This is an optimization exercise on Yosys and OpenROAD, whose aim is small area, not a production implementation.
Where RTL was checked, it was by simulation tests only, not by an equivalence proof against the original.
Some runs may be left out. An edit can pass the tests and still lose a function that they never use.
No functional check of the RTL was part of runs 3 and 4.
Power is estimated from default activity; no workload was simulated.

$ cat flow/design.v
module module_alu (
    input [15:0] register_A,
    input [15:0] register_B,
	 input sendButton,
    input [2:0] opcode,
    output reg [15:0] result
);
    reg signed [15:0] operand_A;
    reg signed [15:0] operand_B;
    reg signed [31:0] result_c2;   
    parameter LOAD = 0, ADD = 1, ADDI = 2, SUB = 3, SUBI = 4, MUL = 5, CLEAR = 6, DISPLAY = 7;
    always @(*) begin
        result = 16'd0;
        operand_A = 16'd0;
        operand_B = 16'd0;
        result_c2 = 32'd0;
        if (opcode != LOAD && opcode != CLEAR && opcode != DISPLAY) begin
            operand_A = $signed(register_A);
            operand_B = $signed(register_B);
            case (opcode)
					 3'b001: result_c2 = operand_A + operand_B;   
					 3'b010: result_c2 = operand_A + operand_B;   
					 3'b011: result_c2 = operand_A - operand_B;   
					 3'b100: result_c2 = operand_A - operand_B;   
					 3'b101: result_c2 = operand_A * operand_B;   
					 default: result_c2 = result_c2;
				endcase
            if (result_c2 > 32767) begin
                result = 16'h7FFF;
            end else if (result_c2 < -32768) begin
                result = 16'h8000;
            end else begin
                result = result_c2[15:0];   
            end
        end
    end
endmodule
module memory (
    input wire clk,                 
    input wire reset,               
    input wire [3:0] read_reg1,     
    input wire [3:0] read_reg2,     
    input wire [3:0] write_reg,     
    input wire [15:0] write_data,   
    input wire reg_write_en,        
    output [15:0] read_data1,   
    output [15:0] read_data2    
);
    reg [15:0] registers [0:15];
    integer i;
	 assign read_data1 = registers[read_reg1];
	 assign read_data2 = registers[read_reg2];
    always @(posedge clk) begin
        if (reset) begin
            for (i = 0; i < 16; i = i + 1) begin
                registers[i] <= 16'b0;
            end
        end else if (reg_write_en) begin
            registers[write_reg] <= write_data;
        end
    end
endmodule
module lcd (
    input clk_50MHz,
    input reset_n,            
    input system_on,
    input display_enable,
    input [2:0] opcode_last,
    input [3:0] reg_number,
    input [15:0] reg_value,
    output reg [7:0] LCD_DATA,
    output reg LCD_RS,
    output reg LCD_EN,
    output LCD_RW,
    output wire LCD_ON
);
    assign LCD_RW = 1'b0;  
    assign LCD_ON = 1'b1;  
    localparam DELAY_15MS  = 750_000;     
    localparam DELAY_4_1MS = 205_000;     
    localparam DELAY_100US = 5_000;       
    localparam DELAY_40US  = 2_000;       
    localparam DELAY_2MS   = 100_000;     
    localparam [5:0]
        OFF = 0,
        POWER_ON = 1,
        WAIT_15MS = 2,
        FUNC_SET1 = 3,
        PULSE_EN = 4,
        WAIT_4_1MS = 5,
        FUNC_SET2 = 6,
        WAIT_100US1 = 7,
        FUNC_SET3 = 8,
        WAIT_100US2 = 9,
        FUNC_SET_FINAL = 10,
        WAIT_100US3 = 11,
        DISP_OFF = 12,
        WAIT_100US4 = 13,
        DISP_CLEAR = 14,
        WAIT_2MS = 15,
        ENTRY_MODE = 16,
        WAIT_100US5 = 17,
        DISP_ON = 18,
        IDLE = 20,
        SET_ADDR1 = 21,
        WAIT_ADDR1 = 22,
        WRITE_CHAR1 = 23,
        CHECK_LOOP1 = 24,
        SET_ADDR2 = 25,
        WAIT_ADDR2 = 26,
        WRITE_CHAR2 = 27,
        CHECK_LOOP2 = 28,
        CLEAR_SCREEN = 29;
    reg [5:0] state;
    reg [5:0] next_state_after_pulse;
    reg [19:0] delay_cnt;
    reg [4:0] char_index;
    reg [7:0] line1 [0:15];
    reg [7:0] line2 [0:15];
    reg write_pending;
    reg clear_pending;
    reg init_mode;
    reg lcd_ready;  
    wire signed [15:0] signed_value = reg_value;
    reg [15:0] abs_value;
    reg negative;
    reg [19:0] bcd;
    integer i, j;
    always @(*) begin
        negative = (signed_value < 0);
        if (signed_value == 16'sh8000)
            abs_value = 32768;
        else
            abs_value = negative ? -signed_value : signed_value;
        bcd = 0;
        for (i = 15; i >= 0; i = i - 1) begin
            if (bcd[3:0] >= 5) bcd[3:0] = bcd[3:0] + 3;
            if (bcd[7:4] >= 5) bcd[7:4] = bcd[7:4] + 3;
            if (bcd[11:8] >= 5) bcd[11:8] = bcd[11:8] + 3;
            if (bcd[15:12] >= 5) bcd[15:12] = bcd[15:12] + 3;
            if (bcd[19:16] >= 5) bcd[19:16] = bcd[19:16] + 3;
            bcd = {bcd[18:0], abs_value[i]};
        end
    end
    always @(posedge clk_50MHz) begin
        if (!reset_n) begin
            state <= OFF;
            LCD_EN <= 0;
            LCD_RS <= 0;
            LCD_DATA <= 0;
            write_pending <= 0;
            clear_pending <= 0;
            init_mode <= 0;
            lcd_ready <= 0;
            delay_cnt <= 0;
            char_index <= 0;
            for (j = 0; j < 16; j = j + 1) begin
                line1[j] <= " ";
                line2[j] <= " ";
            end
        end else begin
            if (!system_on) begin
                state <= OFF;
                LCD_EN <= 0;
                LCD_RS <= 0;
                LCD_DATA <= 0;
                lcd_ready <= 0;
                for (j = 0; j < 16; j = j + 1) begin
                    line1[j] <= " ";
                    line2[j] <= " ";
                end
            end else begin
                case (state)
                    OFF: begin
                        LCD_DATA <= 8'h00;
                        LCD_EN <= 0;
                        LCD_RS <= 0;
                        lcd_ready <= 0;
                        state <= POWER_ON;
                    end
                    POWER_ON: begin
                        init_mode <= 1;
                        delay_cnt <= 0;
                        state <= WAIT_15MS;
                    end
                    WAIT_15MS: begin
                        delay_cnt <= delay_cnt + 1;
                        if (delay_cnt >= DELAY_15MS) begin
                            delay_cnt <= 0;
                            state <= FUNC_SET1;
                        end
                    end
                    FUNC_SET1: begin
                        LCD_RS <= 0;
                        LCD_DATA <= 8'h30;
                        next_state_after_pulse <= WAIT_4_1MS;
                        state <= PULSE_EN;
                    end
                    WAIT_4_1MS: begin
                        delay_cnt <= delay_cnt + 1;
                        if (delay_cnt >= DELAY_4_1MS) begin
                            delay_cnt <= 0;
                            state <= FUNC_SET2;
                        end
                    end
                    FUNC_SET2: begin
                        LCD_RS <= 0;
                        LCD_DATA <= 8'h30;
                        next_state_after_pulse <= WAIT_100US1;
                        state <= PULSE_EN;
                    end
                    WAIT_100US1: begin
                        delay_cnt <= delay_cnt + 1;
                        if (delay_cnt >= DELAY_100US) begin
                            delay_cnt <= 0;
                            state <= FUNC_SET3;
                        end
                    end
                    FUNC_SET3: begin
                        LCD_RS <= 0;
                        LCD_DATA <= 8'h30;
                        next_state_after_pulse <= WAIT_100US2;
                        state <= PULSE_EN;
                    end
                    WAIT_100US2: begin
                        delay_cnt <= delay_cnt + 1;
                        if (delay_cnt >= DELAY_100US) begin
                            delay_cnt <= 0;
                            state <= FUNC_SET_FINAL;
                        end
                    end
                    FUNC_SET_FINAL: begin
                        LCD_RS <= 0;
                        LCD_DATA <= 8'h38;  
                        next_state_after_pulse <= WAIT_100US3;
                        state <= PULSE_EN;
                    end
                    WAIT_100US3: begin
                        delay_cnt <= delay_cnt + 1;
                        if (delay_cnt >= DELAY_100US) begin
                            delay_cnt <= 0;
                            state <= DISP_OFF;
                        end
                    end
                    DISP_OFF: begin
                        LCD_RS <= 0;
                        LCD_DATA <= 8'h08;
                        next_state_after_pulse <= WAIT_100US4;
                        state <= PULSE_EN;
                    end
                    WAIT_100US4: begin
                        delay_cnt <= delay_cnt + 1;
                        if (delay_cnt >= DELAY_100US) begin
                            delay_cnt <= 0;
                            state <= DISP_CLEAR;
                        end
                    end
                    DISP_CLEAR: begin
                        LCD_RS <= 0;
                        LCD_DATA <= 8'h01;  
                        next_state_after_pulse <= WAIT_2MS;
                        state <= PULSE_EN;
                    end
                    WAIT_2MS: begin
                        delay_cnt <= delay_cnt + 1;
                        if (delay_cnt >= DELAY_2MS) begin
                            delay_cnt <= 0;
                            if (init_mode)
                                state <= ENTRY_MODE;
                            else begin
                                state <= IDLE;
                                clear_pending <= 0;
                            end
                        end
                    end
                    ENTRY_MODE: begin
                        LCD_RS <= 0;
                        LCD_DATA <= 8'h06;  
                        next_state_after_pulse <= WAIT_100US5;
                        state <= PULSE_EN;
                    end
                    WAIT_100US5: begin
                        delay_cnt <= delay_cnt + 1;
                        if (delay_cnt >= DELAY_100US) begin
                            delay_cnt <= 0;
                            state <= DISP_ON;
                        end
                    end
                    DISP_ON: begin
                        LCD_RS <= 0;
                        LCD_DATA <= 8'h0C;  
                        next_state_after_pulse <= IDLE;
                        state <= PULSE_EN;
                    end
                    IDLE: begin
                        init_mode <= 0;
                        lcd_ready <= 1;   
                        LCD_EN <= 0;
                        if (display_enable && lcd_ready) begin
                            for (j = 0; j < 16; j = j + 1) begin
                                line1[j] <= " ";
                                line2[j] <= " ";
                            end
                            case (opcode_last)
                                3'b000: begin 
                                    line1[0] <= "L"; line1[1] <= "O"; line1[2] <= "A"; line1[3] <= "D"; 
                                end
                                3'b001: begin 
                                    line1[0] <= "A"; line1[1] <= "D"; line1[2] <= "D"; 
                                end
                                3'b010: begin 
                                    line1[0] <= "A"; line1[1] <= "D"; line1[2] <= "D"; line1[3] <= "I"; 
                                end
                                3'b011: begin 
                                    line1[0] <= "S"; line1[1] <= "U"; line1[2] <= "B"; 
                                end
                                3'b100: begin 
                                    line1[0] <= "S"; line1[1] <= "U"; line1[2] <= "B"; line1[3] <= "I"; 
                                end
                                3'b101: begin 
                                    line1[0] <= "M"; line1[1] <= "U"; line1[2] <= "L"; 
                                end
                                3'b110: begin
                                    line1[0] <= "C"; line1[1] <= "L"; line1[2] <= "E";
                                    line1[3] <= "A"; line1[4] <= "R";
                                end
                                3'b111: begin 
                                    line1[0] <= "D"; line1[1] <= "P"; line1[2] <= "L"; 
                                end
                                default: begin 
                                end
                            endcase
                            if (opcode_last == 3'b110) begin
                                clear_pending <= 0;
                            end else begin
                                line2[0] <= "[";
										  line2[1] <= 8'h30 + reg_number[3];
                                line2[2] <= 8'h30 + reg_number[2];
                                line2[3] <= 8'h30 + reg_number[1];
                                line2[4] <= 8'h30 + reg_number[0];
                                line2[5] <= "]";
                                line2[10] <= negative ? "-" : "+";
                                line2[11] <= (bcd[19:16] == 0) ? " " : 8'h30 + bcd[19:16];
                                line2[12] <= (bcd[15:12] == 0 && bcd[19:16] == 0) ? " " : 8'h30 + bcd[15:12];
                                line2[13] <= 8'h30 + bcd[11:8];
                                line2[14] <= 8'h30 + bcd[7:4];
                                line2[15] <= 8'h30 + bcd[3:0];
                                clear_pending <= 0;
                            end
                            write_pending <= 1;
                            lcd_ready <= 0;   
                            state <= IDLE;    
                        end else if (write_pending) begin
                            if (clear_pending) begin
                                state <= CLEAR_SCREEN;
                                write_pending <= 0;
                            end else begin
                                char_index <= 0;
                                state <= SET_ADDR1;
                            end
                        end
                    end
                    SET_ADDR1: begin
                        LCD_RS <= 0;
                        LCD_DATA <= 8'h80;   
                        next_state_after_pulse <= WAIT_ADDR1;
                        state <= PULSE_EN;
                    end
                    WAIT_ADDR1: begin
                        delay_cnt <= delay_cnt + 1;
                        if (delay_cnt >= DELAY_40US) begin
                            delay_cnt <= 0;
                            state <= WRITE_CHAR1;
                        end
                    end
                    WRITE_CHAR1: begin
                        LCD_RS <= 1;
                        LCD_DATA <= line1[char_index];
                        next_state_after_pulse <= CHECK_LOOP1;
                        state <= PULSE_EN;
                    end
                    CHECK_LOOP1: begin
                        delay_cnt <= delay_cnt + 1;
                        if (delay_cnt >= DELAY_40US) begin
                            delay_cnt <= 0;
                            if (char_index == 15) begin
                                char_index <= 0;
                                state <= SET_ADDR2;
                            end else begin
                                char_index <= char_index + 1;
                                state <= WRITE_CHAR1;
                            end
                        end
                    end
                    SET_ADDR2: begin
                        LCD_RS <= 0;
                        LCD_DATA <= 8'hC0;  
                        next_state_after_pulse <= WAIT_ADDR2;
                        state <= PULSE_EN;
                    end
                    WAIT_ADDR2: begin
                        delay_cnt <= delay_cnt + 1;
                        if (delay_cnt >= DELAY_40US) begin
                            delay_cnt <= 0;
                            state <= WRITE_CHAR2;
                        end
                    end
                    WRITE_CHAR2: begin
                        LCD_RS <= 1;
                        LCD_DATA <= line2[char_index];
                        next_state_after_pulse <= CHECK_LOOP2;
                        state <= PULSE_EN;
                    end
                    CHECK_LOOP2: begin
                        delay_cnt <= delay_cnt + 1;
                        if (delay_cnt >= DELAY_40US) begin
                            delay_cnt <= 0;
                            if (char_index == 15) begin
                                char_index <= 0;
                                write_pending <= 0;
                                state <= IDLE;
                            end else begin
                                char_index <= char_index + 1;
                                state <= WRITE_CHAR2;
                            end
                        end
                    end
                    CLEAR_SCREEN: begin
                        LCD_RS <= 0;
                        LCD_DATA <= 8'h01;
                        next_state_after_pulse <= WAIT_2MS;
                        state <= PULSE_EN;
                    end
                    PULSE_EN: begin
                        if (delay_cnt == 0) begin
                            LCD_EN <= 1;
                        end
                        delay_cnt <= delay_cnt + 1;
                        if (delay_cnt >= DELAY_40US) begin
                            LCD_EN <= 0;
                            delay_cnt <= 0;
                            state <= next_state_after_pulse;
                        end
                    end
                    default: begin
                        state <= OFF;
                    end
                endcase
            end
        end
    end
endmodule
module module_mini_cpu(
    input clk,               
    input rst,               
    input power,             
    input send,              
    input [17:0] switches,   
    output wire [7:0] data,  
    output wire rs,          
    output wire rw,          
    output wire en,          
    output wire lcd_on,      
    output wire lcd_blon     
);
    localparam OFF        = 3'd0;
    localparam IDLE       = 3'd1;
    localparam FETCH      = 3'd2;
    localparam DECODE     = 3'd3;
    localparam EXECUTE    = 3'd4;
    localparam UPDATE_LCD = 3'd5;
    reg [2:0] state;
    reg system_on;
    reg prev_power;
    reg prev_send;
    reg [2:0] opcode;
    reg [3:0] dest_reg;
    reg [3:0] src1_reg;
    reg [3:0] src2_reg;
    reg [15:0] immediate;
    reg use_immediate;
    reg is_load;
    wire [15:0] mem_read_data1;
    wire [15:0] mem_read_data2;
    reg [3:0] mem_read_addr1;
    reg [3:0] mem_read_addr2;
    reg [3:0] mem_write_addr;
    reg [15:0] mem_write_data;
    reg mem_write_en;
    reg mem_reset;
    wire [15:0] alu_result;
    wire [15:0] alu_in_A;
    wire [15:0] alu_in_B;
    assign alu_in_A = mem_read_data1;
    assign alu_in_B = (use_immediate) ? immediate : mem_read_data2;
    reg lcd_update_en;
    wire [15:0] lcd_reg_value;
    memory mem_inst (
        .clk(clk),
        .reset(mem_reset),
        .read_reg1(mem_read_addr1),
        .read_reg2(mem_read_addr2),
        .write_reg(mem_write_addr),
        .write_data(mem_write_data),
        .reg_write_en(mem_write_en),
        .read_data1(mem_read_data1),
        .read_data2(mem_read_data2)
    );
    module_alu alu_inst (
        .register_A(alu_in_A),
        .register_B(alu_in_B),
		  .sendButton(send),
        .opcode(opcode),
        .result(alu_result)
    );
    lcd lcd_inst (
        .clk_50MHz(clk),
        .reset_n(system_on & ~rst),     
        .system_on(system_on),
        .display_enable(lcd_update_en),
        .opcode_last(opcode),
        .reg_number(src1_reg),  
        .reg_value(lcd_reg_value),
        .LCD_DATA(data),
        .LCD_RS(rs),
        .LCD_EN(en),
        .LCD_RW(rw),
        .LCD_ON(lcd_on) 
    );
    assign lcd_reg_value = (opcode == 3'b111) ? mem_read_data1 : mem_write_data;
    assign lcd_blon = 1'b0;
    always @(posedge clk) begin
      if (rst) begin
        state <= OFF;
        system_on <= 0;
        prev_power <= 1;
        prev_send <= 1;
        mem_read_addr1 <= 0;
        mem_read_addr2 <= 0;
        mem_write_addr <= 0;
        mem_write_data <= 0;
        mem_write_en <= 0;
        mem_reset <= 0;
        lcd_update_en <= 0;
      end else begin
        prev_power <= power;
        prev_send <= send;
        if (power && !prev_power) begin
            system_on <= ~system_on;
            if (system_on) begin
                state <= OFF;
                mem_reset <= 1;
            end else begin      
                state <= IDLE;
                mem_reset <= 1;  
            end
        end
        if (system_on) begin
            if (mem_reset) begin
                mem_reset <= 0;
            end
            case (state)
                OFF: begin
                    mem_write_en <= 0;
                    lcd_update_en <= 0;
                end
                IDLE: begin
                    mem_write_en <= 0;
                    lcd_update_en <= 0;
                    if (send && !prev_send) begin
                        state <= FETCH;
                    end
                end
                FETCH: begin
                    state <= DECODE;
                end
                DECODE: begin
                    if (switches[17:15] == 3'b010 || switches[17:15] == 3'b100 || switches[17:15] == 3'b101) begin 
                        opcode <= switches[17:15];
                        dest_reg <= switches[14:11];
                        src1_reg <= switches[10:7];
                        immediate <= switches[6] ? -{10'd0, switches[5:0]} : {10'd0, switches[5:0]};
                        use_immediate <= 1;
                        is_load <= 0;
                        mem_read_addr1 <= switches[10:7];
                        mem_read_addr2 <= 4'b0;  
                    end
                    else if (switches[17:15] == 3'b001 || switches[17:15] == 3'b011) begin 
                        opcode <= switches[17:15];
                        dest_reg <= switches[14:11];
                        src1_reg <= switches[10:7];
                        src2_reg <= switches[6:3];
                        use_immediate <= 0;
                        is_load <= 0;
                        mem_read_addr1 <= switches[10:7];
                        mem_read_addr2 <= switches[6:3];
                    end
                    else if (switches[17:15] == 3'b000) begin 
                        opcode <= 3'b000;
                        dest_reg <= switches[14:11];
                        immediate <= switches[10] ? -{10'd0, switches[9:4]} : {10'd0, switches[9:4]};
                        use_immediate <= 1;
                        is_load <= 1;
                    end
                    else begin 
                        if (switches[17:15] == 3'b111) begin  
                            opcode <= 3'b111;
                            src1_reg <= switches[14:11];  
                            mem_read_addr1 <= switches[14:11];  
                            use_immediate <= 0;
                            is_load <= 0;
                        end else begin  
                            opcode <= 3'b110;
                            mem_reset <= 1;
                            use_immediate <= 0;
                            is_load <= 0;
                        end
                    end
                    state <= EXECUTE;
                end
                EXECUTE: begin
                    if (opcode == 3'b110) begin
                        mem_reset <= 0;
                    end
                    if (opcode != 3'b111 && opcode != 3'b110) begin
                        mem_write_en <= 1;
                        mem_write_addr <= dest_reg;
                        if (is_load) mem_write_data <= immediate;
                        else mem_write_data <= alu_result;
                    end
                    state <= UPDATE_LCD;
                end
                UPDATE_LCD: begin
                    mem_write_en <= 0;
                    if (opcode != 3'b111) src1_reg <= dest_reg;
                    lcd_update_en <= 1;
                    state <= IDLE;
                end
                default: state <= IDLE;
            endcase
        end
      end
    end
endmodule
$ cat flow/config.mk
export PLATFORM = sky130hd
export DESIGN_NAME = module_mini_cpu
export DESIGN_NICKNAME = module_mini_cpu
export VERILOG_FILES = /design/flow/design.v
export SDC_FILE = /design/flow/constraint.sdc
export NUM_CORES = 4
export LEC_CHECK = 0
export CAP_MARGIN = 20
export CORE_MARGIN = 2
export CORE_UTILIZATION = 40
export PLACE_DENSITY = 0.6
export SLEW_MARGIN = 20
$ cat flow/constraint.sdc
create_clock -name core_clock -period 20.0 [get_ports {clk}]
set_input_delay 4.0000 -clock core_clock [delete_from_list [all_inputs] [get_ports {clk}]]
set_output_delay 4.0000 -clock core_clock [all_outputs]
set_load 0.01 [all_outputs]
$ cat flow/run.sh
#!/bin/bash
# synth_recipe.tcl (not shown) runs the flow's synth.tcl, then flattens the netlist and writes it again
# the make line also repeats each setting of config.mk as NAME=value (left out here)
make -C /OpenROAD-flow-scripts/flow DESIGN_CONFIG=/design/flow/config.mk WORK_HOME=/design/flow/orfs CLKGATE_MAP_FILE= SYNTH_SCRIPT=/design/flow/synth_recipe.tcl finish
### Floorplan with the power grid, run 1

Drawn at 1 px/um. Pins as bars on the die edge.
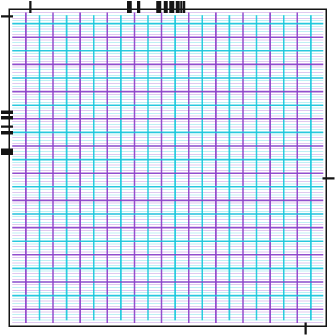
VDD -> cyan
VSS -> purple
signal pins = 35
met1 rails = 115
met5 straps = 22
rows = 114
met4 straps = 22

### Cells coloured by class, run 1

Drawn at 1 px/um. Fill, decap, tap and diode cells in grey.
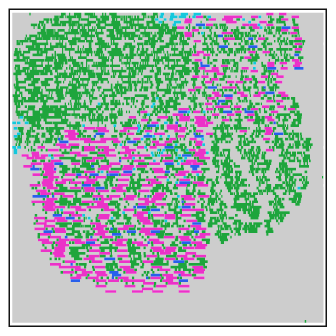
clock drivers and dummy loads -> blue  # cells 88, share of their area 3.9%
sequential cells -> magenta  # cells 426, share of their area 28%
remaining buffers and delay cells -> cyan  # cells 98, share of their area 2.0%
remaining logic cells -> green  # cells 3442, share of their area 66%

==> summary.md, run 1 <==
| Metric | Value |
|---|---|
| Crit. path cell count | `65` |
| Util after Layout | `0.435` |
| Status | `finished clean` |
| Adder-Cell Fraction of Synth Area | `0.190` |
| Static leakage | `0.0163 uW` |
| TritonCTS buffer count | `48` |
| Synth Area per Inst | `9.48 um2` |
| Hold Violations, Final | `0` |
| XOR/XNOR share of the synthesized area | `0.0174` |
| CP max-delay cell | `o41ai_2` |
| Max layer used | `met5` |
| Largest family of logic cells by synthesized area | `adder cells` |
| H-tree Lvls | `2` |
| Post-CTS Setup Inserts | `0` |
| RSZ-0062 raised after global routing | `false` |
| All-Layer GR Usage | `0.237` |
| Maxcap violations | `0` |
| GRT busiest layer | `met2` |
| Post-route clock period utilization | `0.830` |
| Cell with the most instances after synthesis | `nand2_1` |
| Synth Area in Simple Gates | `0.183` |
| Reg2Reg Depth | `65` |
| Mux contribution to synthesized area | `0.101` |
| Clock Sinks | `426` |
| Die Area | `99500 um2` |
| Post-synth EDFFs | `285` |
| Max_slew headroom | `0.301` |
| Share of cells above drive strength 1 | `0.0994` |
| Vias in the first global route | `30400` |
| Worst endpoint required time | `20.50 ns` |
| First-pass GRT wire length | `182000 um` |
| Post-synthesis compound-gate area fraction | `0.151` |
| Initial antenna violation count | `5` |
| CTS tree | `done` |
| Worst path top cell family by delay | `compound AO/OA/AOI/OAI gates` |
| 1st-iter DRT viols | `3107` |
| Pre-antenna DRT Iters | `6` |
| Grt total ovfl | `0` |
| Final setup vio count | `0` |
| Routed WL | `118000 um` |
| Fin nets | `4468` |
| Core Region | `96400 um2` |
| Synth cell types | `119` |
| TNS Setup | `0 ns` |
| Crit end category | `flip-flop` |
| CTS Hold Buffers Added | `0` |
| Clk root buf | `clkbuf_16` |
| DR WL met3 | `10400 um` |
### Clock network drawn from the DEF, run 1

Drawn at 1 px/um.
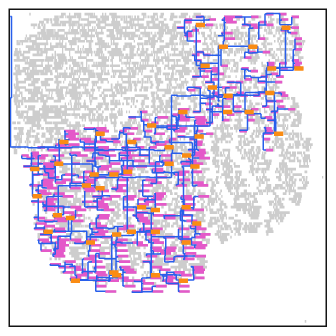
clock-net drivers -> orange  # count 48
clock wires -> blue  # length 5980 um
flip-flops -> magenta  # count 426
routed clock nets = 49
flops lie = all over the die

-- run 1: cell families after synthesis --
logic type	Yosys count
flip-flops	426
buffers and inverters	620
adder cells (fa/ha/maj)	432
AO/OA/AOI/OAI	844
multiplexers	243
AND/OR/NAND/NOR	1453
other	2
XOR/XNOR	73
-- run 1: per-stage QoR --
stage               cell area (um2)  power, uW  cells
floorplan                     38800       3010   4094
global placement              40300       3580   5242
detailed placement            40300       3610   5242
CTS                           41900       4520   5330
global route                  41900       4920   5331
finish                        41900       4490   5332
-- run 1: cells in the final DEF, fill, tap and decap left out, types with 27 or more instances in the layout --
cell type / count
buf_4: 67
inv_1: 377
nand2b_1: 28
nor3_1: 56
nand3_1: 90
nand2_1: 409
clkdlybuf4s50_1: 31
a22oi_1: 40
and3_1: 28
dfxtp_1: 137
xnor2_1: 52
and2_1: 291
edfxtp_1: 285
nor2b_1: 33
clkbuf_16: 49
or2_2: 28
ha_1: 166
mux2_2: 27
a211oi_1: 38
mux2i_1: 96
nor2_1: 343
a21oi_1: 214
mux4_2: 113
fa_1: 264
o21ai_0: 139
-- run 1: path summary, 6_finish.rpt --
kind / start / end / slack, ns
min reg2reg: lcd_inst.char_index[4] / lcd_inst.char_index[4] / 0.44
min: lcd_inst.char_index[4] / lcd_inst.char_index[4] / 0.44
max: flip-flop / lcd_inst.line2[15][2] / 3.41
max reg2reg: flip-flop / lcd_inst.line2[15][2] / 3.41
-- run 1: cell type report --
cell class / instances / area (um2)
antenna: 2 / 5.00
clock buffer: 69 / 1390
clock inverter: 19 / 195
fill: 9392 / 54500
inverter: 394 / 1480
multi-input combinational: 3048 / 25000
sequential: 426 / 11400
tap: 1276 / 1600
timing repair buffer: 98 / 813
-- run 1: where the power goes --
| group | total [uW] | switching [uW] | internal (uW) |
|---|---|---|---|
| registers | 982 | 15.9 | 966 |
| clock network | 892 | 382 | 510 |
| logic | 2620 | 1520 | 1100 |
-- run 1: worst reg2reg max path: cells and delay by family, from the launching register on --
kind,cells,cell delay (ns)
DFF,1,0.78
xor gates and xnor gates,2,0.41
muxes,2,0.75
and+or+nand+nor,18,4.21
buffers and inverters,7,0.53
adders and majority gates,13,3.19
AOI/OAI and AO/OA,23,6.61
## Run 2: files that changed since run 1, shown whole
==> flow/design.v <==
module module_alu (
    input  wire [21:0] x,
    input  wire [21:0] y,
    input  wire        sub,
    output wire [21:0] sum,
    output wire [15:0] sat
);
    assign sum = x + (y ^ {22{sub}}) + {21'd0, sub};
    wire pos_ovf = ~sum[21] & (|sum[20:15]);
    wire neg_ovf =  sum[21] & ~(&sum[20:15]);
    assign sat = pos_ovf ? 16'h7fff : neg_ovf ? 16'h8000 : sum[15:0];
endmodule
module memory (
    input wire clk,
    input wire clr,
    input wire we,
    input wire [3:0] waddr,
    input wire [15:0] wdata,
    input wire [3:0] raddr,
    output wire [15:0] rdata
);
    reg [255:0] regs;
    wire [15:0] d = clr ? 16'd0 : wdata;
    genvar i;
    generate
        for (i = 0; i < 16; i = i + 1) begin : row
            always @(posedge clk)
                if (clr | (we & (waddr == i)))
                    regs[16*i +: 16] <= d;
        end
    endgenerate
    assign rdata = regs[16*raddr +: 16];
endmodule
module lcd (
    input clk_50MHz,
    input reset_n,
    input display_enable,
    input [2:0] opcode_last,
    input [3:0] reg_number,
    input [15:0] reg_value,
    output reg [7:0] LCD_DATA,
    output reg LCD_RS,
    output reg LCD_EN,
    output LCD_RW,
    output wire LCD_ON
);
    assign LCD_RW = 1'b0;
    assign LCD_ON = 1'b1;
    localparam [4:0]
        S_OFF   = 5'd0,
        S_PWR   = 5'd1,
        S_W15   = 5'd2,
        S_FS1   = 5'd3,
        S_FS2   = 5'd4,
        S_FS3   = 5'd5,
        S_FSF   = 5'd6,
        S_DOFF  = 5'd7,
        S_DCLR  = 5'd8,
        S_EM    = 5'd9,
        S_DON   = 5'd10,
        S_IDLE0 = 5'd11,
        S_IDLE  = 5'd12,
        S_PRE   = 5'd13,
        S_SA1   = 5'd14,
        S_WC1   = 5'd15,
        S_SA2   = 5'd16,
        S_WC2   = 5'd17;
    reg [4:0] state;
    reg [19:0] cnt;
    reg [3:0] idx;
    reg [2:0] s_op;
    reg [3:0] s_rn;
    reg s_neg;
    reg [15:0] v;
    reg [3:0] dig;
    reg blank;
    reg [19:0] last;
    always @(*) begin
        case (state)
            S_W15:  last = 20'd750000;
            S_FS1:  last = 20'd207002;
            S_DCLR: last = 20'd102002;
            S_DON:  last = 20'd2001;
            S_SA1, S_WC1, S_SA2, S_WC2: last = 20'd4002;
            default: last = 20'd7002;
        endcase
    end
    wire at_end = (cnt == last);
    reg [7:0] c1;
    always @(*) begin
        c1 = " ";
        case (s_op)
            3'b000: case (idx) 0: c1 = "L"; 1: c1 = "O"; 2: c1 = "A"; 3: c1 = "D"; default: ; endcase
            3'b001: case (idx) 0: c1 = "A"; 1: c1 = "D"; 2: c1 = "D"; default: ; endcase
            3'b010: case (idx) 0: c1 = "A"; 1: c1 = "D"; 2: c1 = "D"; 3: c1 = "I"; default: ; endcase
            3'b011: case (idx) 0: c1 = "S"; 1: c1 = "U"; 2: c1 = "B"; default: ; endcase
            3'b100: case (idx) 0: c1 = "S"; 1: c1 = "U"; 2: c1 = "B"; 3: c1 = "I"; default: ; endcase
            3'b101: case (idx) 0: c1 = "M"; 1: c1 = "U"; 2: c1 = "L"; default: ; endcase
            3'b110: case (idx) 0: c1 = "C"; 1: c1 = "L"; 2: c1 = "E"; 3: c1 = "A"; 4: c1 = "R"; default: ; endcase
            3'b111: case (idx) 0: c1 = "D"; 1: c1 = "P"; 2: c1 = "L"; default: ; endcase
        endcase
    end
    wire dig0 = (dig == 4'd0);
    reg [7:0] c2;
    always @(*) begin
        c2 = " ";
        if (s_op != 3'b110) begin
            case (idx)
                0: c2 = "[";
                1: c2 = {7'h18, s_rn[3]};
                2: c2 = {7'h18, s_rn[2]};
                3: c2 = {7'h18, s_rn[1]};
                4: c2 = {7'h18, s_rn[0]};
                5: c2 = "]";
                10: c2 = s_neg ? "-" : "+";
                11, 12: c2 = (blank & dig0) ? " " : {4'h3, dig};
                13, 14, 15: c2 = {4'h3, dig};
                default: ;
            endcase
        end
    end
    reg [15:0] p;
    always @(*) begin
        case (idx)
            4'd10: p = 16'd10000;
            4'd11: p = 16'd1000;
            4'd12: p = 16'd100;
            4'd13: p = 16'd10;
            default: p = 16'd1;
        endcase
    end
    wire [15:0] t = s_neg ? v + p : v - p;
    wire fits = s_neg ? (t[15] | (t == 16'd0)) : ~t[15];
    wire run = (state == S_WC2) & (cnt != 20'd0) & (idx >= 4'd10) & (idx != 4'd15);
    wire latch = (state == S_IDLE) & display_enable;
    always @(posedge clk_50MHz) begin
        if (latch) begin
            s_op <= opcode_last;
            s_rn <= reg_number;
            s_neg <= reg_value[15];
            v <= reg_value;
            blank <= 1'b1;
            dig <= 4'd0;
        end else if (state == S_WC2 && cnt == 20'd0) begin
            dig <= 4'd0;
            if (idx == 4'd11) blank <= dig0;
        end else if (run & fits) begin
            v <= t;
            dig <= dig + 4'd1;
        end
    end
    always @(posedge clk_50MHz) begin
        if (!reset_n) begin
            state <= S_OFF;
            LCD_EN <= 0;
            LCD_RS <= 0;
            LCD_DATA <= 0;
            cnt <= 0;
            idx <= 0;
        end else begin
            case (state)
                S_OFF: begin
                    state <= S_PWR;
                end
                S_PWR: begin
                    state <= S_W15;
                end
                S_IDLE0: state <= S_IDLE;
                S_IDLE: if (display_enable) state <= S_PRE;
                S_PRE: state <= S_SA1;
                default: begin
                    cnt <= cnt + 20'd1;
                    if (state != S_W15) begin
                        if (cnt == 20'd0) begin
                            case (state)
                                S_FS1, S_FS2, S_FS3: LCD_DATA <= 8'h30;
                                S_FSF:  LCD_DATA <= 8'h38;
                                S_DOFF: LCD_DATA <= 8'h08;
                                S_DCLR: LCD_DATA <= 8'h01;
                                S_EM:   LCD_DATA <= 8'h06;
                                S_DON:  LCD_DATA <= 8'h0C;
                                S_SA1:  LCD_DATA <= 8'h80;
                                S_SA2:  LCD_DATA <= 8'hC0;
                                S_WC1:  LCD_DATA <= c1;
                                default: LCD_DATA <= c2;
                            endcase
                            LCD_RS <= (state == S_WC1) | (state == S_WC2);
                        end
                        if (cnt == 20'd1) LCD_EN <= 1;
                        if (cnt == 20'd2001) LCD_EN <= 0;
                    end
                    if (at_end) begin
                        cnt <= 0;
                        case (state)
                            S_WC1: begin
                                idx <= idx + 4'd1;
                                if (idx == 4'd15) state <= S_SA2;
                            end
                            S_WC2: begin
                                idx <= idx + 4'd1;
                                if (idx == 4'd15) state <= S_IDLE;
                            end
                            S_DON: state <= S_IDLE0;
                            default: state <= state + 5'd1;
                        endcase
                    end
                end
            endcase
        end
    end
endmodule
module module_mini_cpu(
    input clk,
    input rst,               
    input power,
    input send,
    input [17:0] switches,
    output wire [7:0] data,
    output wire rs,
    output wire rw,
    output wire en,
    output wire lcd_on,
    output wire lcd_blon
);
    localparam IDLE       = 3'd1;
    localparam FETCH      = 3'd2;
    localparam DECODE     = 3'd3;
    localparam EXECUTE    = 3'd4;
    localparam UPDATE_LCD = 3'd5;
    reg [2:0] state;
    reg system_on;
    reg prev_power;
    reg prev_send;
    reg mem_reset;
    reg lcd_update_en;
    reg [17:0] ir;
    reg [21:0] acc;
    wire [2:0] op  = ir[17:15];
    wire [2:0] op0 = switches[17:15];
    wire in_decode = (state == DECODE);
    wire in_exec   = (state == EXECUTE);
    wire in_upd    = (state == UPDATE_LCD);
    wire in_last   = (state == IDLE) & lcd_update_en;
    wire [3:0] raddr = in_decode ? ((op0 == 3'b111) ? switches[14:11] : switches[10:7])
                                 : ((op == 3'b001 || op == 3'b011) ? ir[6:3] : ir[10:7]);
    wire [15:0] rdata;
    wire [21:0] A = {{6{rdata[15]}}, rdata};
    reg [2:0] bt;
    always @(*) begin
        if (in_decode)    bt = {2'b00, switches[5]};
        else if (in_exec) bt = ir[5:3];
        else if (in_upd)  bt = ir[3:1];
        else              bt = {ir[1:0], 1'b0};
    end
    wire b_neg = bt[2] & ~(bt[1] & bt[0]);
    wire b_one = bt[1] ^ bt[0];
    wire b_two = (bt == 3'b011) | (bt == 3'b100);
    wire [21:0] booth = b_one ? A : b_two ? {A[20:0], 1'b0} : 22'd0;
    wire msign = in_decode ? switches[6] : ir[6];
    reg [21:0] ax, ay;
    reg asub;
    always @(*) begin
        ax = acc; ay = 22'd0; asub = 1'b0;
        if (in_decode) begin
            case (op0)
                3'b000: begin ax = 22'd0; ay = {16'd0, switches[9:4]}; asub = switches[10]; end
                3'b010: begin ax = A; ay = {16'd0, switches[5:0]}; asub = switches[6]; end
                3'b100: begin ax = A; ay = {16'd0, switches[5:0]}; asub = ~switches[6]; end
                3'b101: begin ax = 22'd0; ay = booth; asub = msign ^ b_neg; end
                default: begin ax = A; end
            endcase
        end else if (op == 3'b101) begin
            ax = {acc[19:0], 2'b00}; ay = booth; asub = msign ^ b_neg;
        end else if (in_exec && (op == 3'b001 || op == 3'b011)) begin
            ay = A; asub = op[1];
        end
    end
    wire [21:0] sum;
    wire [15:0] result;
    module_alu alu_inst (.x(ax), .y(ay), .sub(asub), .sum(sum), .sat(result));
    always @(posedge clk) begin
        acc <= sum;
        if (in_decode) ir <= switches;
    end
    wire mem_we = system_on & in_last & ~(op[2] & op[1]);
    memory mem_inst (
        .clk(clk),
        .clr(mem_reset),
        .we(mem_we),
        .waddr(ir[14:11]),
        .wdata(result),
        .raddr(raddr),
        .rdata(rdata)
    );
    lcd lcd_inst (
        .clk_50MHz(clk),
        .reset_n(system_on & ~rst),
        .display_enable(lcd_update_en),
        .opcode_last(op),
        .reg_number(ir[14:11]),
        .reg_value(result),
        .LCD_DATA(data),
        .LCD_RS(rs),
        .LCD_EN(en),
        .LCD_RW(rw),
        .LCD_ON(lcd_on)
    );
    assign lcd_blon = 1'b0;
    always @(posedge clk) begin
        if (rst) begin
            state <= IDLE;
            system_on <= 0;
            prev_power <= 1;
            prev_send <= 1;
            mem_reset <= 0;
            lcd_update_en <= 0;
        end else begin
            prev_power <= power;
            prev_send <= send;
            if (power && !prev_power) begin
                system_on <= ~system_on;
                if (!system_on) begin
                    state <= IDLE;
                    mem_reset <= 1;
                end
            end
            if (system_on) begin
                mem_reset <= 0;
                case (state)
                    IDLE: begin
                        lcd_update_en <= 0;
                        if (send && !prev_send) state <= FETCH;
                    end
                    FETCH: state <= DECODE;
                    DECODE: begin
                        if (op0 == 3'b110) mem_reset <= 1;
                        state <= EXECUTE;
                    end
                    EXECUTE: state <= UPDATE_LCD;
                    UPDATE_LCD: begin
                        lcd_update_en <= 1;
                        state <= IDLE;
                    end
                    default: state <= IDLE;
                endcase
            end
        end
    end
endmodule
### Cells coloured by class, run 2

Drawn at 1.5 px/um. Fill, decap, tap and diode cells in grey.
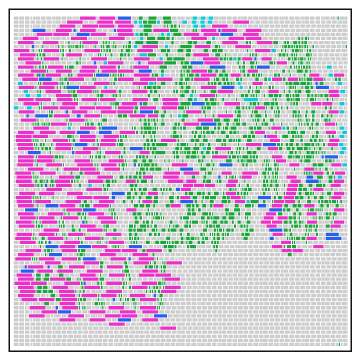
sequential cells -> magenta  # cells 387, share of their area 50%
remaining buffers and delay cells -> cyan  # cells 60, share of their area 2.6%
remaining logic cells -> green  # cells 1479, share of their area 41%
clock drivers and dummy loads -> blue  # cells 80, share of their area 6.4%

### Wiring by layer, run 2

Drawn at 2 px/um.
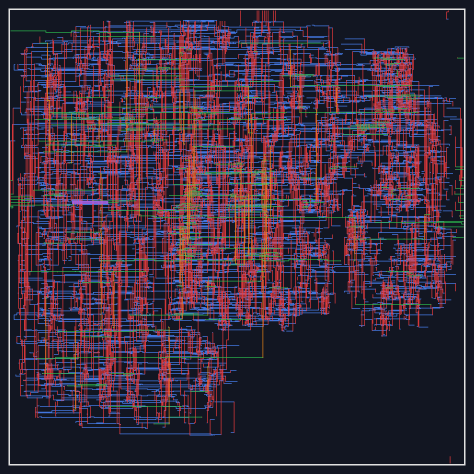
M2 -> red  # wire length 26.6 mm
M1 -> blue  # wire length 24.3 mm
M3 -> green  # wire length 3300 um
M5 -> purple  # wire length 16.6 um
M4 -> orange  # wire length 1370 um

### Floorplan with the power grid, run 2

Drawn at 1.5 px/um. Pins as bars on the die edge.
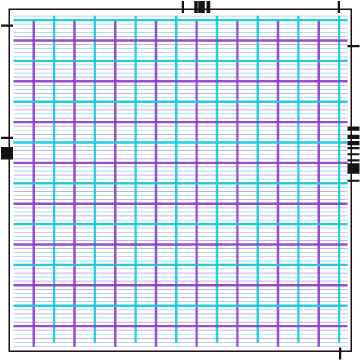
VSS -> purple
VDD -> cyan
met1 rails = 82
met4 straps = 16
met5 straps = 16
rows = 81

==> summary.md, run 2 <==
| Metric | Value |
|---|---|
| Status | `finished clean` |
| Share of cells above drive strength 1 | `0.0758` |
| Final Instance Count excl. Fillers | `2670` |
| TritonCTS buffer count | `43` |
| Core Region | `49100 um2` |
| CTS tree | `done` |
| Initial antenna violation count | `1` |
| N_diodes | `0` |
| H-tree Lvls | `2` |
| Switch share | `0.292` |
| Cell total after placement | `2587` |
| Synth Area per Inst | `10.1 um2` |
| Clk root buf | `clkbuf_16` |
| Logic pwr share | `0.191` |
| Synth cell types | `82` |
| Sequential fraction of design power | `0.480` |
| Static leakage | `0.00824 uW` |
| Most common cell after layout, fill and taps aside | `nand2_1` |
| Die W | `227 um` |
| Final setup vio count | `0` |
| Clock Sinks | `387` |
| Maxcap violations | `0` |
| Routed WL | `55600 um` |
| Max_slew headroom | `0.294` |
| Setup CP Type | `in2reg` |
| Post-route cell area | `22400 um2` |
| Crit end category | `flip-flop` |
| Grt total ovfl | `0` |
| Post-route clock period utilization | `0.620` |
| Most frequent cells in the layout | `350 x nand2_1, 298 x edfxtp_1, 128 x nor2_1` |
| Post-CTS Setup Inserts | `0` |
| Vias in the first global route | `14100` |
| TNS Setup | `0 ns` |
| First-pass GRT wire length | `84600 um` |
| Util after Layout | `0.457` |
| RSZ-0062 raised after global routing | `false` |
| CTS Hold Buffers Added | `0` |
| Clock Power Share | `0.328` |
| Total power | `2350 uW` |
| Die Area | `51600 um2` |
| All-Layer GR Usage | `0.216` |
| Post-synth EDFFs | `298` |
[run 2: changes by cell type after synthesis, moves of 38 or more]
cell	change
nand2_1	-59
dfxtp_1	-52
ha_1	-115
and2_1	-283
mux4_2	-112
clkbuf_1	-82
nor2_1	-220
fa_1	-262
inv_1	-321
a21oi_1	-81
mux2i_1	-38
[run 2: area by class of cell]
type / instances / area [um2] / area share
clock inverter: 27 / 249 / 0.0111
tap: 664 / 831 / 0.0371
clock buffer: 53 / 1120 / 0.0501
inverter: 57 / 214 / 0.00955
sequential: 387 / 10700 / 0.479
timing repair buffer: 60 / 556 / 0.0248
multi-input combinational: 1422 / 8710 / 0.389
[run 2: worst max-delay path: stages]
cell	delay, ns
clkdlybuf4s50_1	0.89
and4_1	0.33
a211oi_2	0.08
nor2_4	0.12
buf_4	0.47
buf_4	0.69
mux2i_1	0.30
o32ai_1	0.09
or4_1	0.69
inv_1	0.15
o22ai_1	0.10
a21oi_1	0.20
xnor2_1	0.14
fa_1	0.50
a21o_1	0.20
a21oi_1	0.35
o211a_1	0.20
o21ai_0	0.15
a311o_1	0.34
a211oi_1	0.28
o21bai_1	0.11
a21oi_1	0.18
xnor2_1	0.11
or3_1	0.38
or4_4	0.57
nand2_1	0.49
a21oi_1	0.44
[run 2: routing by layer]
metal  track usage  wire length (um)  up-vias
li1              -                 -     7196
met1         0.285             24300     7366
met2         0.365             26600      416
met3        0.0381              3300      101
met4        0.0601              1370        2
met5             0                16        -
[run 2: cells by family after synthesis]
family | Yosys count | synth area share
xor gates and xnor gates | 91 | 0.0400
AOI/OAI and AO/OA | 477 | 0.151
muxes | 66 | 0.0349
DFF | 387 | 0.539
adders and majority gates | 53 | 0.0341
buffers and inverters | 172 | 0.0346
and+or+nand+nor | 732 | 0.166
other | 2 | 0.000377
[run 2: path summary, 6_finish.rpt]
check	from	end	slack [ns]	cells past startpoint
worst min register to register	lcd_inst.LCD_RS	lcd_inst.LCD_RS	0.50	2
worst max-delay path	switches[16]	mem_inst.regs[129]	7.60	27
worst max register to register	state[0]	mem_inst.regs[129]	11.07	27
worst min-delay path	lcd_inst.LCD_RS	lcd_inst.LCD_RS	0.50	2
[run 2: power by group through the flow]
stage	logic (uW)	clock network [uW]	registers, uW
CTS	437	786	1130
global placement	426	0	1140
finish	449	771	1130
floorplan	286	0	1130
detailed placement	435	0	1150
global route	497	819	1140
--- run 3 (diff from run 2) ---
--- a/flow/design.v
+++ b/flow/design.v
@@ -14,2 +14,3 @@
     input wire clk,
+    input wire rst,
     input wire clr,
@@ -21,13 +22,28 @@
 );
-    reg [255:0] regs;
+    reg ph;
+    reg [127:0] s0;
+    reg [127:0] s1;
     wire [15:0] d = clr ? 16'd0 : wdata;
-    genvar i;
+    wire wr = we & (waddr[0] != ph);
+    always @(posedge clk) ph <= ~ph & ~rst;
+    genvar j;
     generate
-        for (i = 0; i < 16; i = i + 1) begin : row
-            always @(posedge clk)
-                if (clr | (we & (waddr == i)))
-                    regs[16*i +: 16] <= d;
+        for (j = 0; j < 8; j = j + 1) begin : ring
+            always @(posedge clk) begin
+                s1[16*j +: 16] <= s0[16*j +: 16];
+                s0[16*j +: 16] <= (clr | (wr & (waddr[3:1] == j))) ? d : s1[16*j +: 16];
+            end
         end
     endgenerate
-    assign rdata = regs[16*raddr +: 16];
+    wire [3:0] pos = {raddr[3:1], raddr[0] ^ ph};
+    reg [15:0] rd;
+    integer k;
+    always @(*) begin
+        rd = 16'd0;
+        for (k = 0; k < 8; k = k + 1) begin
+            rd = rd | (s0[16*k +: 16] & {16{pos == 2*k}});
+            rd = rd | (s1[16*k +: 16] & {16{pos == 2*k+1}});
+        end
+    end
+    assign rdata = rd;
 endmodule
@@ -76,14 +92,6 @@
     reg blank;
-    reg [19:0] last;
-    always @(*) begin
-        case (state)
-            S_W15:  last = 20'd750000;
-            S_FS1:  last = 20'd207002;
-            S_DCLR: last = 20'd102002;
-            S_DON:  last = 20'd2001;
-            S_SA1, S_WC1, S_SA2, S_WC2: last = 20'd4002;
-            default: last = 20'd7002;
-        endcase
-    end
-    wire at_end = (cnt == last);
+    wire at_end = (state == S_W15 && cnt == 20'd750000) | (state == S_FS1 && cnt == 20'd207002) |
+                  (state == S_DCLR && cnt == 20'd102002) | (state == S_DON && cnt == 20'd2001) |
+                  ((state == S_SA1 || state == S_WC1 || state == S_SA2 || state == S_WC2) && cnt == 20'd4002) |
+                  ((state == S_FS2 || state == S_FS3 || state == S_FSF || state == S_DOFF || state == S_EM) && cnt == 20'd7002);
     reg [7:0] c1;
@@ -131,5 +139,15 @@
     end
-    wire [15:0] t = s_neg ? v + p : v - p;
-    wire fits = s_neg ? (t[15] | (t == 16'd0)) : ~t[15];
-    wire run = (state == S_WC2) & (cnt != 20'd0) & (idx >= 4'd10) & (idx != 4'd15);
+    wire [3:0] bi = cnt[3:0] - 4'd1;
+    wire pb = p[bi];
+    reg cy;         
+    reg restore;    
+    reg done;       
+    wire negp = (idx == 4'd9);
+    wire xa = negp ? ~v[0] : v[0];
+    wire yb = negp ? 1'b0 : (pb ^ ~restore);
+    wire cin = (bi == 4'd0) ? ~restore : cy;
+    wire tb = xa ^ yb ^ cin;
+    wire co = negp ? (xa & cin) : ((xa & yb) | (xa & cin) | (yb & cin));
+    wire run = (state == S_WC2) & (cnt != 20'd0) & ~done & ((idx >= 4'd10 && idx != 4'd15) | (negp & s_neg));
+    wire pass_end = run & (bi == 4'd15);
     wire latch = (state == S_IDLE) & display_enable;
@@ -143,8 +161,17 @@
             dig <= 4'd0;
+            restore <= 1'b0;
+            done <= 1'b0;
         end else if (state == S_WC2 && cnt == 20'd0) begin
             dig <= 4'd0;
+            restore <= 1'b0;
+            done <= 1'b0;
             if (idx == 4'd11) blank <= dig0;
-        end else if (run & fits) begin
-            v <= t;
-            dig <= dig + 4'd1;
+        end else if (run) begin
+            v <= {tb, v[15:1]};
+            cy <= co;
+            if (pass_end) begin
+                if (restore | negp) done <= 1'b1;
+                else if (co) dig <= dig + 4'd1;
+                else restore <= 1'b1;
+            end
         end
@@ -271,3 +298,3 @@
             endcase
-        end else if (op == 3'b101) begin
+        end else if (op == 3'b101 && (in_exec | in_upd | in_last)) begin
             ax = {acc[19:0], 2'b00}; ay = booth; asub = msign ^ b_neg;
@@ -284,6 +311,11 @@
     end
-    wire mem_we = system_on & in_last & ~(op[2] & op[1]);
+    reg last_d;
+    always @(posedge clk) last_d <= in_last;
+    wire mem_we = system_on & (in_last | last_d) & ~(op[2] & op[1]);
+    reg mem_reset_d;
+    always @(posedge clk) mem_reset_d <= mem_reset;
     memory mem_inst (
         .clk(clk),
-        .clr(mem_reset),
+        .rst(rst),
+        .clr(mem_reset | mem_reset_d),
         .we(mem_we),
--- a/flow/config.mk
+++ b/flow/config.mk
@@ -7,2 +7,3 @@
 export LEC_CHECK = 0
+export ABC_AREA = 1
 export CAP_MARGIN = 20
@@ -10,2 +11,3 @@
 export CORE_UTILIZATION = 40
+export CTS_BUF_LIST = sky130_fd_sc_hd__clkbuf_4
 export PLACE_DENSITY = 0.6
### Clock network drawn from the DEF, run 3

Drawn at 1.5 px/um.
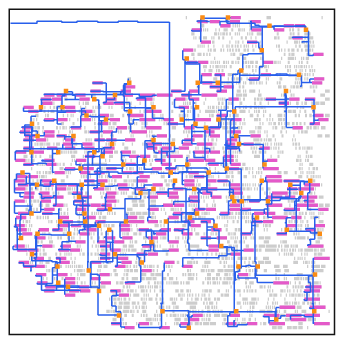
clock wires -> blue  # length 5800 um
flip-flops -> magenta  # count 378
clock-net drivers -> orange  # count 103
routed clock nets = 104
clk_skew: 0.116 ns
Power Clock: 718 uW
worst skew pair latency: 0.88 ns

### Cells coloured by class, run 3

Drawn at 1.5 px/um. Fill, decap, tap and diode cells in grey.
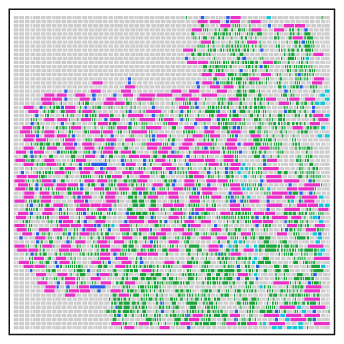
sequential cells -> magenta  # cells 378, share of their area 41%
remaining logic cells -> green  # cells 1862, share of their area 49%
clock drivers and dummy loads -> blue  # cells 184, share of their area 6.9%
remaining buffers and delay cells -> cyan  # cells 57, share of their area 2.6%
post-route cell area: 20100 um2
sequential cell area share: 0.397

### Floorplan with the power grid, run 3

Drawn at 1.5 px/um. Pins as bars on the die edge.
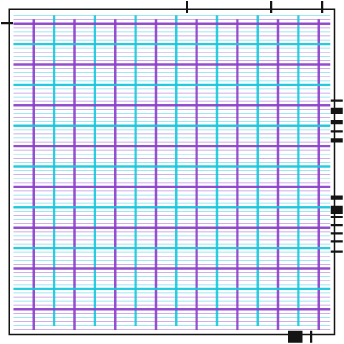
VSS -> purple
VDD -> cyan
met4 straps = 15
rows = 77
met1 rails = 78
signal pins = 35
met5 straps = 15
Core Region: 44200 um2
Max VDD drop: 0.0000708 V

==> summary.md, run 3 <==
| Metric | Value |
|---|---|
| Status | `finished clean` |
| Grt total ovfl | `0` |
| RSZ-0062 raised after global routing | `false` |
| Hold Violations, Final | `0` |
| Placed cell area | `18800 um2` |
| Final setup vio count | `0` |
| All-Layer GR Usage | `0.248` |
| Fillers | `4415` |
| CP max-delay cell | `clkdlybuf4s50_1` |
| Final Instance Count excl. Fillers | `3074` |
| Max layer used | `met4` |
| Cell with the most instances after synthesis | `nand2_1` |
| Met2 Usage GRT | `0.372` |
| Met3 GRT Util | `0.0554` |
| Post-route clock period utilization | `0.553` |
| Share of cells above drive strength 1 | `0.116` |
| Total power | `2550 uW` |
| Post-CTS Setup Inserts | `0` |
| Synth Area per Inst | `7.73 um2` |
| Crit end category | `flip-flop` |
| Most frequent cells in the layout | `675 x nand2_1, 335 x dfxtp_1, 205 x inv_1` |
| Register area | `8000 um2` |
| Routed WL | `58100 um` |
| Post-synth EDFFs | `43` |
| Critical Path Most Common Cell | `nand2_1` |
| First-pass GRT wire length | `90500 um` |
| Max_slew headroom | `0.210` |
| Clk root buf | `clkbuf_4` |
| Initial antenna violation count | `1` |
| CTS Hold Buffers Added | `0` |
| WL met1 | `26100 um` |
| Worst endpoint required time | `20.56 ns` |
| Max incr delay on CP | `0.75 ns` |
| Met1 GRT Util | `0.340` |
| TNS Setup | `0 ns` |
| GRT busiest layer | `met2` |
| Maxcap violations | `0` |
| Met2 WL post-DR | `25100 um` |
| Clock Sinks | `378` |
| H-tree Lvls | `3` |
## run 3: cell types whose count changed after synthesis, sizes merged, moves of 58 or more
cell | previous run | this run
nand3 | 83 | 183
dfxtp | 89 | 335
inv | 57 | 216
edfxtp | 298 | 43
nand2 | 350 | 717
mux2i | 61 | 0
a21oi | 134 | 76
## run 3: cells by family (layout without fill, tap and decap cells)
family / after synthesis / in the layout / share of synthesized area
and+or+nand+nor: 1191 / 1191 / 0.304
DFF: 378 / 378 / 0.445
AOI/OAI and AO/OA: 358 / 358 / 0.129
other: 2 / 4 / 0.000418
xor gates and xnor gates: 43 / 43 / 0.0210
buffers and inverters: 311 / 467 / 0.0708
adders and majority gates: 41 / 41 / 0.0294
## run 3: cell type report
| cell class | count | area share |
|---|---|---|
| sequential | 378 | 0.397 |
| antenna | 1 | 0.000124 |
| clock buffer | 154 | 0.0574 |
| tap | 592 | 0.0368 |
| timing repair buffer | 57 | 0.0251 |
| multi-input combinational | 1636 | 0.432 |
| clock inverter | 30 | 0.00926 |
| inverter | 226 | 0.0424 |
## run 3: worst max-delay path: cells and delay by family
family	cells	cell delay [ns]
and+or+nand+nor	24	3.07
adders and majority gates	1	0.48
AOI/OAI and AO/OA	10	2.50
xor gates and xnor gates	2	0.38
buffers and inverters	3	1.16
## run 3: path summary, 6_finish.rpt
check             cells after the start           start             end  slack, ns
setup / recovery                     40    switches[16]   lcd_inst.v[3]       8.94
hold / removal                        0  mem_inst.s0[9]  mem_inst.s1[9]       0.32
setup reg to reg                     39        state[2]   lcd_inst.v[3]      11.75
hold reg to reg                       0  mem_inst.s0[9]  mem_inst.s1[9]       0.32
## run 3: metrics by stage
| stage | utilization | setup WS (ns) |
|---|---|---|
| 2_1_floorplan | - | 10.73 |
| 3_3_place_gp | 0.425 | 8.50 |
| 3_5_place_dp | 0.425 | 8.33 |
| 4_1_cts | 0.455 | 9.18 |
| 5_1_grt | 0.455 | 8.26 |
| 6_report | 0.455 | 8.94 |
## run 3: power by group
group | leakage, uW | switching [uW] | total [uW] | internal, uW
registers | 0.00319 | 149 | 1210 | 1060
clock network | 0.000791 | 341 | 718 | 377
logic | 0.00516 | 431 | 623 | 192
--- run 4 (diff from run 3) ---
--- a/flow/config.mk
+++ b/flow/config.mk
@@ -11,3 +11,4 @@
 export CORE_UTILIZATION = 40
-export CTS_BUF_LIST = sky130_fd_sc_hd__clkbuf_4
+export CTS_BUF_LIST = sky130_fd_sc_hd__clkbuf_2
+export CTS_CLUSTER_SIZE = 20
 export PLACE_DENSITY = 0.6
### Wiring by layer, run 4

Drawn at 2 px/um.
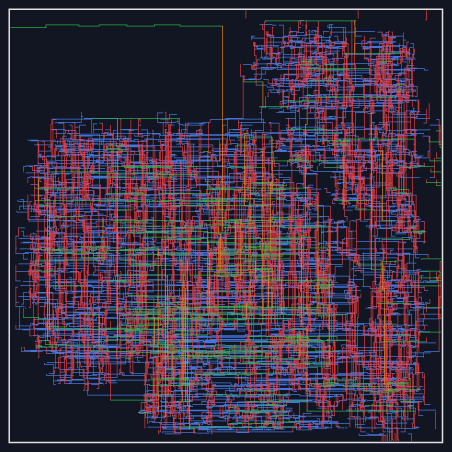
M3 -> green  # wire length 5130 um
M2 -> red  # wire length 24.9 mm
M4 -> orange  # wire length 2030 um
M1 -> blue  # wire length 25.9 mm

### Clock network drawn from the DEF, run 4

Drawn at 1.5 px/um.
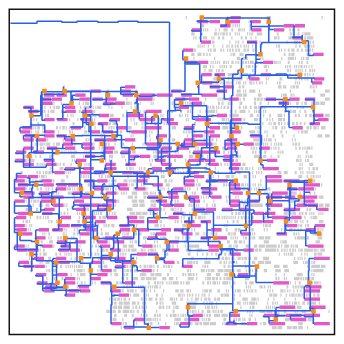
clock wires -> blue  # length 5660 um
clock-net drivers -> orange  # count 100
flip-flops -> magenta  # count 378
routed clock nets = 101

### Finished layout with every layer on, run 4

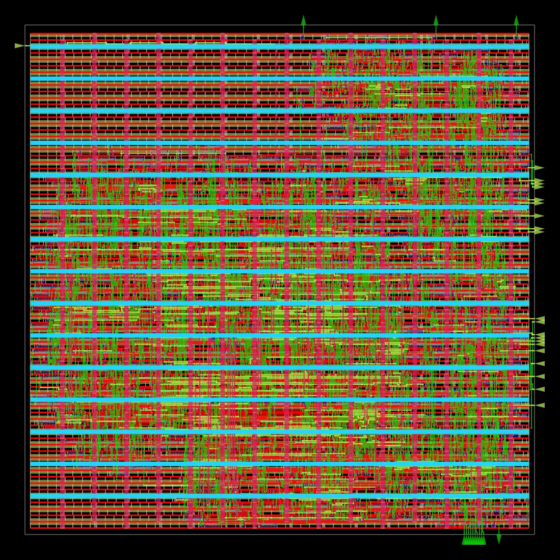
num ports: 35
Final Instance Count excl. Fillers: 3066
Die Ht: 216 um
num rows: 77

==> summary.md, run 4 <==
| Metric | Value |
|---|---|
| 1st-iter DRT viols | `1686` |
| Hold Violations, Final | `0` |
| Critical Path Most Common Cell | `nand2_1` |
| Status | `finished clean` |
| TritonCTS buffer count | `100` |
| Synth Area per Inst | `7.73 um2` |
| Worst skew pair latency | `1.14 ns` |
| Pre-antenna DRT Iters | `7` |
| Most common cell after layout, fill and taps aside | `nand2_1` |
| CTS tree | `done` |
| Initial antenna violation count | `1` |
| First-pass GRT wire length | `90300 um` |
| Post-route clock period utilization | `0.542` |
| Max incr delay on CP | `0.74 ns` |
| Fin nets | `2462` |
| Static leakage | `0.00903 uW` |
| TNS Setup | `0 ns` |
| Vias in the first global route | `15900` |
| Post-route cell area | `19700 um2` |
| All-Layer GR Usage | `0.247` |
| Clk root buf | `clkbuf_2` |
| Clk_skew | `0.179 ns` |
| Maxcap violations | `0` |
| Total power | `2380 uW` |
| H-tree Lvls | `3` |
| Most frequent cells in the layout | `675 x nand2_1, 335 x dfxtp_1, 205 x inv_1` |
| Largest family of logic cells by synthesized area | `simple AND/OR/NAND/NOR gates` |
| CP max-delay cell | `clkdlybuf4s50_1` |
| Max_slew headroom | `0.278` |
| Placed cell area | `18800 um2` |
| Grt total ovfl | `0` |
| Die Area | `46600 um2` |
| Max VDD drop | `0.0000721 V` |
| Post-synth EDFFs | `43` |
| Synth cell types | `68` |
| Final setup vio count | `0` |
| Post-synthesis compound-gate area fraction | `0.129` |
| Die W | `216 um` |
| Setup CP Type | `in2reg` |
| Routed WL | `58000 um` |
| Clock Sinks | `378` |
| Worst endpoint required time | `20.83 ns` |
| Core Region | `44200 um2` |
| RSZ-0062 raised after global routing | `false` |
| CTS Hold Buffers Added | `0` |
| Share of cells above drive strength 1 | `0.113` |
| Synth Area in Simple Gates | `0.304` |
| Cell with the most instances after synthesis | `nand2_1` |
[run 4: cell counts after synthesis]
Identical to the previous run, type by type.
[run 4: logic make-up after synthesis]
kind of cell | Yosys count
AND/OR/NAND/NOR | 1191
flip-flops | 378
AO/OA/AOI/OAI | 358
buffers and inverters | 311
XOR/XNOR | 43
adder cells (fa/ha/maj) | 41
other | 2
[run 4: layout make-up]
class / count / area (um2) / share of cell area
diodes: 1 / 2.50 / 0.000127
clock buffers: 146 / 731 / 0.0371
clock inverters: 30 / 179 / 0.00908
inverters: 226 / 853 / 0.0433
multi-input cells: 1636 / 8700 / 0.441
flip-flops and latches: 378 / 8000 / 0.406
well taps: 592 / 741 / 0.0376
repair buffers: 57 / 505 / 0.0256
[run 4: critical path: cells and delay by family]
kind            cells  cell delay [ns]
buf+inv             3             1.19
compound gates     10             2.99
simple gates       22             2.87
fa+ha+maj           1             0.35
xor+xnor            2             0.25
[run 4: final timing paths]
| path | from | depth (start not counted) | slack, ns | to |
|---|---|---|---|---|
| min | mem_inst.s0[44] | 0 | 0.27 | mem_inst.s1[44] |
| max reg2reg | state[0] | 36 | 11.73 | lcd_inst.v[3] |
| min reg2reg | mem_inst.s0[44] | 0 | 0.27 | mem_inst.s1[44] |
| max | switches[16] | 38 | 9.16 | lcd_inst.v[3] |
[run 4: report_power, final]
part | leakage (uW) | internal (uW) | switching (uW)
Combinational | 0.00516 | 192 | 430
Sequential | 0.00319 | 1060 | 150
Clock | 0.000686 | 213 | 341
Total | 0.00903 | 1460 | 922
[run 4: routing by layer]
layer | share of wire | vias up | track usage
met5 | 0 | - | 0
met4 | 0.035 | 0 | 0.103
met2 | 0.43 | 759 | 0.373
li1 | - | 8001 | -
met1 | 0.45 | 7818 | 0.339
met3 | 0.088 | 126 | 0.0553
[run 4: metrics by stage]
stage	util	hold WS (ns)	worst slack, ns	cells
2_1_floorplan	-	0.331	10.73	2325
5_1_grt	0.446	0.311	8.48	3066
4_1_cts	0.446	0.256	9.40	3065
3_3_place_gp	0.425	0.333	8.50	2889
3_5_place_dp	0.425	0.335	8.33	2889
6_report	0.446	0.269	9.16	3066
--- run 5 (diff from run 4) ---
--- a/flow/design.v
+++ b/flow/design.v
@@ -274,8 +274,16 @@
     wire [21:0] A = {{6{rdata[15]}}, rdata};
+    wire is_mul  = (op == 3'b101);
+    wire mul0    = (op0 == 3'b101);
+    wire load0   = (op0 == 3'b000);
+    wire mstep   = is_mul & (in_exec | in_upd | in_last);
+    wire addsub1 = in_exec & (op == 3'b001 || op == 3'b011);
+    wire imm1    = in_exec & (op == 3'b010 || op == 3'b100);
     reg [2:0] bt;
     always @(*) begin
-        if (in_decode)    bt = {2'b00, switches[5]};
-        else if (in_exec) bt = ir[5:3];
-        else if (in_upd)  bt = ir[3:1];
-        else              bt = {ir[1:0], 1'b0};
+        if (in_decode)     bt = mul0 ? {2'b00, switches[5]} : 3'b001;
+        else if (addsub1)  bt = 3'b001;
+        else if (!mstep)   bt = 3'b000;
+        else if (in_exec)  bt = ir[5:3];
+        else if (in_upd)   bt = ir[3:1];
+        else               bt = {ir[1:0], 1'b0};
     end
@@ -285,21 +293,10 @@
     wire [21:0] booth = b_one ? A : b_two ? {A[20:0], 1'b0} : 22'd0;
-    wire msign = in_decode ? switches[6] : ir[6];
-    reg [21:0] ax, ay;
-    reg asub;
-    always @(*) begin
-        ax = acc; ay = 22'd0; asub = 1'b0;
-        if (in_decode) begin
-            case (op0)
-                3'b000: begin ax = 22'd0; ay = {16'd0, switches[9:4]}; asub = switches[10]; end
-                3'b010: begin ax = A; ay = {16'd0, switches[5:0]}; asub = switches[6]; end
-                3'b100: begin ax = A; ay = {16'd0, switches[5:0]}; asub = ~switches[6]; end
-                3'b101: begin ax = 22'd0; ay = booth; asub = msign ^ b_neg; end
-                default: begin ax = A; end
-            endcase
-        end else if (op == 3'b101 && (in_exec | in_upd | in_last)) begin
-            ax = {acc[19:0], 2'b00}; ay = booth; asub = msign ^ b_neg;
-        end else if (in_exec && (op == 3'b001 || op == 3'b011)) begin
-            ay = A; asub = op[1];
-        end
-    end
+    wire use_imm = (in_decode & load0) | imm1;
+    wire [5:0] imm6 = in_decode ? switches[9:4] : ir[5:0];
+    wire [21:0] ax = in_decode ? 22'd0 : mstep ? {acc[19:0], 2'b00} : acc;
+    wire [21:0] ay = use_imm ? {16'd0, imm6} : booth;
+    wire asub = in_decode ? (load0 ? switches[10] : (mul0 & switches[6])) :
+                addsub1 ? op[1] :
+                imm1 ? (ir[6] ^ op[2]) :
+                mstep & (ir[6] ^ b_neg);
     wire [21:0] sum;
==> flow/flow/run.sh (new file) <==
#!/bin/bash
# Standard ORFS layout (standard.sh) with two changes to how the
# netlist is mapped and buffered:
#  - ABC maps the logic with an area-oriented script (abc_area.script here)
#    instead of ORFS's delay-oriented one; registers are mapped before ABC,
#    so they are the standard synthesis's, with the same names and cells.
#  - port buffers use the smallest buffer cell.
# Every tool's output goes to the ORFS logs under orfs/logs and to
# standard.log in this folder.
set -euo pipefail
W=$PWD
rm -rf "$W/scripts_mod"
cp -r "$FLOW_HOME/scripts" "$W/scripts_mod"
cp "$W/flow/abc_area.script" "$W/scripts_mod/abc_area.script"
bash standard.sh SCRIPTS_DIR="$W/scripts_mod" ABC_AREA=1 \
  "BUFFER_PORTS_ARGS=-buffer_cell sky130_fd_sc_hd__buf_1" finish > "$W/standard.log" 2>&1
==> flow/flow/abc_area.script (new file) <==
strash
&get -n
&fraig -x
&put
scorr
dc2
dretime
strash
&get -n
&dch -f
&nf -R 1000
&put
strash
&get -n
&dch -f
&nf -R 1000
&put
==> flow/standard.sh (new file) <==
#!/bin/bash
# synth_recipe.tcl (not shown) runs the flow's synth.tcl, then flattens the netlist and writes it again
# the make line also repeats each setting of config.mk as NAME=value (left out here)
make -C /OpenROAD-flow-scripts/flow DESIGN_CONFIG=/design/flow/config.mk WORK_HOME=/design/flow/orfs CLKGATE_MAP_FILE= SYNTH_SCRIPT=/design/flow/synth_recipe.tcl "${@:-finish}"
--- a/flow/config.mk
+++ b/flow/config.mk
@@ -7,3 +7,2 @@
 export LEC_CHECK = 0
-export ABC_AREA = 1
 export CAP_MARGIN = 20
@@ -11,4 +10,3 @@
 export CORE_UTILIZATION = 40
-export CTS_BUF_LIST = sky130_fd_sc_hd__clkbuf_2
-export CTS_CLUSTER_SIZE = 20
+export CTS_BUF_LIST = sky130_fd_sc_hd__clkbuf_4
 export PLACE_DENSITY = 0.6
removed: flow/run.sh
### Floorplan with the power grid, run 5

Drawn at 2 px/um. Pins as bars on the die edge.
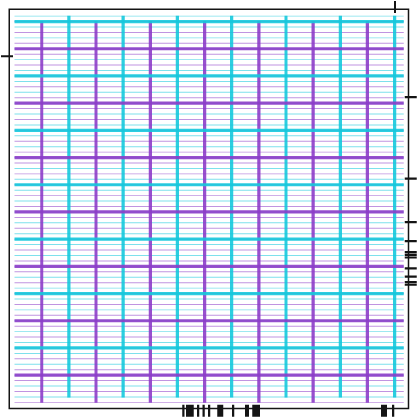
VSS -> purple
VDD -> cyan
met5 straps = 14
met1 rails = 72
met4 straps = 14
signal pins = 35
rows = 71
Die W: 199 um
Die Ht: 199 um
Core Region: 37600 um2
Max VDD drop: 0.0000511 V

### Clock network drawn from the DEF, run 5

Drawn at 2 px/um.
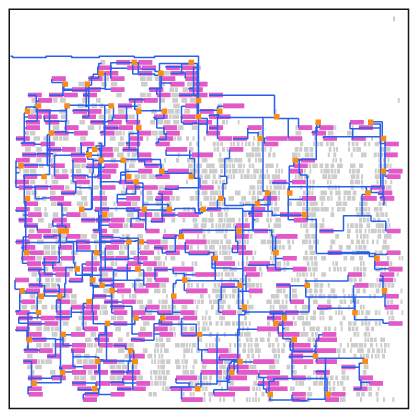
flip-flops -> magenta  # count 378
clock wires -> blue  # length 5220 um
clock-net drivers -> orange  # count 96
routed clock nets = 97
flops lie = all over the die
Clock Power Share: 0.378
Power Clock: 642 uW
worst skew pair latency: 0.76 ns
clk_skew: 0.0383 ns

### Wiring by layer, run 5

Drawn at 2 px/um.
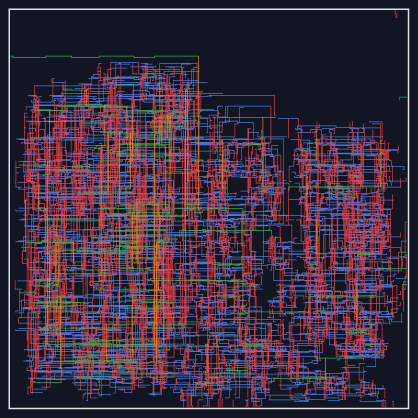
M4 -> orange  # wire length 1810 um
M3 -> green  # wire length 3390 um
M2 -> red  # wire length 21.6 mm
M1 -> blue  # wire length 20.1 mm
Routed WL: 46800 um
drt wl/cell: 20.6 um

==> summary.md, run 5 <==
| Metric | Value |
|---|---|
| Vias in the first global route | `13100` |
| Die Area | `39600 um2` |
| Fin nets | `1752` |
| Synth cell types | `56` |
| CP max-delay cell | `nor2_1` |
| Clk root buf | `clkbuf_4` |
| Mux contribution to synthesized area | `0.00601` |
| Final setup vio count | `0` |
| Post-synth EDFFs | `43` |
| Synth Area in Simple Gates | `0.152` |
| H-tree Lvls | `3` |
| Switch share | `0.304` |
| Largest family of logic cells by synthesized area | `compound AO/OA/AOI/OAI gates` |
| Hold Violations, Final | `0` |
| Hold slack final | `0.339 ns` |
| Cell total after placement | `2102` |
| Initial antenna violation count | `1` |
| Util after Layout | `0.464` |
| XOR/XNOR share of the synthesized area | `0.0329` |
| Static leakage | `0.00656 uW` |
| Clock Sinks | `378` |
| Most common cell after layout, fill and taps aside | `dfxtp_1` |
| Psw | `517 uW` |
| Worst endpoint required time | `20.68 ns` |
| Max_slew headroom | `0.330` |
| Most frequent cells in the layout | `335 x dfxtp_1, 184 x nor2_1, 140 x clkbuf_4` |
| TNS Setup | `0 ns` |
| Num ports | `35` |
| TritonCTS buffer count | `96` |
| Post-synthesis compound-gate area fraction | `0.238` |
| Fillers | `3654` |
| Area of the multi-input gates | `7060 um2` |
| Status | `finished clean` |
| Cell with the most instances after synthesis | `dfxtp_1` |
| Sequential fraction of design power | `0.473` |
| CTS Hold Buffers Added | `0` |
| RSZ-0062 raised after global routing | `false` |
| Post-route cell area | `17400 um2` |
| Post-CTS Setup Inserts | `0` |
| Share of cells above drive strength 1 | `0.107` |
| Setup CP Type | `in2reg` |
| Register area | `8000 um2` |
| Synth Area per Inst | `9.98 um2` |
| Post-route clock period utilization | `0.586` |
| Max incr delay on CP | `0.80 ns` |
| CTS tree | `done` |
| 1st-iter DRT viols | `1296` |
| Critical Path Most Common Cell | `a21oi_1` |
| First-pass GRT wire length | `73600 um` |
| Logic pwr share | `0.149` |
| Adder-Cell Fraction of Synth Area | `0.0347` |
| Grt total ovfl | `0` |
## run 5: cell count changes after synthesis, sizes merged, moves of 18 or more
cell,change
a22o,+100
clkbuf,-64
nor2,+19
a222oi,+63
o22ai,-19
clkinv,+24
nand4,-45
inv,-216
a221oi,-31
a22oi,+29
nand3,-126
buf,-18
nand2,-589
## run 5: worst max-delay path: cells and delay by family
kind	cells	cell delay (ns)
xor+xnor	3	0.72
compound gates	25	4.25
buf+inv	3	0.80
fa+ha+maj	1	0.51
simple gates	8	2.09
## run 5: power groups by stage
stage / clock (uW) / combinational, uW / sequential [uW]
CTS: 657 / 248 / 804
global placement: 0 / 247 / 821
detailed placement: 0 / 247 / 821
floorplan: 0 / 161 / 817
finish: 642 / 253 / 804
global route: 695 / 275 / 807
## run 5: logic make-up after synthesis
kind of cell / Yosys count
fa+ha+maj: 41
simple gates: 502
buf+inv: 37
xor+xnor: 57
compound gates: 497
mux: 9
flops: 378
other cells: 2
## run 5: area by class of cell
cell class | count | share of cell area
sequential | 378 | 0.459
multi-input combinational | 1109 | 0.405
clock buffer | 140 | 0.0603
tap | 511 | 0.0367
timing repair buffer | 70 | 0.0235
clock inverter | 30 | 0.00783
inverter | 34 | 0.00732
antenna | 1 | 0.000144
## run 5: routing by layer
metal / wire (um) / vias to the layer above / track usage
li1: - / 6231 / -
met1: 20100 / 6448 / 0.303
met2: 21600 / 527 / 0.398
met3: 3390 / 147 / 0.0439
met4: 1810 / 0 / 0.101
met5: 0 / - / 0
## run 5: worst paths after layout
path,start,to,slack [ns],cells past startpoint
worst max-delay path,switches[16],mem_inst.s0[51],8.27,40
worst min-delay path,mem_inst.s0[54],mem_inst.s1[54],0.34,0
worst max register to register,state[0],mem_inst.s0[51],10.68,42
worst min register to register,mem_inst.s0[54],mem_inst.s1[54],0.34,0
## run 5: stage by stage
| step | worst slack, ns | total power (uW) |
|---|---|---|
| global route | 7.60 | 1780 |
| detailed placement | 7.72 | 1070 |
| CTS | 8.44 | 1710 |
| floorplan | 8.67 | 978 |
| global placement | 7.83 | 1070 |
| finish | 8.27 | 1700 |
--- run 6 (diff from run 5) ---
--- a/flow/flow/run.sh
+++ b/flow/flow/run.sh
@@ -1,3 +1,3 @@
 #!/bin/bash
-# Standard ORFS layout (standard.sh) with two changes to how the
+# Standard ORFS layout (standard.sh) with these changes to how the
 # netlist is mapped and buffered:
@@ -6,2 +6,4 @@
 #    so they are the standard synthesis's, with the same names and cells.
+#  - Yosys does not extract adders into full/half-adder cells (ADDER_MAP_FILE
+#    empty); ABC maps that logic with the rest.
 #  - port buffers use the smallest buffer cell.
@@ -14,3 +16,3 @@
 cp "$W/flow/abc_area.script" "$W/scripts_mod/abc_area.script"
-bash standard.sh SCRIPTS_DIR="$W/scripts_mod" ABC_AREA=1 \
+bash standard.sh SCRIPTS_DIR="$W/scripts_mod" ABC_AREA=1 ADDER_MAP_FILE= \
   "BUFFER_PORTS_ARGS=-buffer_cell sky130_fd_sc_hd__buf_1" finish > "$W/standard.log" 2>&1
--- a/flow/config.mk
+++ b/flow/config.mk
@@ -10,3 +10,5 @@
 export CORE_UTILIZATION = 40
-export CTS_BUF_LIST = sky130_fd_sc_hd__clkbuf_4
+export CTS_BUF_LIST = sky130_fd_sc_hd__clkbuf_8
+export CTS_CLUSTER_DIAMETER = 80
+export CTS_CLUSTER_SIZE = 15
 export PLACE_DENSITY = 0.6
### Clock network drawn from the DEF, run 6

Drawn at 2 px/um.
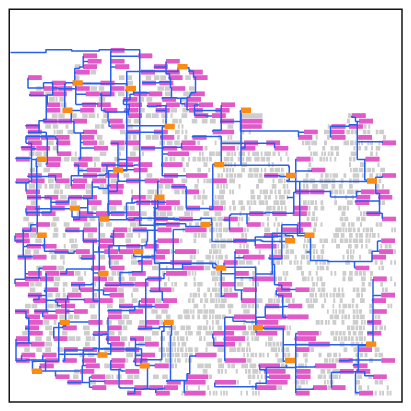
clock-net drivers -> orange  # count 29
clock wires -> blue  # length 4260 um
flip-flops -> magenta  # count 378
routed clock nets = 30
flops lie = all over the die

### Wiring by layer, run 6

Drawn at 2 px/um.
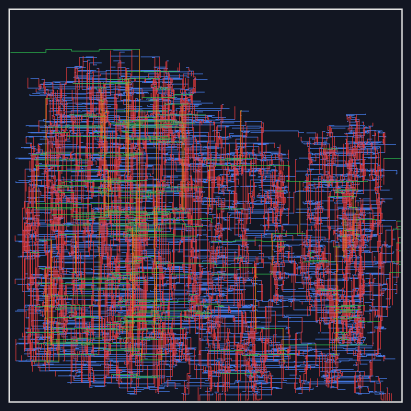
M3 -> green  # wire length 3210 um
M2 -> red  # wire length 20.5 mm
M4 -> orange  # wire length 1260 um
M1 -> blue  # wire length 19600 um
DR vias: 12500
Routed WL: 44600 um
drt wl/cell: 21.8 um

### Cells coloured by class, run 6

Drawn at 2 px/um. Fill, decap, tap and diode cells in grey.
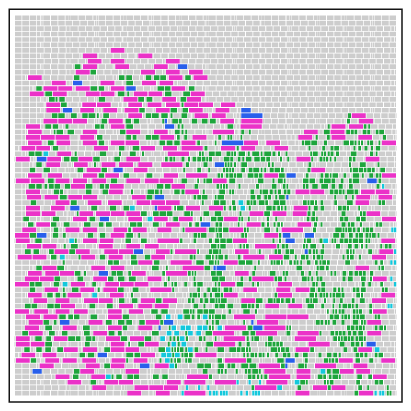
remaining buffers and delay cells -> cyan  # cells 70, share of their area 2.6%
remaining logic cells -> green  # cells 1086, share of their area 43%
sequential cells -> magenta  # cells 378, share of their area 51%
clock drivers and dummy loads -> blue  # cells 40, share of their area 3.2%
Util after Layout: 0.445
post-route cell area: 16200 um2
Core Region: 36300 um2
num rows: 70

==> summary.md, run 6 <==
| Metric | Value |
|---|---|
| Status | `finished clean` |
| Largest family of logic cells by synthesized area | `compound AO/OA/AOI/OAI gates` |
| Most frequent cells in the layout | `335 x dfxtp_1, 190 x nor2_1, 128 x a22o_1` |
| Worst skew pair latency | `0.66 ns` |
| Die Area | `38300 um2` |
| Clock Power Share | `0.277` |
| All-Layer GR Usage | `0.230` |
| Switch share | `0.304` |
| Most common cell after layout, fill and taps aside | `dfxtp_1` |
| Worst path top cell family by delay | `compound AO/OA/AOI/OAI gates` |
| Internal power | `1020 uW` |
| Placed cell area | `15700 um2` |
| Vias in the first global route | `12100` |
| Setup CP Type | `in2reg` |
| Adder-Cell Fraction of Synth Area | `0.00273` |
| Clk_skew | `0.0486 ns` |
| N_diodes | `0` |
| CP Buf/Inv Count | `5` |
| Max incr delay on CP | `0.53 ns` |
| Pre-antenna DRT Iters | `7` |
| Sequential fraction of design power | `0.550` |
| Clk root buf | `clkbuf_8` |
| Total power | `1460 uW` |
| TritonCTS buffer count | `29` |
| Clock Sinks | `378` |
| Psw | `446 uW` |
| Fillers | `3544` |
| TNS Setup | `0 ns` |
==> run 6: worst reg2reg max path, delay by kind of cell (launching register included) <==
| family | cells | cell delay (ns) |
|---|---|---|
| AND/OR/NAND/NOR | 20 | 4.71 |
| adder cells (fa/ha/maj) | 3 | 1.07 |
| XOR/XNOR | 2 | 0.52 |
| AO/OA/AOI/OAI | 14 | 3.10 |
| flip-flops | 1 | 0.51 |
| buffers and inverters | 3 | 0.33 |
==> run 6: cell type report <==
| type | instances | area, um2 | area share |
|---|---|---|---|
| multi-input combinational | 1058 | 6580 | 0.407 |
| clock buffer | 29 | 399 | 0.0247 |
| clock inverter | 11 | 103 | 0.00634 |
| sequential | 378 | 8000 | 0.494 |
| timing repair buffer | 70 | 409 | 0.0253 |
| tap | 468 | 586 | 0.0362 |
| inverter | 28 | 105 | 0.00650 |
==> run 6: power by group through the flow <==
stage / registers, uW / logic, uW / clock network [uW]
finish: 805 / 253 / 406
global route: 809 / 275 / 443
CTS: 805 / 249 / 415
detailed placement: 823 / 249 / 0
global placement: 823 / 250 / 0
floorplan: 819 / 162 / 0
==> run 6: path summary, 6_finish.rpt <==
path,start,endpoint,slack [ns]
setup / recovery,switches[16],mem_inst.s0[24],7.71
hold / removal,mem_inst.s0[32],mem_inst.s1[32],0.34
setup reg to reg,state[0],mem_inst.s0[24],9.67
hold reg to reg,mem_inst.s0[32],mem_inst.s1[32],0.34
==> run 6: per-layer routing <==
layer / vias to the layer above / part of all wire / routed length (um) / track usage
li1: 5814 / - / - / -
met2: 515 / 0.46 / 20500 / 0.379
met5: - / 0 / 0 / 0
met4: 0 / 0.028 / 1260 / 0.0710
met3: 102 / 0.072 / 3210 / 0.0358
met1: 6035 / 0.44 / 19600 / 0.310
==> run 6: stage by stage <==
stage | cells | hold WS (ns) | setup WS, ns
floorplan | 1467 | 0.330 | 8.11
global placement | 2002 | 0.331 | 7.35
detailed placement | 2002 | 0.336 | 7.23
CTS | 2042 | 0.348 | 7.88
global route | 2042 | 0.360 | 6.81
finish | 2042 | 0.337 | 7.71
==> run 6: kinds of logic (layout without fill, tap and decap cells) <==
kind of cell,after synthesis,in the layout
AO/OA/AOI/OAI,469,469
XOR/XNOR,58,58
adder cells (fa/ha/maj),4,4
buffers and inverters,31,138
flip-flops,378,378
multiplexers,17,17
other,2,3
AND/OR/NAND/NOR,507,507
--- run 7 (diff from run 6) ---
--- a/flow/config.mk
+++ b/flow/config.mk
@@ -13,2 +13,3 @@
 export CTS_CLUSTER_SIZE = 15
+export GPL_TIMING_DRIVEN = 0
 export PLACE_DENSITY = 0.6
### Floorplan with the power grid, run 7

Drawn at 2 px/um. Pins as bars on the die edge.
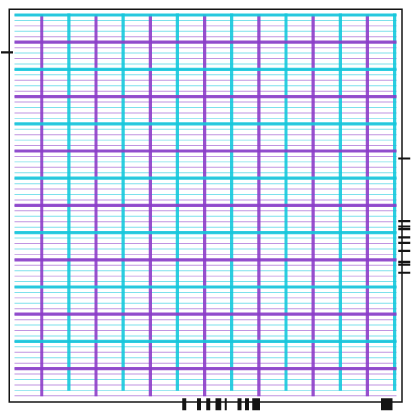
VSS -> purple
VDD -> cyan
signal pins = 35
rows = 70
met4 straps = 14
Max VDD drop: 0.0000586 V
Die W: 196 um
Die Ht: 196 um

### Clock network drawn from the DEF, run 7

Drawn at 2 px/um.
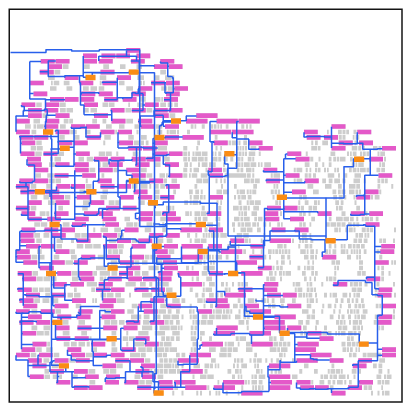
flip-flops -> magenta  # count 378
clock wires -> blue  # length 4210 um
clock-net drivers -> orange  # count 29
flops lie = all over the die
Clock Power Share: 0.272
worst skew pair latency: 0.65 ns
Power Clock: 397 uW
clk_skew: 0.0403 ns

### Wiring by layer, run 7

Drawn at 2 px/um.
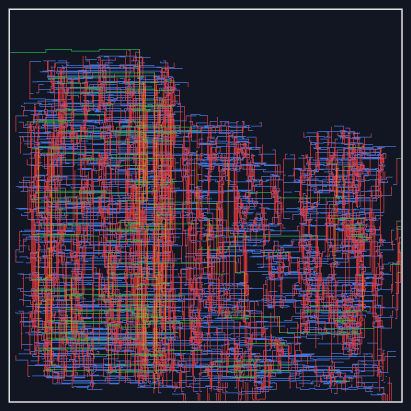
M2 -> red  # wire length 20.5 mm
M1 -> blue  # wire length 19200 um
M4 -> orange  # wire length 1450 um
M3 -> green  # wire length 3030 um

==> summary.md, run 7 <==
| Metric | Value |
|---|---|
| Status | `finished clean` |
| TritonCTS buffer count | `29` |
| N_diodes | `0` |
| Clock Sinks | `378` |
| Critical Path Most Common Cell | `nor2_1` |
| Max_slew headroom | `0.328` |
| All-Layer GR Usage | `0.229` |
| Routed WL | `44200 um` |
| Maxcap violations | `0` |
| Post-CTS Setup Inserts | `0` |
| Synth cell types | `56` |
| 1st-iter DRT viols | `1486` |
| Hold slack final | `0.333 ns` |
| Pre-antenna DRT Iters | `6` |
| Hold Violations, Final | `0` |
| First-pass GRT wire length | `69400 um` |
| Clk root buf | `clkbuf_8` |
| Max incr delay on CP | `0.70 ns` |
| CTS tree | `done` |
| Die Area | `38300 um2` |
| Fin nets | `1576` |
| H-tree Lvls | `1` |
| Post-route clock period utilization | `0.675` |
| Initial antenna violation count | `0` |
| Psw | `450 uW` |
## run 7: cell counts after synthesis
No cell type changed its count.
## run 7: critical path: cells and delay by family
family	cells	cell delay, ns
simple gates	18	4.02
compound gates	15	3.28
fa+ha+maj	3	1.09
buf+inv	5	0.83
xor+xnor	3	0.82
## run 7: final timing paths
check,startpoint,end,slack [ns],depth (start not counted)
setup / recovery,switches[16],mem_inst.s0[72],6.49,44
hold / removal,mem_inst.s0[81],mem_inst.s1[81],0.33,0
setup reg to reg,state[0],mem_inst.s0[72],8.32,46
hold reg to reg,mem_inst.s0[81],mem_inst.s1[81],0.33,0
## run 7: stage by stage
| stage | cell area [um2] | instances | utilization | setup slack (ns) | total power [uW] |
|---|---|---|---|---|---|
| CTS | 16400 | 2032 | 0.451 | 6.68 | 1460 |
| floorplan | 14700 | 1467 | - | 8.11 | 980 |
| global route | 16400 | 2032 | 0.451 | 5.65 | 1520 |
| detailed placement | 15900 | 1991 | 0.437 | 6.05 | 1080 |
| finish | 16400 | 2032 | 0.451 | 6.49 | 1460 |
| global placement | 15400 | 1966 | 0.424 | 4.39 | 1060 |
## run 7: cells by family (layout without fill, tap and decap cells)
| kind of cell | Yosys count | after routing | share of synthesized area |
|---|---|---|---|
| mux | 17 | 17 | 0.0117 |
| xor+xnor | 58 | 58 | 0.0346 |
| buf+inv | 31 | 128 | 0.00869 |
| fa+ha+maj | 4 | 4 | 0.00273 |
| compound gates | 469 | 469 | 0.236 |
| other cells | 2 | 3 | 0.000511 |
| flops | 378 | 378 | 0.545 |
| simple gates | 507 | 507 | 0.162 |
## run 7: power groups by stage
stage                     sequential (uW)  combinational, uW  clock, uW
after floorplan                       819                162          0
after global placement                822                240          0
after detailed placement              823                253          0
after CTS                             806                254        405
after global routing                  808                279        431
final                                 806                258        397
## run 7: routing by layer
layer,GRT usage,vias to the layer above,routed length [um]
li1,-,5785,-
met1,0.310,6020,19200
met2,0.380,515,20500
met3,0.0263,103,3030
met4,0.0772,0,1450
met5,0,-,0
## run 7: layout make-up
cell class | instances | area (um2)
Tap cell | 468 | 586
Clock inverter | 11 | 77.6
Fill cell | 3487 | 20000
Buffer | 3 | 22.5
Inverter | 28 | 106
Multi-Input combinational cell | 1058 | 6720
Sequential cell | 378 | 8000
Clock buffer | 30 | 413
Timing Repair Buffer | 56 | 459
--- run 8 (diff from run 7) ---
--- a/flow/config.mk
+++ b/flow/config.mk
@@ -7,3 +7,3 @@
 export LEC_CHECK = 0
-export CAP_MARGIN = 20
+export CAP_MARGIN = 0
 export CORE_MARGIN = 2
@@ -15,2 +15,2 @@
 export PLACE_DENSITY = 0.6
-export SLEW_MARGIN = 20
+export SLEW_MARGIN = 0
### Cells coloured by class, run 8

Drawn at 2 px/um. Fill, decap, tap and diode cells in grey.
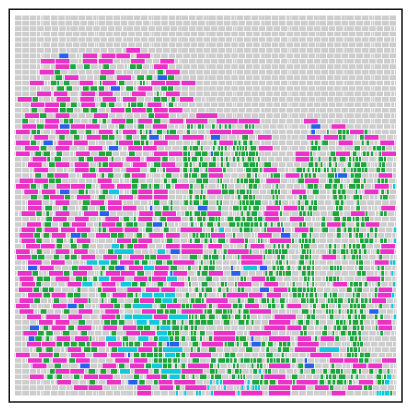
sequential cells -> magenta  # cells 378, share of their area 50%
remaining buffers and delay cells -> cyan  # cells 70, share of their area 4.8%
remaining logic cells -> green  # cells 1086, share of their area 42%
clock drivers and dummy loads -> blue  # cells 43, share of their area 2.9%
sequential cell area share: 0.483
post-route cell area: 16600 um2
Util after Layout: 0.456

### Finished layout with every layer on, run 8

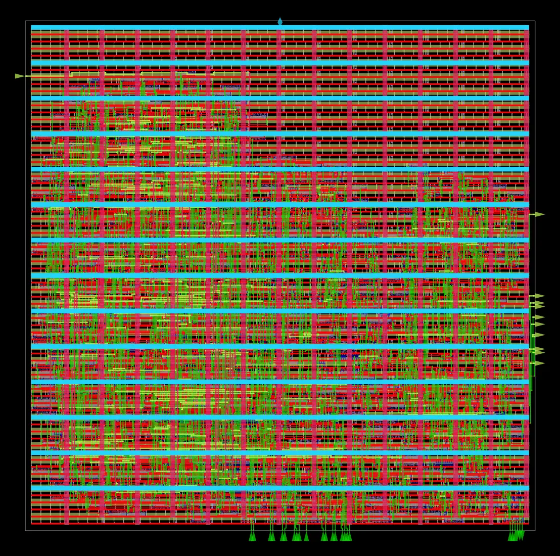
Final Instance Count excl. Fillers: 2045
Die Area: 38300 um2
Routed WL: 44300 um

### Wiring by layer, run 8

Drawn at 2 px/um.
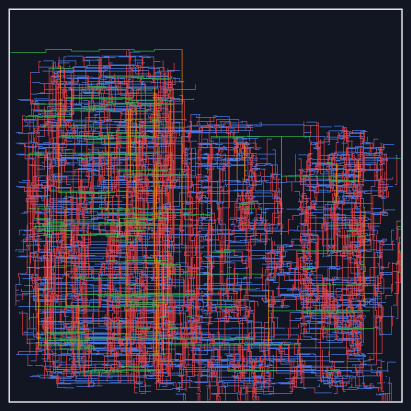
M3 -> green  # wire length 3200 um
M2 -> red  # wire length 20.2 mm
M4 -> orange  # wire length 1530 um
M1 -> blue  # wire length 19300 um
DR vias: 12400
All-Layer GR Usage: 0.230
drt wl/cell: 21.6 um

==> summary.md, run 8 <==
| Metric | Value |
|---|---|
| Fin nets | `1587` |
| Die Ht | `196 um` |
| Max_slew headroom | `0.266` |
| CTS Hold Buffers Added | `0` |
| Critical Path Most Common Cell | `nor2_1` |
| Grt total ovfl | `0` |
| Post-route clock period utilization | `0.677` |
| Die W | `196 um` |
| Post-synth EDFFs | `43` |
| CTS tree | `done` |
| Clock Sinks | `378` |
| Synth cell types | `56` |
| Most common cell after layout, fill and taps aside | `dfxtp_1` |
| Cell with the most instances after synthesis | `dfxtp_1` |
| Static leakage | `0.00587 uW` |
| Setup CP Type | `in2reg` |
| Share of cells above drive strength 1 | `0.0659` |
| Num ports | `35` |
| TNS Setup | `0 ns` |
| Hold Violations, Final | `0` |
| H-tree Lvls | `1` |
| Most frequent cells in the layout | `335 x dfxtp_1, 160 x nor2_1, 128 x a22o_1` |
| Worst skew pair latency | `0.66 ns` |
| Num rows | `70` |
| Vias in the first global route | `12200` |
| Max incr delay on CP | `0.88 ns` |
| CP max-delay cell | `nor2_1` |
| TritonCTS buffer count | `29` |
| Crit end category | `flip-flop` |
| Max VDD drop | `0.0000663 V` |
| RSZ-0062 raised after global routing | `false` |
| N_diodes | `0` |
| Status | `finished clean` |
| 1st-iter DRT viols | `1266` |
| Clk root buf | `clkbuf_8` |
| Core Region | `36300 um2` |
| Worst endpoint required time | `20.58 ns` |
| Post-CTS Setup Inserts | `0` |
[run 8: per-stage QoR]
stage	area (um2)	std cells	utilization	setup WS, ns	hold slack, ns
2_1_floorplan	14700	1467	-	8.11	0.330
3_3_place_gp	15400	1966	0.424	4.39	0.334
3_5_place_dp	16100	2002	0.443	5.85	0.336
4_1_cts	16600	2045	0.456	6.48	0.340
5_1_grt	16600	2045	0.456	5.57	0.338
6_report	16600	2045	0.456	6.45	0.343
[run 8: logic make-up after synthesis]
family                   Yosys count  share of synthesized area
XOR/XNOR                          58                     0.0346
adder cells (fa/ha/maj)            4                    0.00273
flip-flops                       378                      0.545
multiplexers                      17                     0.0117
other                              2                   0.000511
buffers and inverters             31                    0.00869
AND/OR/NAND/NOR                  507                      0.162
AO/OA/AOI/OAI                    469                      0.236
[run 8: layout make-up]
class | instances | area [um2]
plain buffers | 3 | 22.5
clock buffers | 29 | 399
clock inverters | 14 | 67.6
fillers | 3508 | 19800
inverters | 28 | 105
multi-input cells | 1058 | 6650
flip-flops and latches | 378 | 8000
well taps | 468 | 586
repair buffers | 67 | 743
[run 8: worst max-delay path: cells and delay by family]
family                     cells  cell delay [ns]
xor gates and xnor gates       3             0.81
buffers and inverters          5             0.77
AOI/OAI and AO/OA             15             3.30
and+or+nand+nor               18             4.14
adders and majority gates      3             1.09
[run 8: path summary, 6_finish.rpt]
path | start | endpoint | slack [ns] | cells after the start
worst min register to register | mem_inst.s0[35] | mem_inst.s1[35] | 0.34 | 0
worst min-delay path | mem_inst.s0[35] | mem_inst.s1[35] | 0.34 | 0
worst max-delay path | switches[16] | mem_inst.s0[19] | 6.45 | 44
worst max register to register | state[0] | mem_inst.s0[19] | 8.51 | 47
[run 8: power by group]
part           internal [uW]  total [uW]  switching (uW)
logic                   71.7         259             187
clock network            135         387             252
registers                792         806            13.7
total                    999        1450             453
[run 8: layer usage]
metal / track usage / share of wire / vias to the layer above
met5: 0 / 0 / -
met4: 0.0851 / 0.035 / 0
met3: 0.0435 / 0.072 / 117
met2: 0.372 / 0.46 / 481
met1: 0.306 / 0.44 / 5997
li1: - / - / 5821
--- run 9 (diff from run 8) ---
==> flow/config.mk (replaced) <==
export PLATFORM = sky130hd
export DESIGN_NAME = module_mini_cpu
export DESIGN_NICKNAME = module_mini_cpu
export VERILOG_FILES = /design/flow/design.v
export SDC_FILE = /design/flow/constraint.sdc
export NUM_CORES = 4
export LEC_CHECK = 0
export CAP_MARGIN = 20
export CORE_MARGIN = 2
export CORE_UTILIZATION = 40
export CTS_BUF_LIST = sky130_fd_sc_hd__clkbuf_4
export PLACE_DENSITY = 0.6
export SLEW_MARGIN = 20
### Clock network drawn from the DEF, run 9

Drawn at 2 px/um.
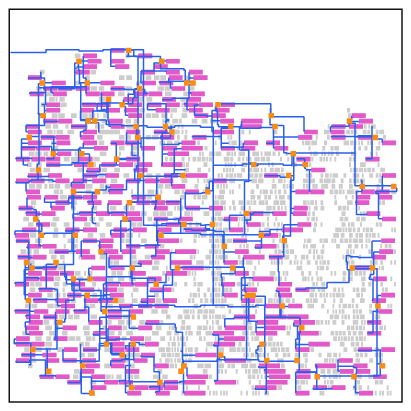
clock wires -> blue  # length 5140 um
flip-flops -> magenta  # count 378
clock-net drivers -> orange  # count 94
flops lie = all over the die
routed clock nets = 95

### Finished layout with every layer on, run 9

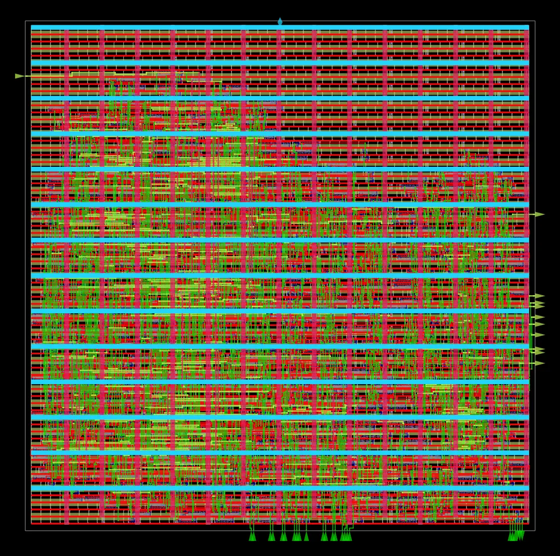
Final Instance Count excl. Fillers: 2170
post-route cell area: 16900 um2
Util after Layout: 0.464

### Cells coloured by class, run 9

Drawn at 2 px/um. Fill, decap, tap and diode cells in grey.
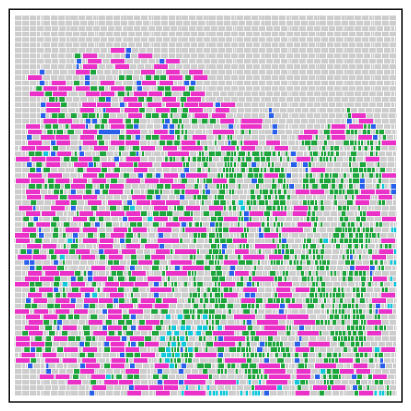
remaining buffers and delay cells -> cyan  # cells 70, share of their area 2.5%
remaining logic cells -> green  # cells 1086, share of their area 41%
clock drivers and dummy loads -> blue  # cells 166, share of their area 7.3%
sequential cells -> magenta  # cells 378, share of their area 49%
sequential cell area share: 0.474

==> summary.md, run 9 <==
| Metric | Value |
|---|---|
| Clock Sinks | `378` |
| CTS Hold Buffers Added | `0` |
| Synth Area per Inst | `10.0 um2` |
| Max_slew headroom | `0.306` |
| Post-CTS Setup Inserts | `0` |
| Status | `finished clean` |
| Crit end category | `flip-flop` |
| Worst skew pair latency | `0.81 ns` |
| Worst endpoint required time | `20.67 ns` |
| Critical Path Most Common Cell | `nor2_1` |
| Drt wl/cell | `20.9 um` |
| Clock Power Share | `0.379` |
| Fin nets | `1652` |
| RSZ-0062 raised after global routing | `false` |
| Internal power | `1190 uW` |
| Grt total ovfl | `0` |
| All-Layer GR Usage | `0.237` |
| Static leakage | `0.00619 uW` |
| Pre-antenna DRT Iters | `10` |
| Max incr delay on CP | `0.53 ns` |
| Sequential fraction of design power | `0.472` |
| H-tree Lvls | `3` |
| Synth cell types | `56` |
| Hold slack final | `0.339 ns` |
| Die W | `196 um` |
| Setup CP Type | `in2reg` |
| Num rows | `70` |
| Cell total after placement | `2002` |
| Met2 Usage GRT | `0.381` |
| Met1 GRT Util | `0.308` |
| Num ports | `35` |
| Clk_skew | `0.0689 ns` |
| CTS tree | `done` |
| Maxcap violations | `0` |
| Routed WL | `45400 um` |
| Vias in the first global route | `12700` |
| Most common cell after layout, fill and taps aside | `dfxtp_1` |
| 1st-iter DRT viols | `1129` |
| Met3 GRT Util | `0.0525` |
| Die Area | `38300 um2` |
| Psw | `516 uW` |
| Final setup vio count | `0` |
| Logic pwr share | `0.149` |
| Share of cells above drive strength 1 | `0.111` |
| Hold Violations, Final | `0` |
| CP max-delay cell | `or4_1` |
run 9: cell types whose count changed in the layout (fill, tap and decap cells not counted), moves of 4 or more:
cell / delta
clkbuf_4: +138
buf_4: +35
nor2_1: +30
nor2_2: -30
clkbuf_8: -29
buf_8: -23
clkinv_1: +19
inv_1: -11
buf_16: -8
clkinv_2: +4
run 9: logic make-up after synthesis:
logic type      Yosys count  synth area share
fa+ha+maj                 4           0.00273
mux                      17            0.0117
simple gates            507             0.162
flops                   378             0.545
buf+inv                  31           0.00869
other cells               2          0.000511
compound gates          469             0.236
xor+xnor                 58            0.0346
run 9: worst paths after layout:
check | start | end | slack (ns) | depth (start not counted)
max | switches[16] | mem_inst.s0[104] | 7.87 | 44
min | mem_inst.s0[80] | mem_inst.s1[80] | 0.34 | 0
max reg2reg | state[0] | mem_inst.s0[104] | 9.67 | 42
min reg2reg | mem_inst.s0[80] | mem_inst.s1[80] | 0.34 | 0
run 9: metrics by stage:
step / instance area [um2] / utilization / power (uW) / setup slack (ns)
5_1_grt: 16900 / 0.464 / 1790 / 6.94
2_1_floorplan: 14700 / - / 980 / 8.11
3_5_place_dp: 15700 / 0.431 / 1070 / 7.23
4_1_cts: 16900 / 0.464 / 1720 / 8.01
3_3_place_gp: 15700 / 0.431 / 1070 / 7.35
6_report: 16900 / 0.464 / 1710 / 7.87
run 9: final cells by class:
cell class	instances	area [um2]
Inverter	28	105
Sequential cell	378	8000
Antenna cell	2	5.00
Clock buffer	138	1040
Fill cell	3518	19500
Multi-Input combinational cell	1058	6580
Clock inverter	28	156
Tap cell	468	586
Timing Repair Buffer	70	409
run 9: power by group through the flow:
stage	sequential [uW]	clock (uW)	combinational (uW)
floorplan	819	0	162
finish	806	647	254
global placement	823	0	250
CTS	806	663	249
detailed placement	823	0	249
global route	809	701	275
run 9: critical path, delay by kind of cell:
family | cells | cell delay (ns)
AO/OA/AOI/OAI | 16 | 3.43
XOR/XNOR | 3 | 0.69
adder cells (fa/ha/maj) | 3 | 1.06
buffers and inverters | 5 | 0.77
AND/OR/NAND/NOR | 17 | 2.84
run 9: layer usage:
| metal | up-vias | routed length, um |
|---|---|---|
| met1 | 6135 | 19600 |
| met2 | 535 | 21000 |
| met4 | 0 | 1360 |
| li1 | 6036 | - |
| met5 | - | 0 |
| met3 | 108 | 3520 |
--- run 10 (diff from run 9) ---
--- a/flow/design.v
+++ b/flow/design.v
@@ -84,4 +84,14 @@
     reg [4:0] state;
-    reg [19:0] cnt;
     reg [3:0] idx;
+    reg [3:0] cnt_lo;
+    reg [15:0] cnt_hi;
+    wire [15:0] hi_next = {cnt_hi[14:0], ~(cnt_hi[15] ^ cnt_hi[14] ^ cnt_hi[12] ^ cnt_hi[3])};
+    wire c0     = (cnt_lo == 4'd0)  & (cnt_hi == 16'h0000);   
+    wire c1_    = (cnt_lo == 4'd1)  & (cnt_hi == 16'h0000);   
+    wire c2001  = (cnt_lo == 4'd1)  & (cnt_hi == 16'h6b08);   
+    wire c4002  = (cnt_lo == 4'd2)  & (cnt_hi == 16'h53e5);   
+    wire c7002  = (cnt_lo == 4'd10) & (cnt_hi == 16'h32b2);   
+    wire c102k  = (cnt_lo == 4'd2)  & (cnt_hi == 16'h24b9);   
+    wire c207k  = (cnt_lo == 4'd10) & (cnt_hi == 16'h8464);   
+    wire c750k  = (cnt_lo == 4'd0)  & (cnt_hi == 16'h7b0b);   
     reg [2:0] s_op;
@@ -92,6 +102,6 @@
     reg blank;
-    wire at_end = (state == S_W15 && cnt == 20'd750000) | (state == S_FS1 && cnt == 20'd207002) |
-                  (state == S_DCLR && cnt == 20'd102002) | (state == S_DON && cnt == 20'd2001) |
-                  ((state == S_SA1 || state == S_WC1 || state == S_SA2 || state == S_WC2) && cnt == 20'd4002) |
-                  ((state == S_FS2 || state == S_FS3 || state == S_FSF || state == S_DOFF || state == S_EM) && cnt == 20'd7002);
+    wire at_end = (state == S_W15 && c750k) | (state == S_FS1 && c207k) |
+                  (state == S_DCLR && c102k) | (state == S_DON && c2001) |
+                  ((state == S_SA1 || state == S_WC1 || state == S_SA2 || state == S_WC2) && c4002) |
+                  ((state == S_FS2 || state == S_FS3 || state == S_FSF || state == S_DOFF || state == S_EM) && c7002);
     reg [7:0] c1;
@@ -130,12 +140,14 @@
     reg [15:0] p;
+    reg [3:0] k;
     always @(*) begin
         case (idx)
-            4'd10: p = 16'd10000;
-            4'd11: p = 16'd1000;
-            4'd12: p = 16'd100;
-            4'd13: p = 16'd10;
-            default: p = 16'd1;
+            4'd9:  begin p = 16'd1;     k = 4'd2;  end
+            4'd10: begin p = 16'd10000; k = 4'd5;  end
+            4'd11: begin p = 16'd1000;  k = 4'd8;  end
+            4'd12: begin p = 16'd100;   k = 4'd11; end
+            4'd13: begin p = 16'd10;    k = 4'd14; end
+            default: begin p = 16'd1;   k = 4'd1;  end
         endcase
     end
-    wire [3:0] bi = cnt[3:0] - 4'd1;
+    wire [3:0] bi = cnt_lo + k;
     wire pb = p[bi];
@@ -144,2 +156,3 @@
     reg done;       
+    reg hold;       
     wire negp = (idx == 4'd9);
@@ -150,3 +163,3 @@
     wire co = negp ? (xa & cin) : ((xa & yb) | (xa & cin) | (yb & cin));
-    wire run = (state == S_WC2) & (cnt != 20'd0) & ~done & ((idx >= 4'd10 && idx != 4'd15) | (negp & s_neg));
+    wire run = (state == S_WC2) & ~c0 & ~hold & ~done & ((idx >= 4'd10 && idx != 4'd15) | (negp & s_neg));
     wire pass_end = run & (bi == 4'd15);
@@ -154,2 +167,6 @@
     always @(posedge clk_50MHz) begin
+        if (latch) v <= reg_value;
+        else v <= {run ? tb : v[0], v[15:1]};
+    end
+    always @(posedge clk_50MHz) begin
         if (latch) begin
@@ -158,8 +175,5 @@
             s_neg <= reg_value[15];
-            v <= reg_value;
             blank <= 1'b1;
             dig <= 4'd0;
-            restore <= 1'b0;
-            done <= 1'b0;
-        end else if (state == S_WC2 && cnt == 20'd0) begin
+        end else if (state == S_WC2 && c0) begin
             dig <= 4'd0;
@@ -167,5 +181,7 @@
             done <= 1'b0;
+            hold <= 1'b1;
             if (idx == 4'd11) blank <= dig0;
+        end else if (hold) begin
+            if (bi == 4'd15) hold <= 1'b0;
         end else if (run) begin
-            v <= {tb, v[15:1]};
             cy <= co;
@@ -184,3 +200,4 @@
             LCD_DATA <= 0;
-            cnt <= 0;
+            cnt_lo <= 0;
+            cnt_hi <= 0;
             idx <= 0;
@@ -198,5 +215,6 @@
                 default: begin
-                    cnt <= cnt + 20'd1;
+                    cnt_lo <= cnt_lo + 4'd1;
+                    if (cnt_lo == 4'd15) cnt_hi <= hi_next;
                     if (state != S_W15) begin
-                        if (cnt == 20'd0) begin
+                        if (c0) begin
                             case (state)
@@ -215,7 +233,8 @@
                         end
-                        if (cnt == 20'd1) LCD_EN <= 1;
-                        if (cnt == 20'd2001) LCD_EN <= 0;
+                        if (c1_) LCD_EN <= 1;
+                        if (c2001) LCD_EN <= 0;
                     end
                     if (at_end) begin
-                        cnt <= 0;
+                        cnt_lo <= 0;
+                        cnt_hi <= 0;
                         case (state)
--- a/flow/config.mk
+++ b/flow/config.mk
@@ -10,3 +10,5 @@
 export CORE_UTILIZATION = 40
-export CTS_BUF_LIST = sky130_fd_sc_hd__clkbuf_4
+export CTS_BUF_LIST = sky130_fd_sc_hd__clkbuf_8
+export CTS_CLUSTER_DIAMETER = 80
+export CTS_CLUSTER_SIZE = 15
 export PLACE_DENSITY = 0.6
### Clock network drawn from the DEF, run 10

Drawn at 2 px/um.
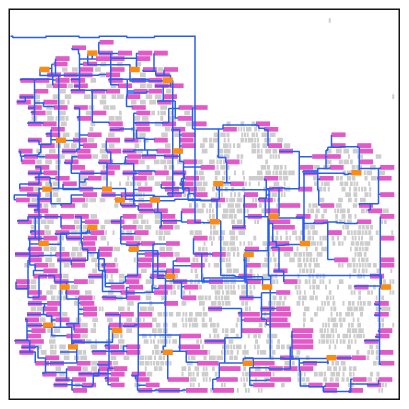
clock-net drivers -> orange  # count 29
flip-flops -> magenta  # count 379
clock wires -> blue  # length 4400 um
flops lie = all over the die
routed clock nets = 30

### Cells coloured by class, run 10

Drawn at 2 px/um. Fill, decap, tap and diode cells in grey.
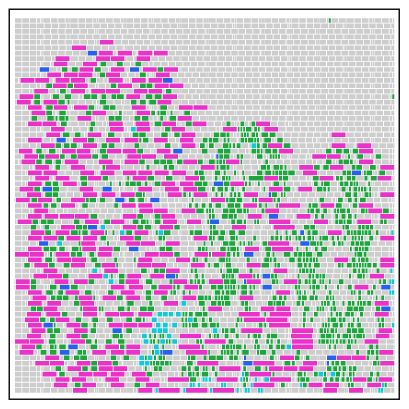
remaining buffers and delay cells -> cyan  # cells 69, share of their area 2.6%
clock drivers and dummy loads -> blue  # cells 39, share of their area 3.0%
sequential cells -> magenta  # cells 379, share of their area 51%
remaining logic cells -> green  # cells 1056, share of their area 43%

### Finished layout with every layer on, run 10

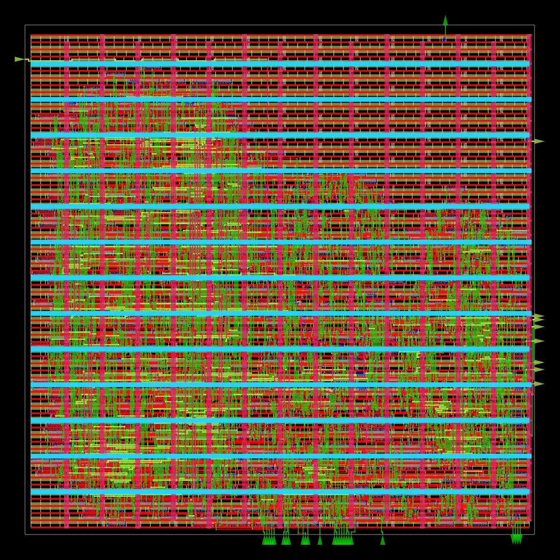
Die W: 194 um
Final Instance Count excl. Fillers: 2004
num rows: 69

==> summary.md, run 10 <==
| Metric | Value |
|---|---|
| Maxcap violations | `0` |
| Grt total ovfl | `0` |
| Cell with the most instances after synthesis | `dfxtp_1` |
| Crit Path Max Fanout | `16` |
| Core Region | `35700 um2` |
| Clk_skew | `0.0146 ns` |
| N_diodes | `0` |
| Synth Area per Inst | `10.1 um2` |
| Post-route clock period utilization | `0.646` |
| All-Layer GR Usage | `0.223` |
| Fin nets | `1557` |
| Drt wl/cell | `21.5 um` |
| Clock Sinks | `379` |
| Hold Violations, Final | `0` |
| Pre-antenna DRT Iters | `22` |
| Post-CTS Setup Inserts | `0` |
| Most frequent cells in the layout | `349 x dfxtp_1, 171 x nor2_1, 150 x a22o_1` |
| Most common cell after layout, fill and taps aside | `dfxtp_1` |
| 1st-iter DRT viols | `1232` |
| Max VDD drop | `0.0000538 V` |
| Worst skew pair latency | `0.65 ns` |
| Routed WL | `43200 um` |
| Worst endpoint required time | `20.59 ns` |
| Critical Path Most Common Cell | `nand2_1` |
| H-tree Lvls | `1` |
| Num ports | `35` |
| Static leakage | `0.00586 uW` |
| Clk root buf | `clkbuf_8` |
| RSZ-0062 raised after global routing | `false` |
| Total power | `1450 uW` |
| TNS Setup | `0 ns` |
| CTS tree | `done` |
| CP max-delay cell | `nor2b_1` |
| Synth cell types | `57` |
| Die Area | `37700 um2` |
| Synth top area share | `0.482` |
| DR vias | `12100` |
| Share of cells above drive strength 1 | `0.0486` |
| CTS Hold Buffers Added | `0` |
| Setup CP Type | `in2reg` |
| TritonCTS buffer count | `29` |
| Status | `finished clean` |
| Post-synth EDFFs | `30` |
| Max incr delay on CP | `0.63 ns` |
run 10: cell types whose count changed in the layout (fill, tap and decap cells not counted), sizes merged, moves of 7 or more:
| cell | delta |
|---|---|
| edfxtp | -13 |
| xnor2 | +8 |
| nor2 | -19 |
| a21oi | -10 |
| nand2b | -7 |
| clkinv | -31 |
| nor3 | -9 |
| o22ai | -10 |
| a22o | +22 |
| dfxtp | +14 |
| nand2 | +18 |
| clkbuf | -107 |
run 10: cell families after synthesis:
logic type | synth area share
XOR/XNOR | 0.0399
buffers and inverters | 0.00700
flip-flops | 0.545
adder cells (fa/ha/maj) | 0.00207
AND/OR/NAND/NOR | 0.154
AO/OA/AOI/OAI | 0.240
other | 0.000519
multiplexers | 0.0115
run 10: metal layers:
metal,share of wire,global-route usage,up-vias
met5,0,0,-
met3,0.069,0.0326,112
met1,0.43,0.294,5863
met2,0.46,0.371,477
met4,0.037,0.0838,0
li1,-,-,5691
run 10: layout make-up:
class	instances	area (um2)
clock buffers	31	427
clock inverters	8	40.0
fillers	3440	19700
inverters	21	78.8
multi-input cells	1035	6530
flip-flops and latches	379	7890
well taps	461	577
repair buffers	69	402
run 10: path summary, 6_finish.rpt:
| path | to | cells past startpoint | slack, ns | start |
|---|---|---|---|---|
| max reg2reg | mem_inst.s0[43] | 41 | 9.03 | state[0] |
| max | mem_inst.s0[43] | 46 | 7.07 | switches[17] |
| min reg2reg | mem_inst.s1[79] | 0 | 0.35 | mem_inst.s0[79] |
| min | mem_inst.s1[79] | 0 | 0.35 | mem_inst.s0[79] |
run 10: critical path, delay by kind of cell:
kind | cells | cell delay, ns
buf+inv | 2 | 0.43
fa+ha+maj | 2 | 0.81
compound gates | 18 | 4.24
xor+xnor | 3 | 0.93
simple gates | 21 | 3.09
run 10: power by group:
group          switching, uW  leakage, uW  internal (uW)
combinational            182      0.00249           67.8
clock                    250     0.000265            141
sequential              13.5      0.00310            790
run 10: per-stage QoR:
step           setup WS (ns)  hold WS [ns]   util  instance area, um2
4_1_cts                 7.09         0.352  0.447               15900
3_5_place_dp            6.47         0.335  0.433               15500
5_1_grt                 6.04         0.351  0.447               15900
2_1_floorplan           7.87         0.330      -               14500
6_report                7.07         0.351  0.447               15900
3_3_place_gp            6.71         0.333  0.433               15500
--- run 11 (diff from run 10) ---
--- a/flow/config.mk
+++ b/flow/config.mk
@@ -9,3 +9,3 @@
 export CORE_MARGIN = 2
-export CORE_UTILIZATION = 40
+export CORE_UTILIZATION = 65
 export CTS_BUF_LIST = sky130_fd_sc_hd__clkbuf_8
@@ -13,3 +13,3 @@
 export CTS_CLUSTER_SIZE = 15
-export PLACE_DENSITY = 0.6
+export PLACE_DENSITY = 0.75
 export SLEW_MARGIN = 20
### Wiring by layer, run 11

Drawn at 3 px/um.
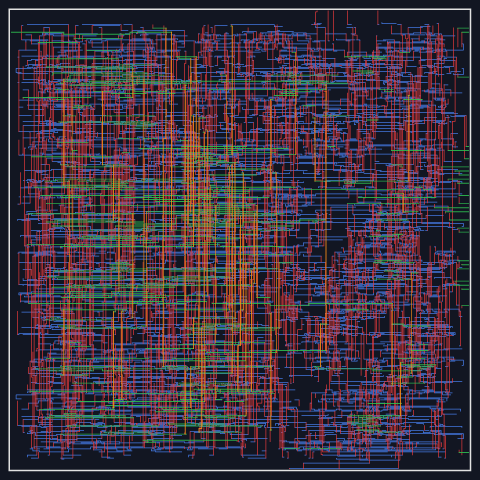
M3 -> green  # wire length 4520 um
M2 -> red  # wire length 18700 um
M1 -> blue  # wire length 17100 um
M4 -> orange  # wire length 2180 um
drt wl/cell: 23.4 um
DR vias: 12300

### Clock network drawn from the DEF, run 11

Drawn at 2 px/um.
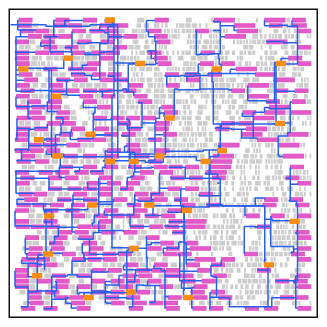
clock-net drivers -> orange  # count 29
clock wires -> blue  # length 3820 um
flip-flops -> magenta  # count 379
routed clock nets = 30

### Floorplan with the power grid, run 11

Drawn at 2 px/um. Pins as bars on the die edge.
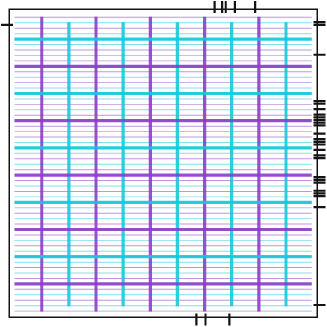
VSS -> purple
VDD -> cyan
signal pins = 35
rows = 54
met1 rails = 55
met5 straps = 10
Die W: 153 um
Core Region: 21800 um2
Die Ht: 153 um
Max VDD drop: 0.0000667 V

==> summary.md, run 11 <==
| Metric | Value |
|---|---|
| Synth top area share | `0.482` |
| Share of cells above drive strength 1 | `0.0474` |
| First-pass GRT wire length | `65900 um` |
| H-tree Lvls | `1` |
| Cell with the most instances after synthesis | `dfxtp_1` |
| Reg-to-reg critical path startpoint | `state[0]` |
| Status | `finished clean` |
| Place WS | `6.76 ns` |
| CTS tree | `done` |
| Synth Area per Inst | `10.1 um2` |
| Vias in the first global route | `11700` |
| Reg2Reg Depth | `44` |
| Max_slew headroom | `0.200` |
| Worst endpoint required time | `20.55 ns` |
| Final setup vio count | `0` |
| RSZ-0062 raised after global routing | `false` |
| Clk_skew | `0.0245 ns` |
| All-Layer GR Usage | `0.354` |
| Fillers | `1689` |
| WHS Path Cells | `0` |
| Crit end category | `flip-flop` |
| TritonCTS buffer count | `29` |
| Post-route clock period utilization | `0.641` |
| Num ports | `35` |
| FF-to-FF End | `mem_inst.s0[121]` |
| Fin nets | `1556` |
| Maxcap violations | `0` |
| Cell total after placement | `1783` |
| Routed WL | `42500 um` |
| Grt total ovfl | `0` |
| Most frequent cells in the layout | `349 x dfxtp_1, 170 x nor2_1, 150 x a22o_1` |
| Total power | `1430 uW` |
| Post-CTS Setup Inserts | `0` |
| Clock Sinks | `379` |
| Post-synth EDFFs | `30` |
==> run 11: worst max-delay path by stage <==
stage | from | slack [ns] | end | depth (start not counted)
after CTS | switches[15] | 7.35 | mem_inst.s0[75] | 46
final | switches[15] | 7.18 | mem_inst.s0[121] | 46
after detailed placement | switches[16] | 6.76 | mem_inst.s0[75] | 46
after global placement | switches[17] | 7.00 | mem_inst.s0[43] | 45
after floorplan | switches[17] | 7.87 | mem_inst.s0[114] | 43
after global routing | switches[15] | 6.24 | mem_inst.s0[41] | 46
==> run 11: metrics by stage <==
stage / area, um2 / hold WS, ns
6_report: 15700 / 0.336
5_1_grt: 15700 / 0.341
4_1_cts: 15700 / 0.338
3_5_place_dp: 15200 / 0.336
3_3_place_gp: 15200 / 0.333
2_1_floorplan: 14500 / 0.330
==> run 11: cells by family (layout without fill, tap and decap cells) <==
kind of cell	Yosys count	after routing	share of synthesized area
muxes	16	16	0.0115
DFF	379	379	0.545
AOI/OAI and AO/OA	461	461	0.240
other	2	3	0.000519
and+or+nand+nor	486	486	0.154
adders and majority gates	3	3	0.00207
buffers and inverters	24	125	0.00700
xor gates and xnor gates	66	66	0.0399
==> run 11: routing by layer <==
metal	up-vias	part of all wire	global-route usage
met5	-	0	0
met4	0	0.051	0.153
met1	5794	0.40	0.477
met3	137	0.11	0.0740
met2	683	0.44	0.558
li1	5671	-	-
==> run 11: area by class of cell <==
| class | instances | area share |
|---|---|---|
| clock buffer | 30 | 0.0263 |
| sequential | 379 | 0.503 |
| tap | 280 | 0.0223 |
| multi-input combinational | 1035 | 0.416 |
| timing repair buffer | 68 | 0.0251 |
| inverter | 21 | 0.00503 |
| clock inverter | 6 | 0.00239 |
==> run 11: worst max-delay path, delay by kind of cell <==
family	cells	cell delay, ns
adders and majority gates	2	0.81
xor gates and xnor gates	3	1.02
and+or+nand+nor	21	3.02
buffers and inverters	2	0.43
AOI/OAI and AO/OA	18	4.08
==> run 11: power by group <==
group	total, uW	internal, uW	leakage [uW]	switching [uW]
Clock	378	137	0.000249	241
Combinational	252	68.0	0.00249	184
Sequential	804	790	0.00310	13.8
Total	1430	996	0.00584	439
--- run 12 (diff from run 11) ---
--- a/flow/flow/run.sh
+++ b/flow/flow/run.sh
@@ -16,3 +16,3 @@
 cp "$W/flow/abc_area.script" "$W/scripts_mod/abc_area.script"
-bash standard.sh SCRIPTS_DIR="$W/scripts_mod" ABC_AREA=1 ADDER_MAP_FILE= \
+bash standard.sh SCRIPTS_DIR="$W/scripts_mod" ABC_AREA=1 ADDER_MAP_FILE= MATCH_CELL_FOOTPRINT=0 \
   "BUFFER_PORTS_ARGS=-buffer_cell sky130_fd_sc_hd__buf_1" finish > "$W/standard.log" 2>&1
--- a/flow/config.mk
+++ b/flow/config.mk
@@ -9,3 +9,3 @@
 export CORE_MARGIN = 2
-export CORE_UTILIZATION = 65
+export CORE_UTILIZATION = 40
 export CTS_BUF_LIST = sky130_fd_sc_hd__clkbuf_8
@@ -13,3 +13,3 @@
 export CTS_CLUSTER_SIZE = 15
-export PLACE_DENSITY = 0.75
+export PLACE_DENSITY = 0.6
 export SLEW_MARGIN = 20
### Floorplan with the power grid, run 12

Drawn at 2 px/um. Pins as bars on the die edge.
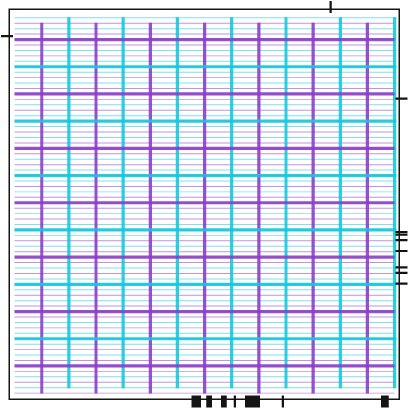
VSS -> purple
VDD -> cyan
signal pins = 35
met5 straps = 13
rows = 69
met4 straps = 14
met1 rails = 70
Die W: 194 um
Die Ht: 194 um
Core Region: 35700 um2
Max VDD drop: 0.0000538 V

### Wiring by layer, run 12

Drawn at 2 px/um.
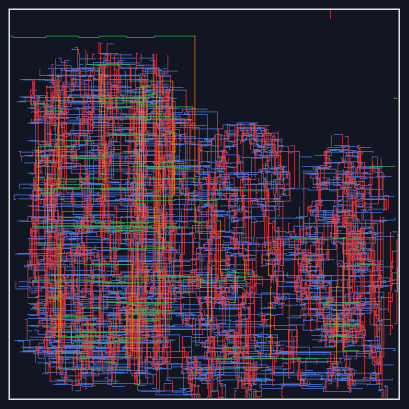
M4 -> orange  # wire length 1620 um
M2 -> red  # wire length 19900 um
M3 -> green  # wire length 2970 um
M1 -> blue  # wire length 18700 um

==> summary.md, run 12 <==
| Metric | Value |
|---|---|
| Critical Path Most Common Cell | `nand2_1` |
| Num rows | `69` |
| Final WS setup | `7.07 ns` |
| Synth Area per Inst | `10.1 um2` |
| Status | `finished clean` |
| Routed WL | `43200 um` |
| Largest family of logic cells by synthesized area | `compound AO/OA/AOI/OAI gates` |
| Clk_skew | `0.0146 ns` |
| FF-to-FF End | `mem_inst.s0[43]` |
| Most common cell after layout, fill and taps aside | `dfxtp_1` |
| Crit Path Max Fanout | `16` |
| Adder-Cell Fraction of Synth Area | `0.00207` |
| Reg-to-reg critical path startpoint | `state[0]` |
| Max incr delay on CP | `0.63 ns` |
| Pre-antenna DRT Iters | `22` |
| First-pass GRT wire length | `67000 um` |
| Post-CTS Setup Inserts | `0` |
| All-Layer GR Usage | `0.223` |
| Reg2Reg Setup Slack | `9.03 ns` |
| Placed cell area | `15500 um2` |
| Static leakage | `0.00586 uW` |
| Synth Area in Simple Gates | `0.154` |
| Crit end category | `flip-flop` |
| Most frequent cells in the layout | `349 x dfxtp_1, 171 x nor2_1, 150 x a22o_1` |
| Reg2Reg Depth | `41` |
| Grt total ovfl | `0` |
| Clk root buf | `clkbuf_8` |
| Fin nets | `1557` |
| CP max-delay cell | `nor2b_1` |
| Total power | `1450 uW` |
[run 12: cell counts after synthesis]
Identical to the previous run, type by type.
[run 12: layout make-up]
class	count	share of cell area
multi-input cells	1035	0.409
clock inverters	8	0.00251
repair buffers	69	0.0252
inverters	21	0.00495
well taps	461	0.0362
flip-flops and latches	379	0.495
clock buffers	31	0.0268
[run 12: layer usage]
layer,GRT usage,vias up,part of all wire
met4,0.0838,0,0.037
met5,0,-,0
met3,0.0326,112,0.069
li1,-,5691,-
met1,0.294,5863,0.43
met2,0.371,477,0.46
[run 12: how the worst max path moves through the flow]
stage                       startpoint                to  slack, ns  depth (start not counted)
after global routing      switches[17]   mem_inst.s0[43]       6.04                         46
after CTS                 switches[17]   mem_inst.s0[43]       7.09                         45
final                     switches[17]   mem_inst.s0[43]       7.07                         46
after floorplan           switches[17]  mem_inst.s0[114]       7.87                         43
after global placement    switches[17]   mem_inst.s0[27]       6.71                         45
after detailed placement  switches[17]   mem_inst.s0[27]       6.47                         45
[run 12: critical path: cells and delay by family]
family / cells / cell delay, ns
AND/OR/NAND/NOR: 21 / 3.09
adder cells (fa/ha/maj): 2 / 0.81
XOR/XNOR: 3 / 0.93
buffers and inverters: 2 / 0.43
AO/OA/AOI/OAI: 18 / 4.24
[run 12: cells by family after synthesis]
group | after synthesis
buffers and inverters | 24
other | 2
muxes | 16
DFF | 379
adders and majority gates | 3
and+or+nand+nor | 486
AOI/OAI and AO/OA | 461
xor gates and xnor gates | 66
[run 12: power breakdown]
part           leakage [uW]  internal [uW]  total, uW  switching [uW]
Combinational       0.00249           67.8        250             182
Clock              0.000265            141        392             250
Sequential          0.00310            790        804            13.5
[run 12: stage by stage]
| step | cells | hold slack, ns |
|---|---|---|
| final | 2004 | 0.351 |
| after global routing | 2004 | 0.351 |
| after CTS | 2003 | 0.352 |
| after detailed placement | 1964 | 0.335 |
| after global placement | 1964 | 0.333 |
| after floorplan | 1438 | 0.330 |
--- run 13 (diff from run 12) ---
--- a/flow/design.v
+++ b/flow/design.v
@@ -25,4 +25,3 @@
     reg [127:0] s1;
-    wire [15:0] d = clr ? 16'd0 : wdata;
-    wire wr = we & (waddr[0] != ph);
+    wire wr = we & ~clr & (waddr[0] != ph);
     always @(posedge clk) ph <= ~ph & ~rst;
@@ -33,3 +32,3 @@
                 s1[16*j +: 16] <= s0[16*j +: 16];
-                s0[16*j +: 16] <= (clr | (wr & (waddr[3:1] == j))) ? d : s1[16*j +: 16];
+                s0[16*j +: 16] <= ({16{wr & (waddr[3:1] == j)}} & wdata) | ({16{~clr & ~(wr & (waddr[3:1] == j))}} & s1[16*j +: 16]);
             end
@@ -301,3 +300,3 @@
     always @(*) begin
-        if (in_decode)     bt = mul0 ? {2'b00, switches[5]} : 3'b001;
+        if (in_decode)     bt = mul0 ? {2'b00, switches[5]} : load0 ? 3'b000 : 3'b001;
         else if (addsub1)  bt = 3'b001;
@@ -311,7 +310,7 @@
     wire b_two = (bt == 3'b011) | (bt == 3'b100);
-    wire [21:0] booth = b_one ? A : b_two ? {A[20:0], 1'b0} : 22'd0;
+    wire [21:0] booth = ({22{b_one}} & A) | ({22{b_two}} & {A[20:0], 1'b0});
     wire use_imm = (in_decode & load0) | imm1;
     wire [5:0] imm6 = in_decode ? switches[9:4] : ir[5:0];
-    wire [21:0] ax = in_decode ? 22'd0 : mstep ? {acc[19:0], 2'b00} : acc;
-    wire [21:0] ay = use_imm ? {16'd0, imm6} : booth;
+    wire [21:0] ax = ({22{mstep}} & {acc[19:0], 2'b00}) | ({22{~in_decode & ~mstep}} & acc);
+    wire [21:0] ay = booth | {16'd0, imm6 & {6{use_imm}}};
     wire asub = in_decode ? (load0 ? switches[10] : (mul0 & switches[6])) :
--- a/flow/flow/run.sh
+++ b/flow/flow/run.sh
@@ -16,3 +16,3 @@
 cp "$W/flow/abc_area.script" "$W/scripts_mod/abc_area.script"
-bash standard.sh SCRIPTS_DIR="$W/scripts_mod" ABC_AREA=1 ADDER_MAP_FILE= MATCH_CELL_FOOTPRINT=0 \
+bash standard.sh SCRIPTS_DIR="$W/scripts_mod" ABC_AREA=1 ADDER_MAP_FILE= \
   "BUFFER_PORTS_ARGS=-buffer_cell sky130_fd_sc_hd__buf_1" finish > "$W/standard.log" 2>&1
--- a/flow/config.mk
+++ b/flow/config.mk
@@ -7,5 +7,5 @@
 export LEC_CHECK = 0
-export CAP_MARGIN = 20
+export CAP_MARGIN = 0
 export CORE_MARGIN = 2
-export CORE_UTILIZATION = 40
+export CORE_UTILIZATION = 65
 export CTS_BUF_LIST = sky130_fd_sc_hd__clkbuf_8
@@ -13,3 +13,3 @@
 export CTS_CLUSTER_SIZE = 15
-export PLACE_DENSITY = 0.6
-export SLEW_MARGIN = 20
+export PLACE_DENSITY = 0.75
+export SLEW_MARGIN = 0
### Finished layout with every layer on, run 13

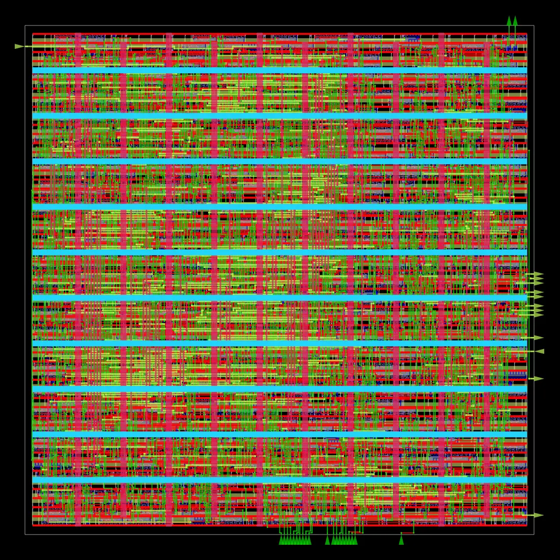
Die Area: 23100 um2
Die Ht: 152 um
Final Instance Count excl. Fillers: 1811

### Clock network drawn from the DEF, run 13

Drawn at 2 px/um.
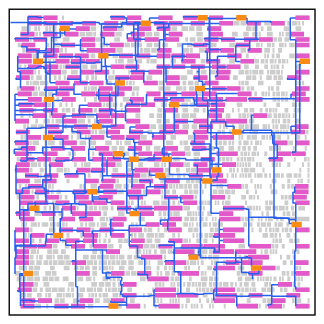
clock wires -> blue  # length 3880 um
clock-net drivers -> orange  # count 29
flip-flops -> magenta  # count 379
routed clock nets = 30
flops lie = all over the die

### Wiring by layer, run 13

Drawn at 3 px/um.
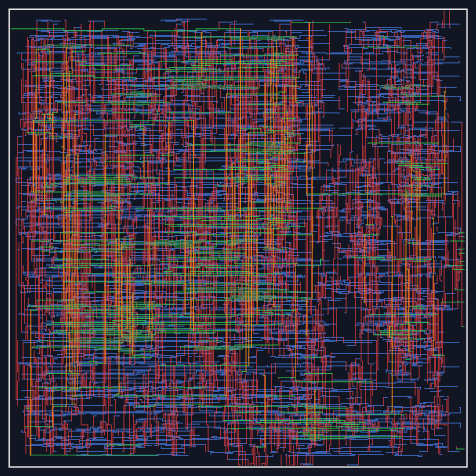
M4 -> orange  # wire length 2650 um
M2 -> red  # wire length 19300 um
M3 -> green  # wire length 4700 um
M1 -> blue  # wire length 16700 um

==> summary.md, run 13 <==
| Metric | Value |
|---|---|
| Synth top area share | `0.490` |
| 1st-iter DRT viols | `1651` |
| Core Region | `21700 um2` |
| Max incr delay on CP | `0.83 ns` |
| Final setup vio count | `0` |
| TritonCTS buffer count | `29` |
| Die W | `152 um` |
| Fin nets | `1546` |
| First-pass GRT wire length | `66900 um` |
| CP max-delay cell | `xnor2_1` |
| All-Layer GR Usage | `0.365` |
| H-tree Lvls | `1` |
| Status | `finished clean` |
| Most frequent cells in the layout | `349 x dfxtp_1, 180 x nand2_1, 124 x o21ai_0` |
| Switch share | `0.326` |
| Vias in the first global route | `11800` |
| Num rows | `54` |
| CTS Hold Buffers Added | `0` |
| Synth cell types | `52` |
| Static leakage | `0.00560 uW` |
| Num ports | `35` |
| Crit end category | `flip-flop` |
| Initial antenna violation count | `0` |
| Grt total ovfl | `0` |
| Total power | `1500 uW` |
| Drt wl/cell | `24.0 um` |
| Cell total after placement | `1773` |
| Clock Power Share | `0.259` |
| Post-CTS Setup Inserts | `0` |
| Routed WL | `43400 um` |
| Fillers | `1701` |
| Max VDD drop | `0.0000836 V` |
## run 13: changes by cell type after synthesis, sizes merged, moves of 7 or more
cell and delta:
a21oi +7, a22o -75, a22oi +26, mux2i -7, nand2 +51, nand2b +8
nor2 -57, o21ai +47, xnor2 +8
## run 13: layer usage
metal	global-route usage	wire length, um	up-vias
li1	-	-	5600
met1	0.482	16700	5705
met2	0.575	19300	723
met3	0.0670	4700	173
met4	0.196	2650	0
met5	0	0	-
## run 13: logic make-up (layout without fill, tap and decap cells)
group / count (synthesis) / in the layout / share of synthesized area
simple gates: 479 / 479 / 0.155
compound gates: 464 / 464 / 0.230
flops: 379 / 379 / 0.553
xor+xnor: 68 / 68 / 0.0418
buf+inv: 21 / 120 / 0.00632
mux: 10 / 10 / 0.00754
fa+ha+maj: 8 / 8 / 0.00562
other cells: 2 / 3 / 0.000527
## run 13: metrics by stage
stage / instance area (um2) / setup WS, ns / util
floorplan: 14300 / 7.00 / -
detailed placement: 15000 / 5.33 / 0.690
CTS: 15400 / 5.92 / 0.712
global route: 15400 / 4.89 / 0.712
finish: 15400 / 5.56 / 0.712
global placement: 15000 / 5.74 / 0.690
## run 13: path summary, 6_finish.rpt
kind | startpoint | cells past startpoint | slack [ns] | endpoint
max | switches[17] | 42 | 5.56 | mem_inst.s0[94]
min | mem_inst.s0[17] | 0 | 0.33 | mem_inst.s1[17]
max reg2reg | state[0] | 43 | 7.75 | mem_inst.s0[94]
min reg2reg | mem_inst.s0[17] | 0 | 0.33 | mem_inst.s1[17]
## run 13: cell type report
cell class	instances	area (um2)	area share
clock buffer	29	399	0.0258
clock inverter	9	72.6	0.00470
inverter	18	67.6	0.00437
multi-input combinational	1032	6300	0.408
sequential	379	7890	0.511
tap	280	350	0.0227
timing repair buffer	64	364	0.0236
## run 13: power groups by stage
stage	Combinational (uW)	Clock, uW	Sequential [uW]
finish	304	389	811
global route	325	417	815
CTS	296	391	811
detailed placement	294	0	828
global placement	290	0	828
floorplan	186	0	821
## run 13: worst max-delay path: cells and delay by family
kind	cells	cell delay, ns
xor+xnor	3	1.27
buf+inv	4	0.97
simple gates	7	1.91
fa+ha+maj	7	2.72
compound gates	21	4.03

==> static timing again, ports no longer ideal <==
In the flow no input, the clock included, has a driving cell. The finished layouts below were timed again as built, in two steps. Step 1: set_driving_cell puts a clkbuf_16 on clk and a buf_2 on each other input, an assumption about the parent block. Step 2 also shifts input and output timing later by t, the mid clock arrival at the registers, as if the neighbouring blocks saw the same clock. Three values: no drivers, after step 1, after step 2; two values: the first two.
run	t, ns	slack for setup (ns)	hold slack, ns	slew at the worst register clock pin (ns)	worst slew at a driven data input, ns
run 1	0.664	3.406 / 3.406 / 3.406	0.443 / 0.443 / 0.443	0.07 / 0.07	0.11
run 2	0.633	7.605 / 7.636 / 7.002	0.496 / 0.496 / 0.496	0.06 / 0.06	0.14
run 3	0.871	8.944 / 8.971 / 8.100	0.322 / 0.322 / 0.322	0.08 / 0.08	0.04
run 4	1.101	9.157 / 9.183 / 8.082	0.269 / 0.269 / 0.269	0.12 / 0.12	0.04
run 5	0.782	8.271 / 8.293 / 7.511	0.339 / 0.339 / 0.339	0.07 / 0.07	0.03
run 6	0.684	7.714 / 7.742 / 7.057	0.337 / 0.337 / 0.337	0.11 / 0.11	0.03
run 7	0.679	6.491 / 6.516 / 5.836	0.333 / 0.333 / 0.333	0.11 / 0.11	0.04
run 8	0.689	6.454 / 6.475 / 5.787	0.343 / 0.343 / 0.343	0.11 / 0.11	0.04
run 9	0.829	7.872 / 7.900 / 7.071	0.339 / 0.339 / 0.339	0.08 / 0.08	0.03
run 10	0.684	7.073 / 7.093 / 6.409	0.351 / 0.351 / 0.351	0.11 / 0.11	0.04
run 11	0.653	7.177 / 7.197 / 6.545	0.336 / 0.336 / 0.336	0.11 / 0.11	0.04
run 12	0.684	7.073 / 7.093 / 6.409	0.351 / 0.351 / 0.351	0.11 / 0.11	0.04
run 13	0.667	5.557 / 5.579 / 4.912	0.330 / 0.330 / 0.330	0.11 / 0.11	0.04
After both steps setup and hold are still met in every run listed. For run 4, which loses most, drivers alone change the setup slack by +0.026 ns; drivers and shift together by -1.075 ns.
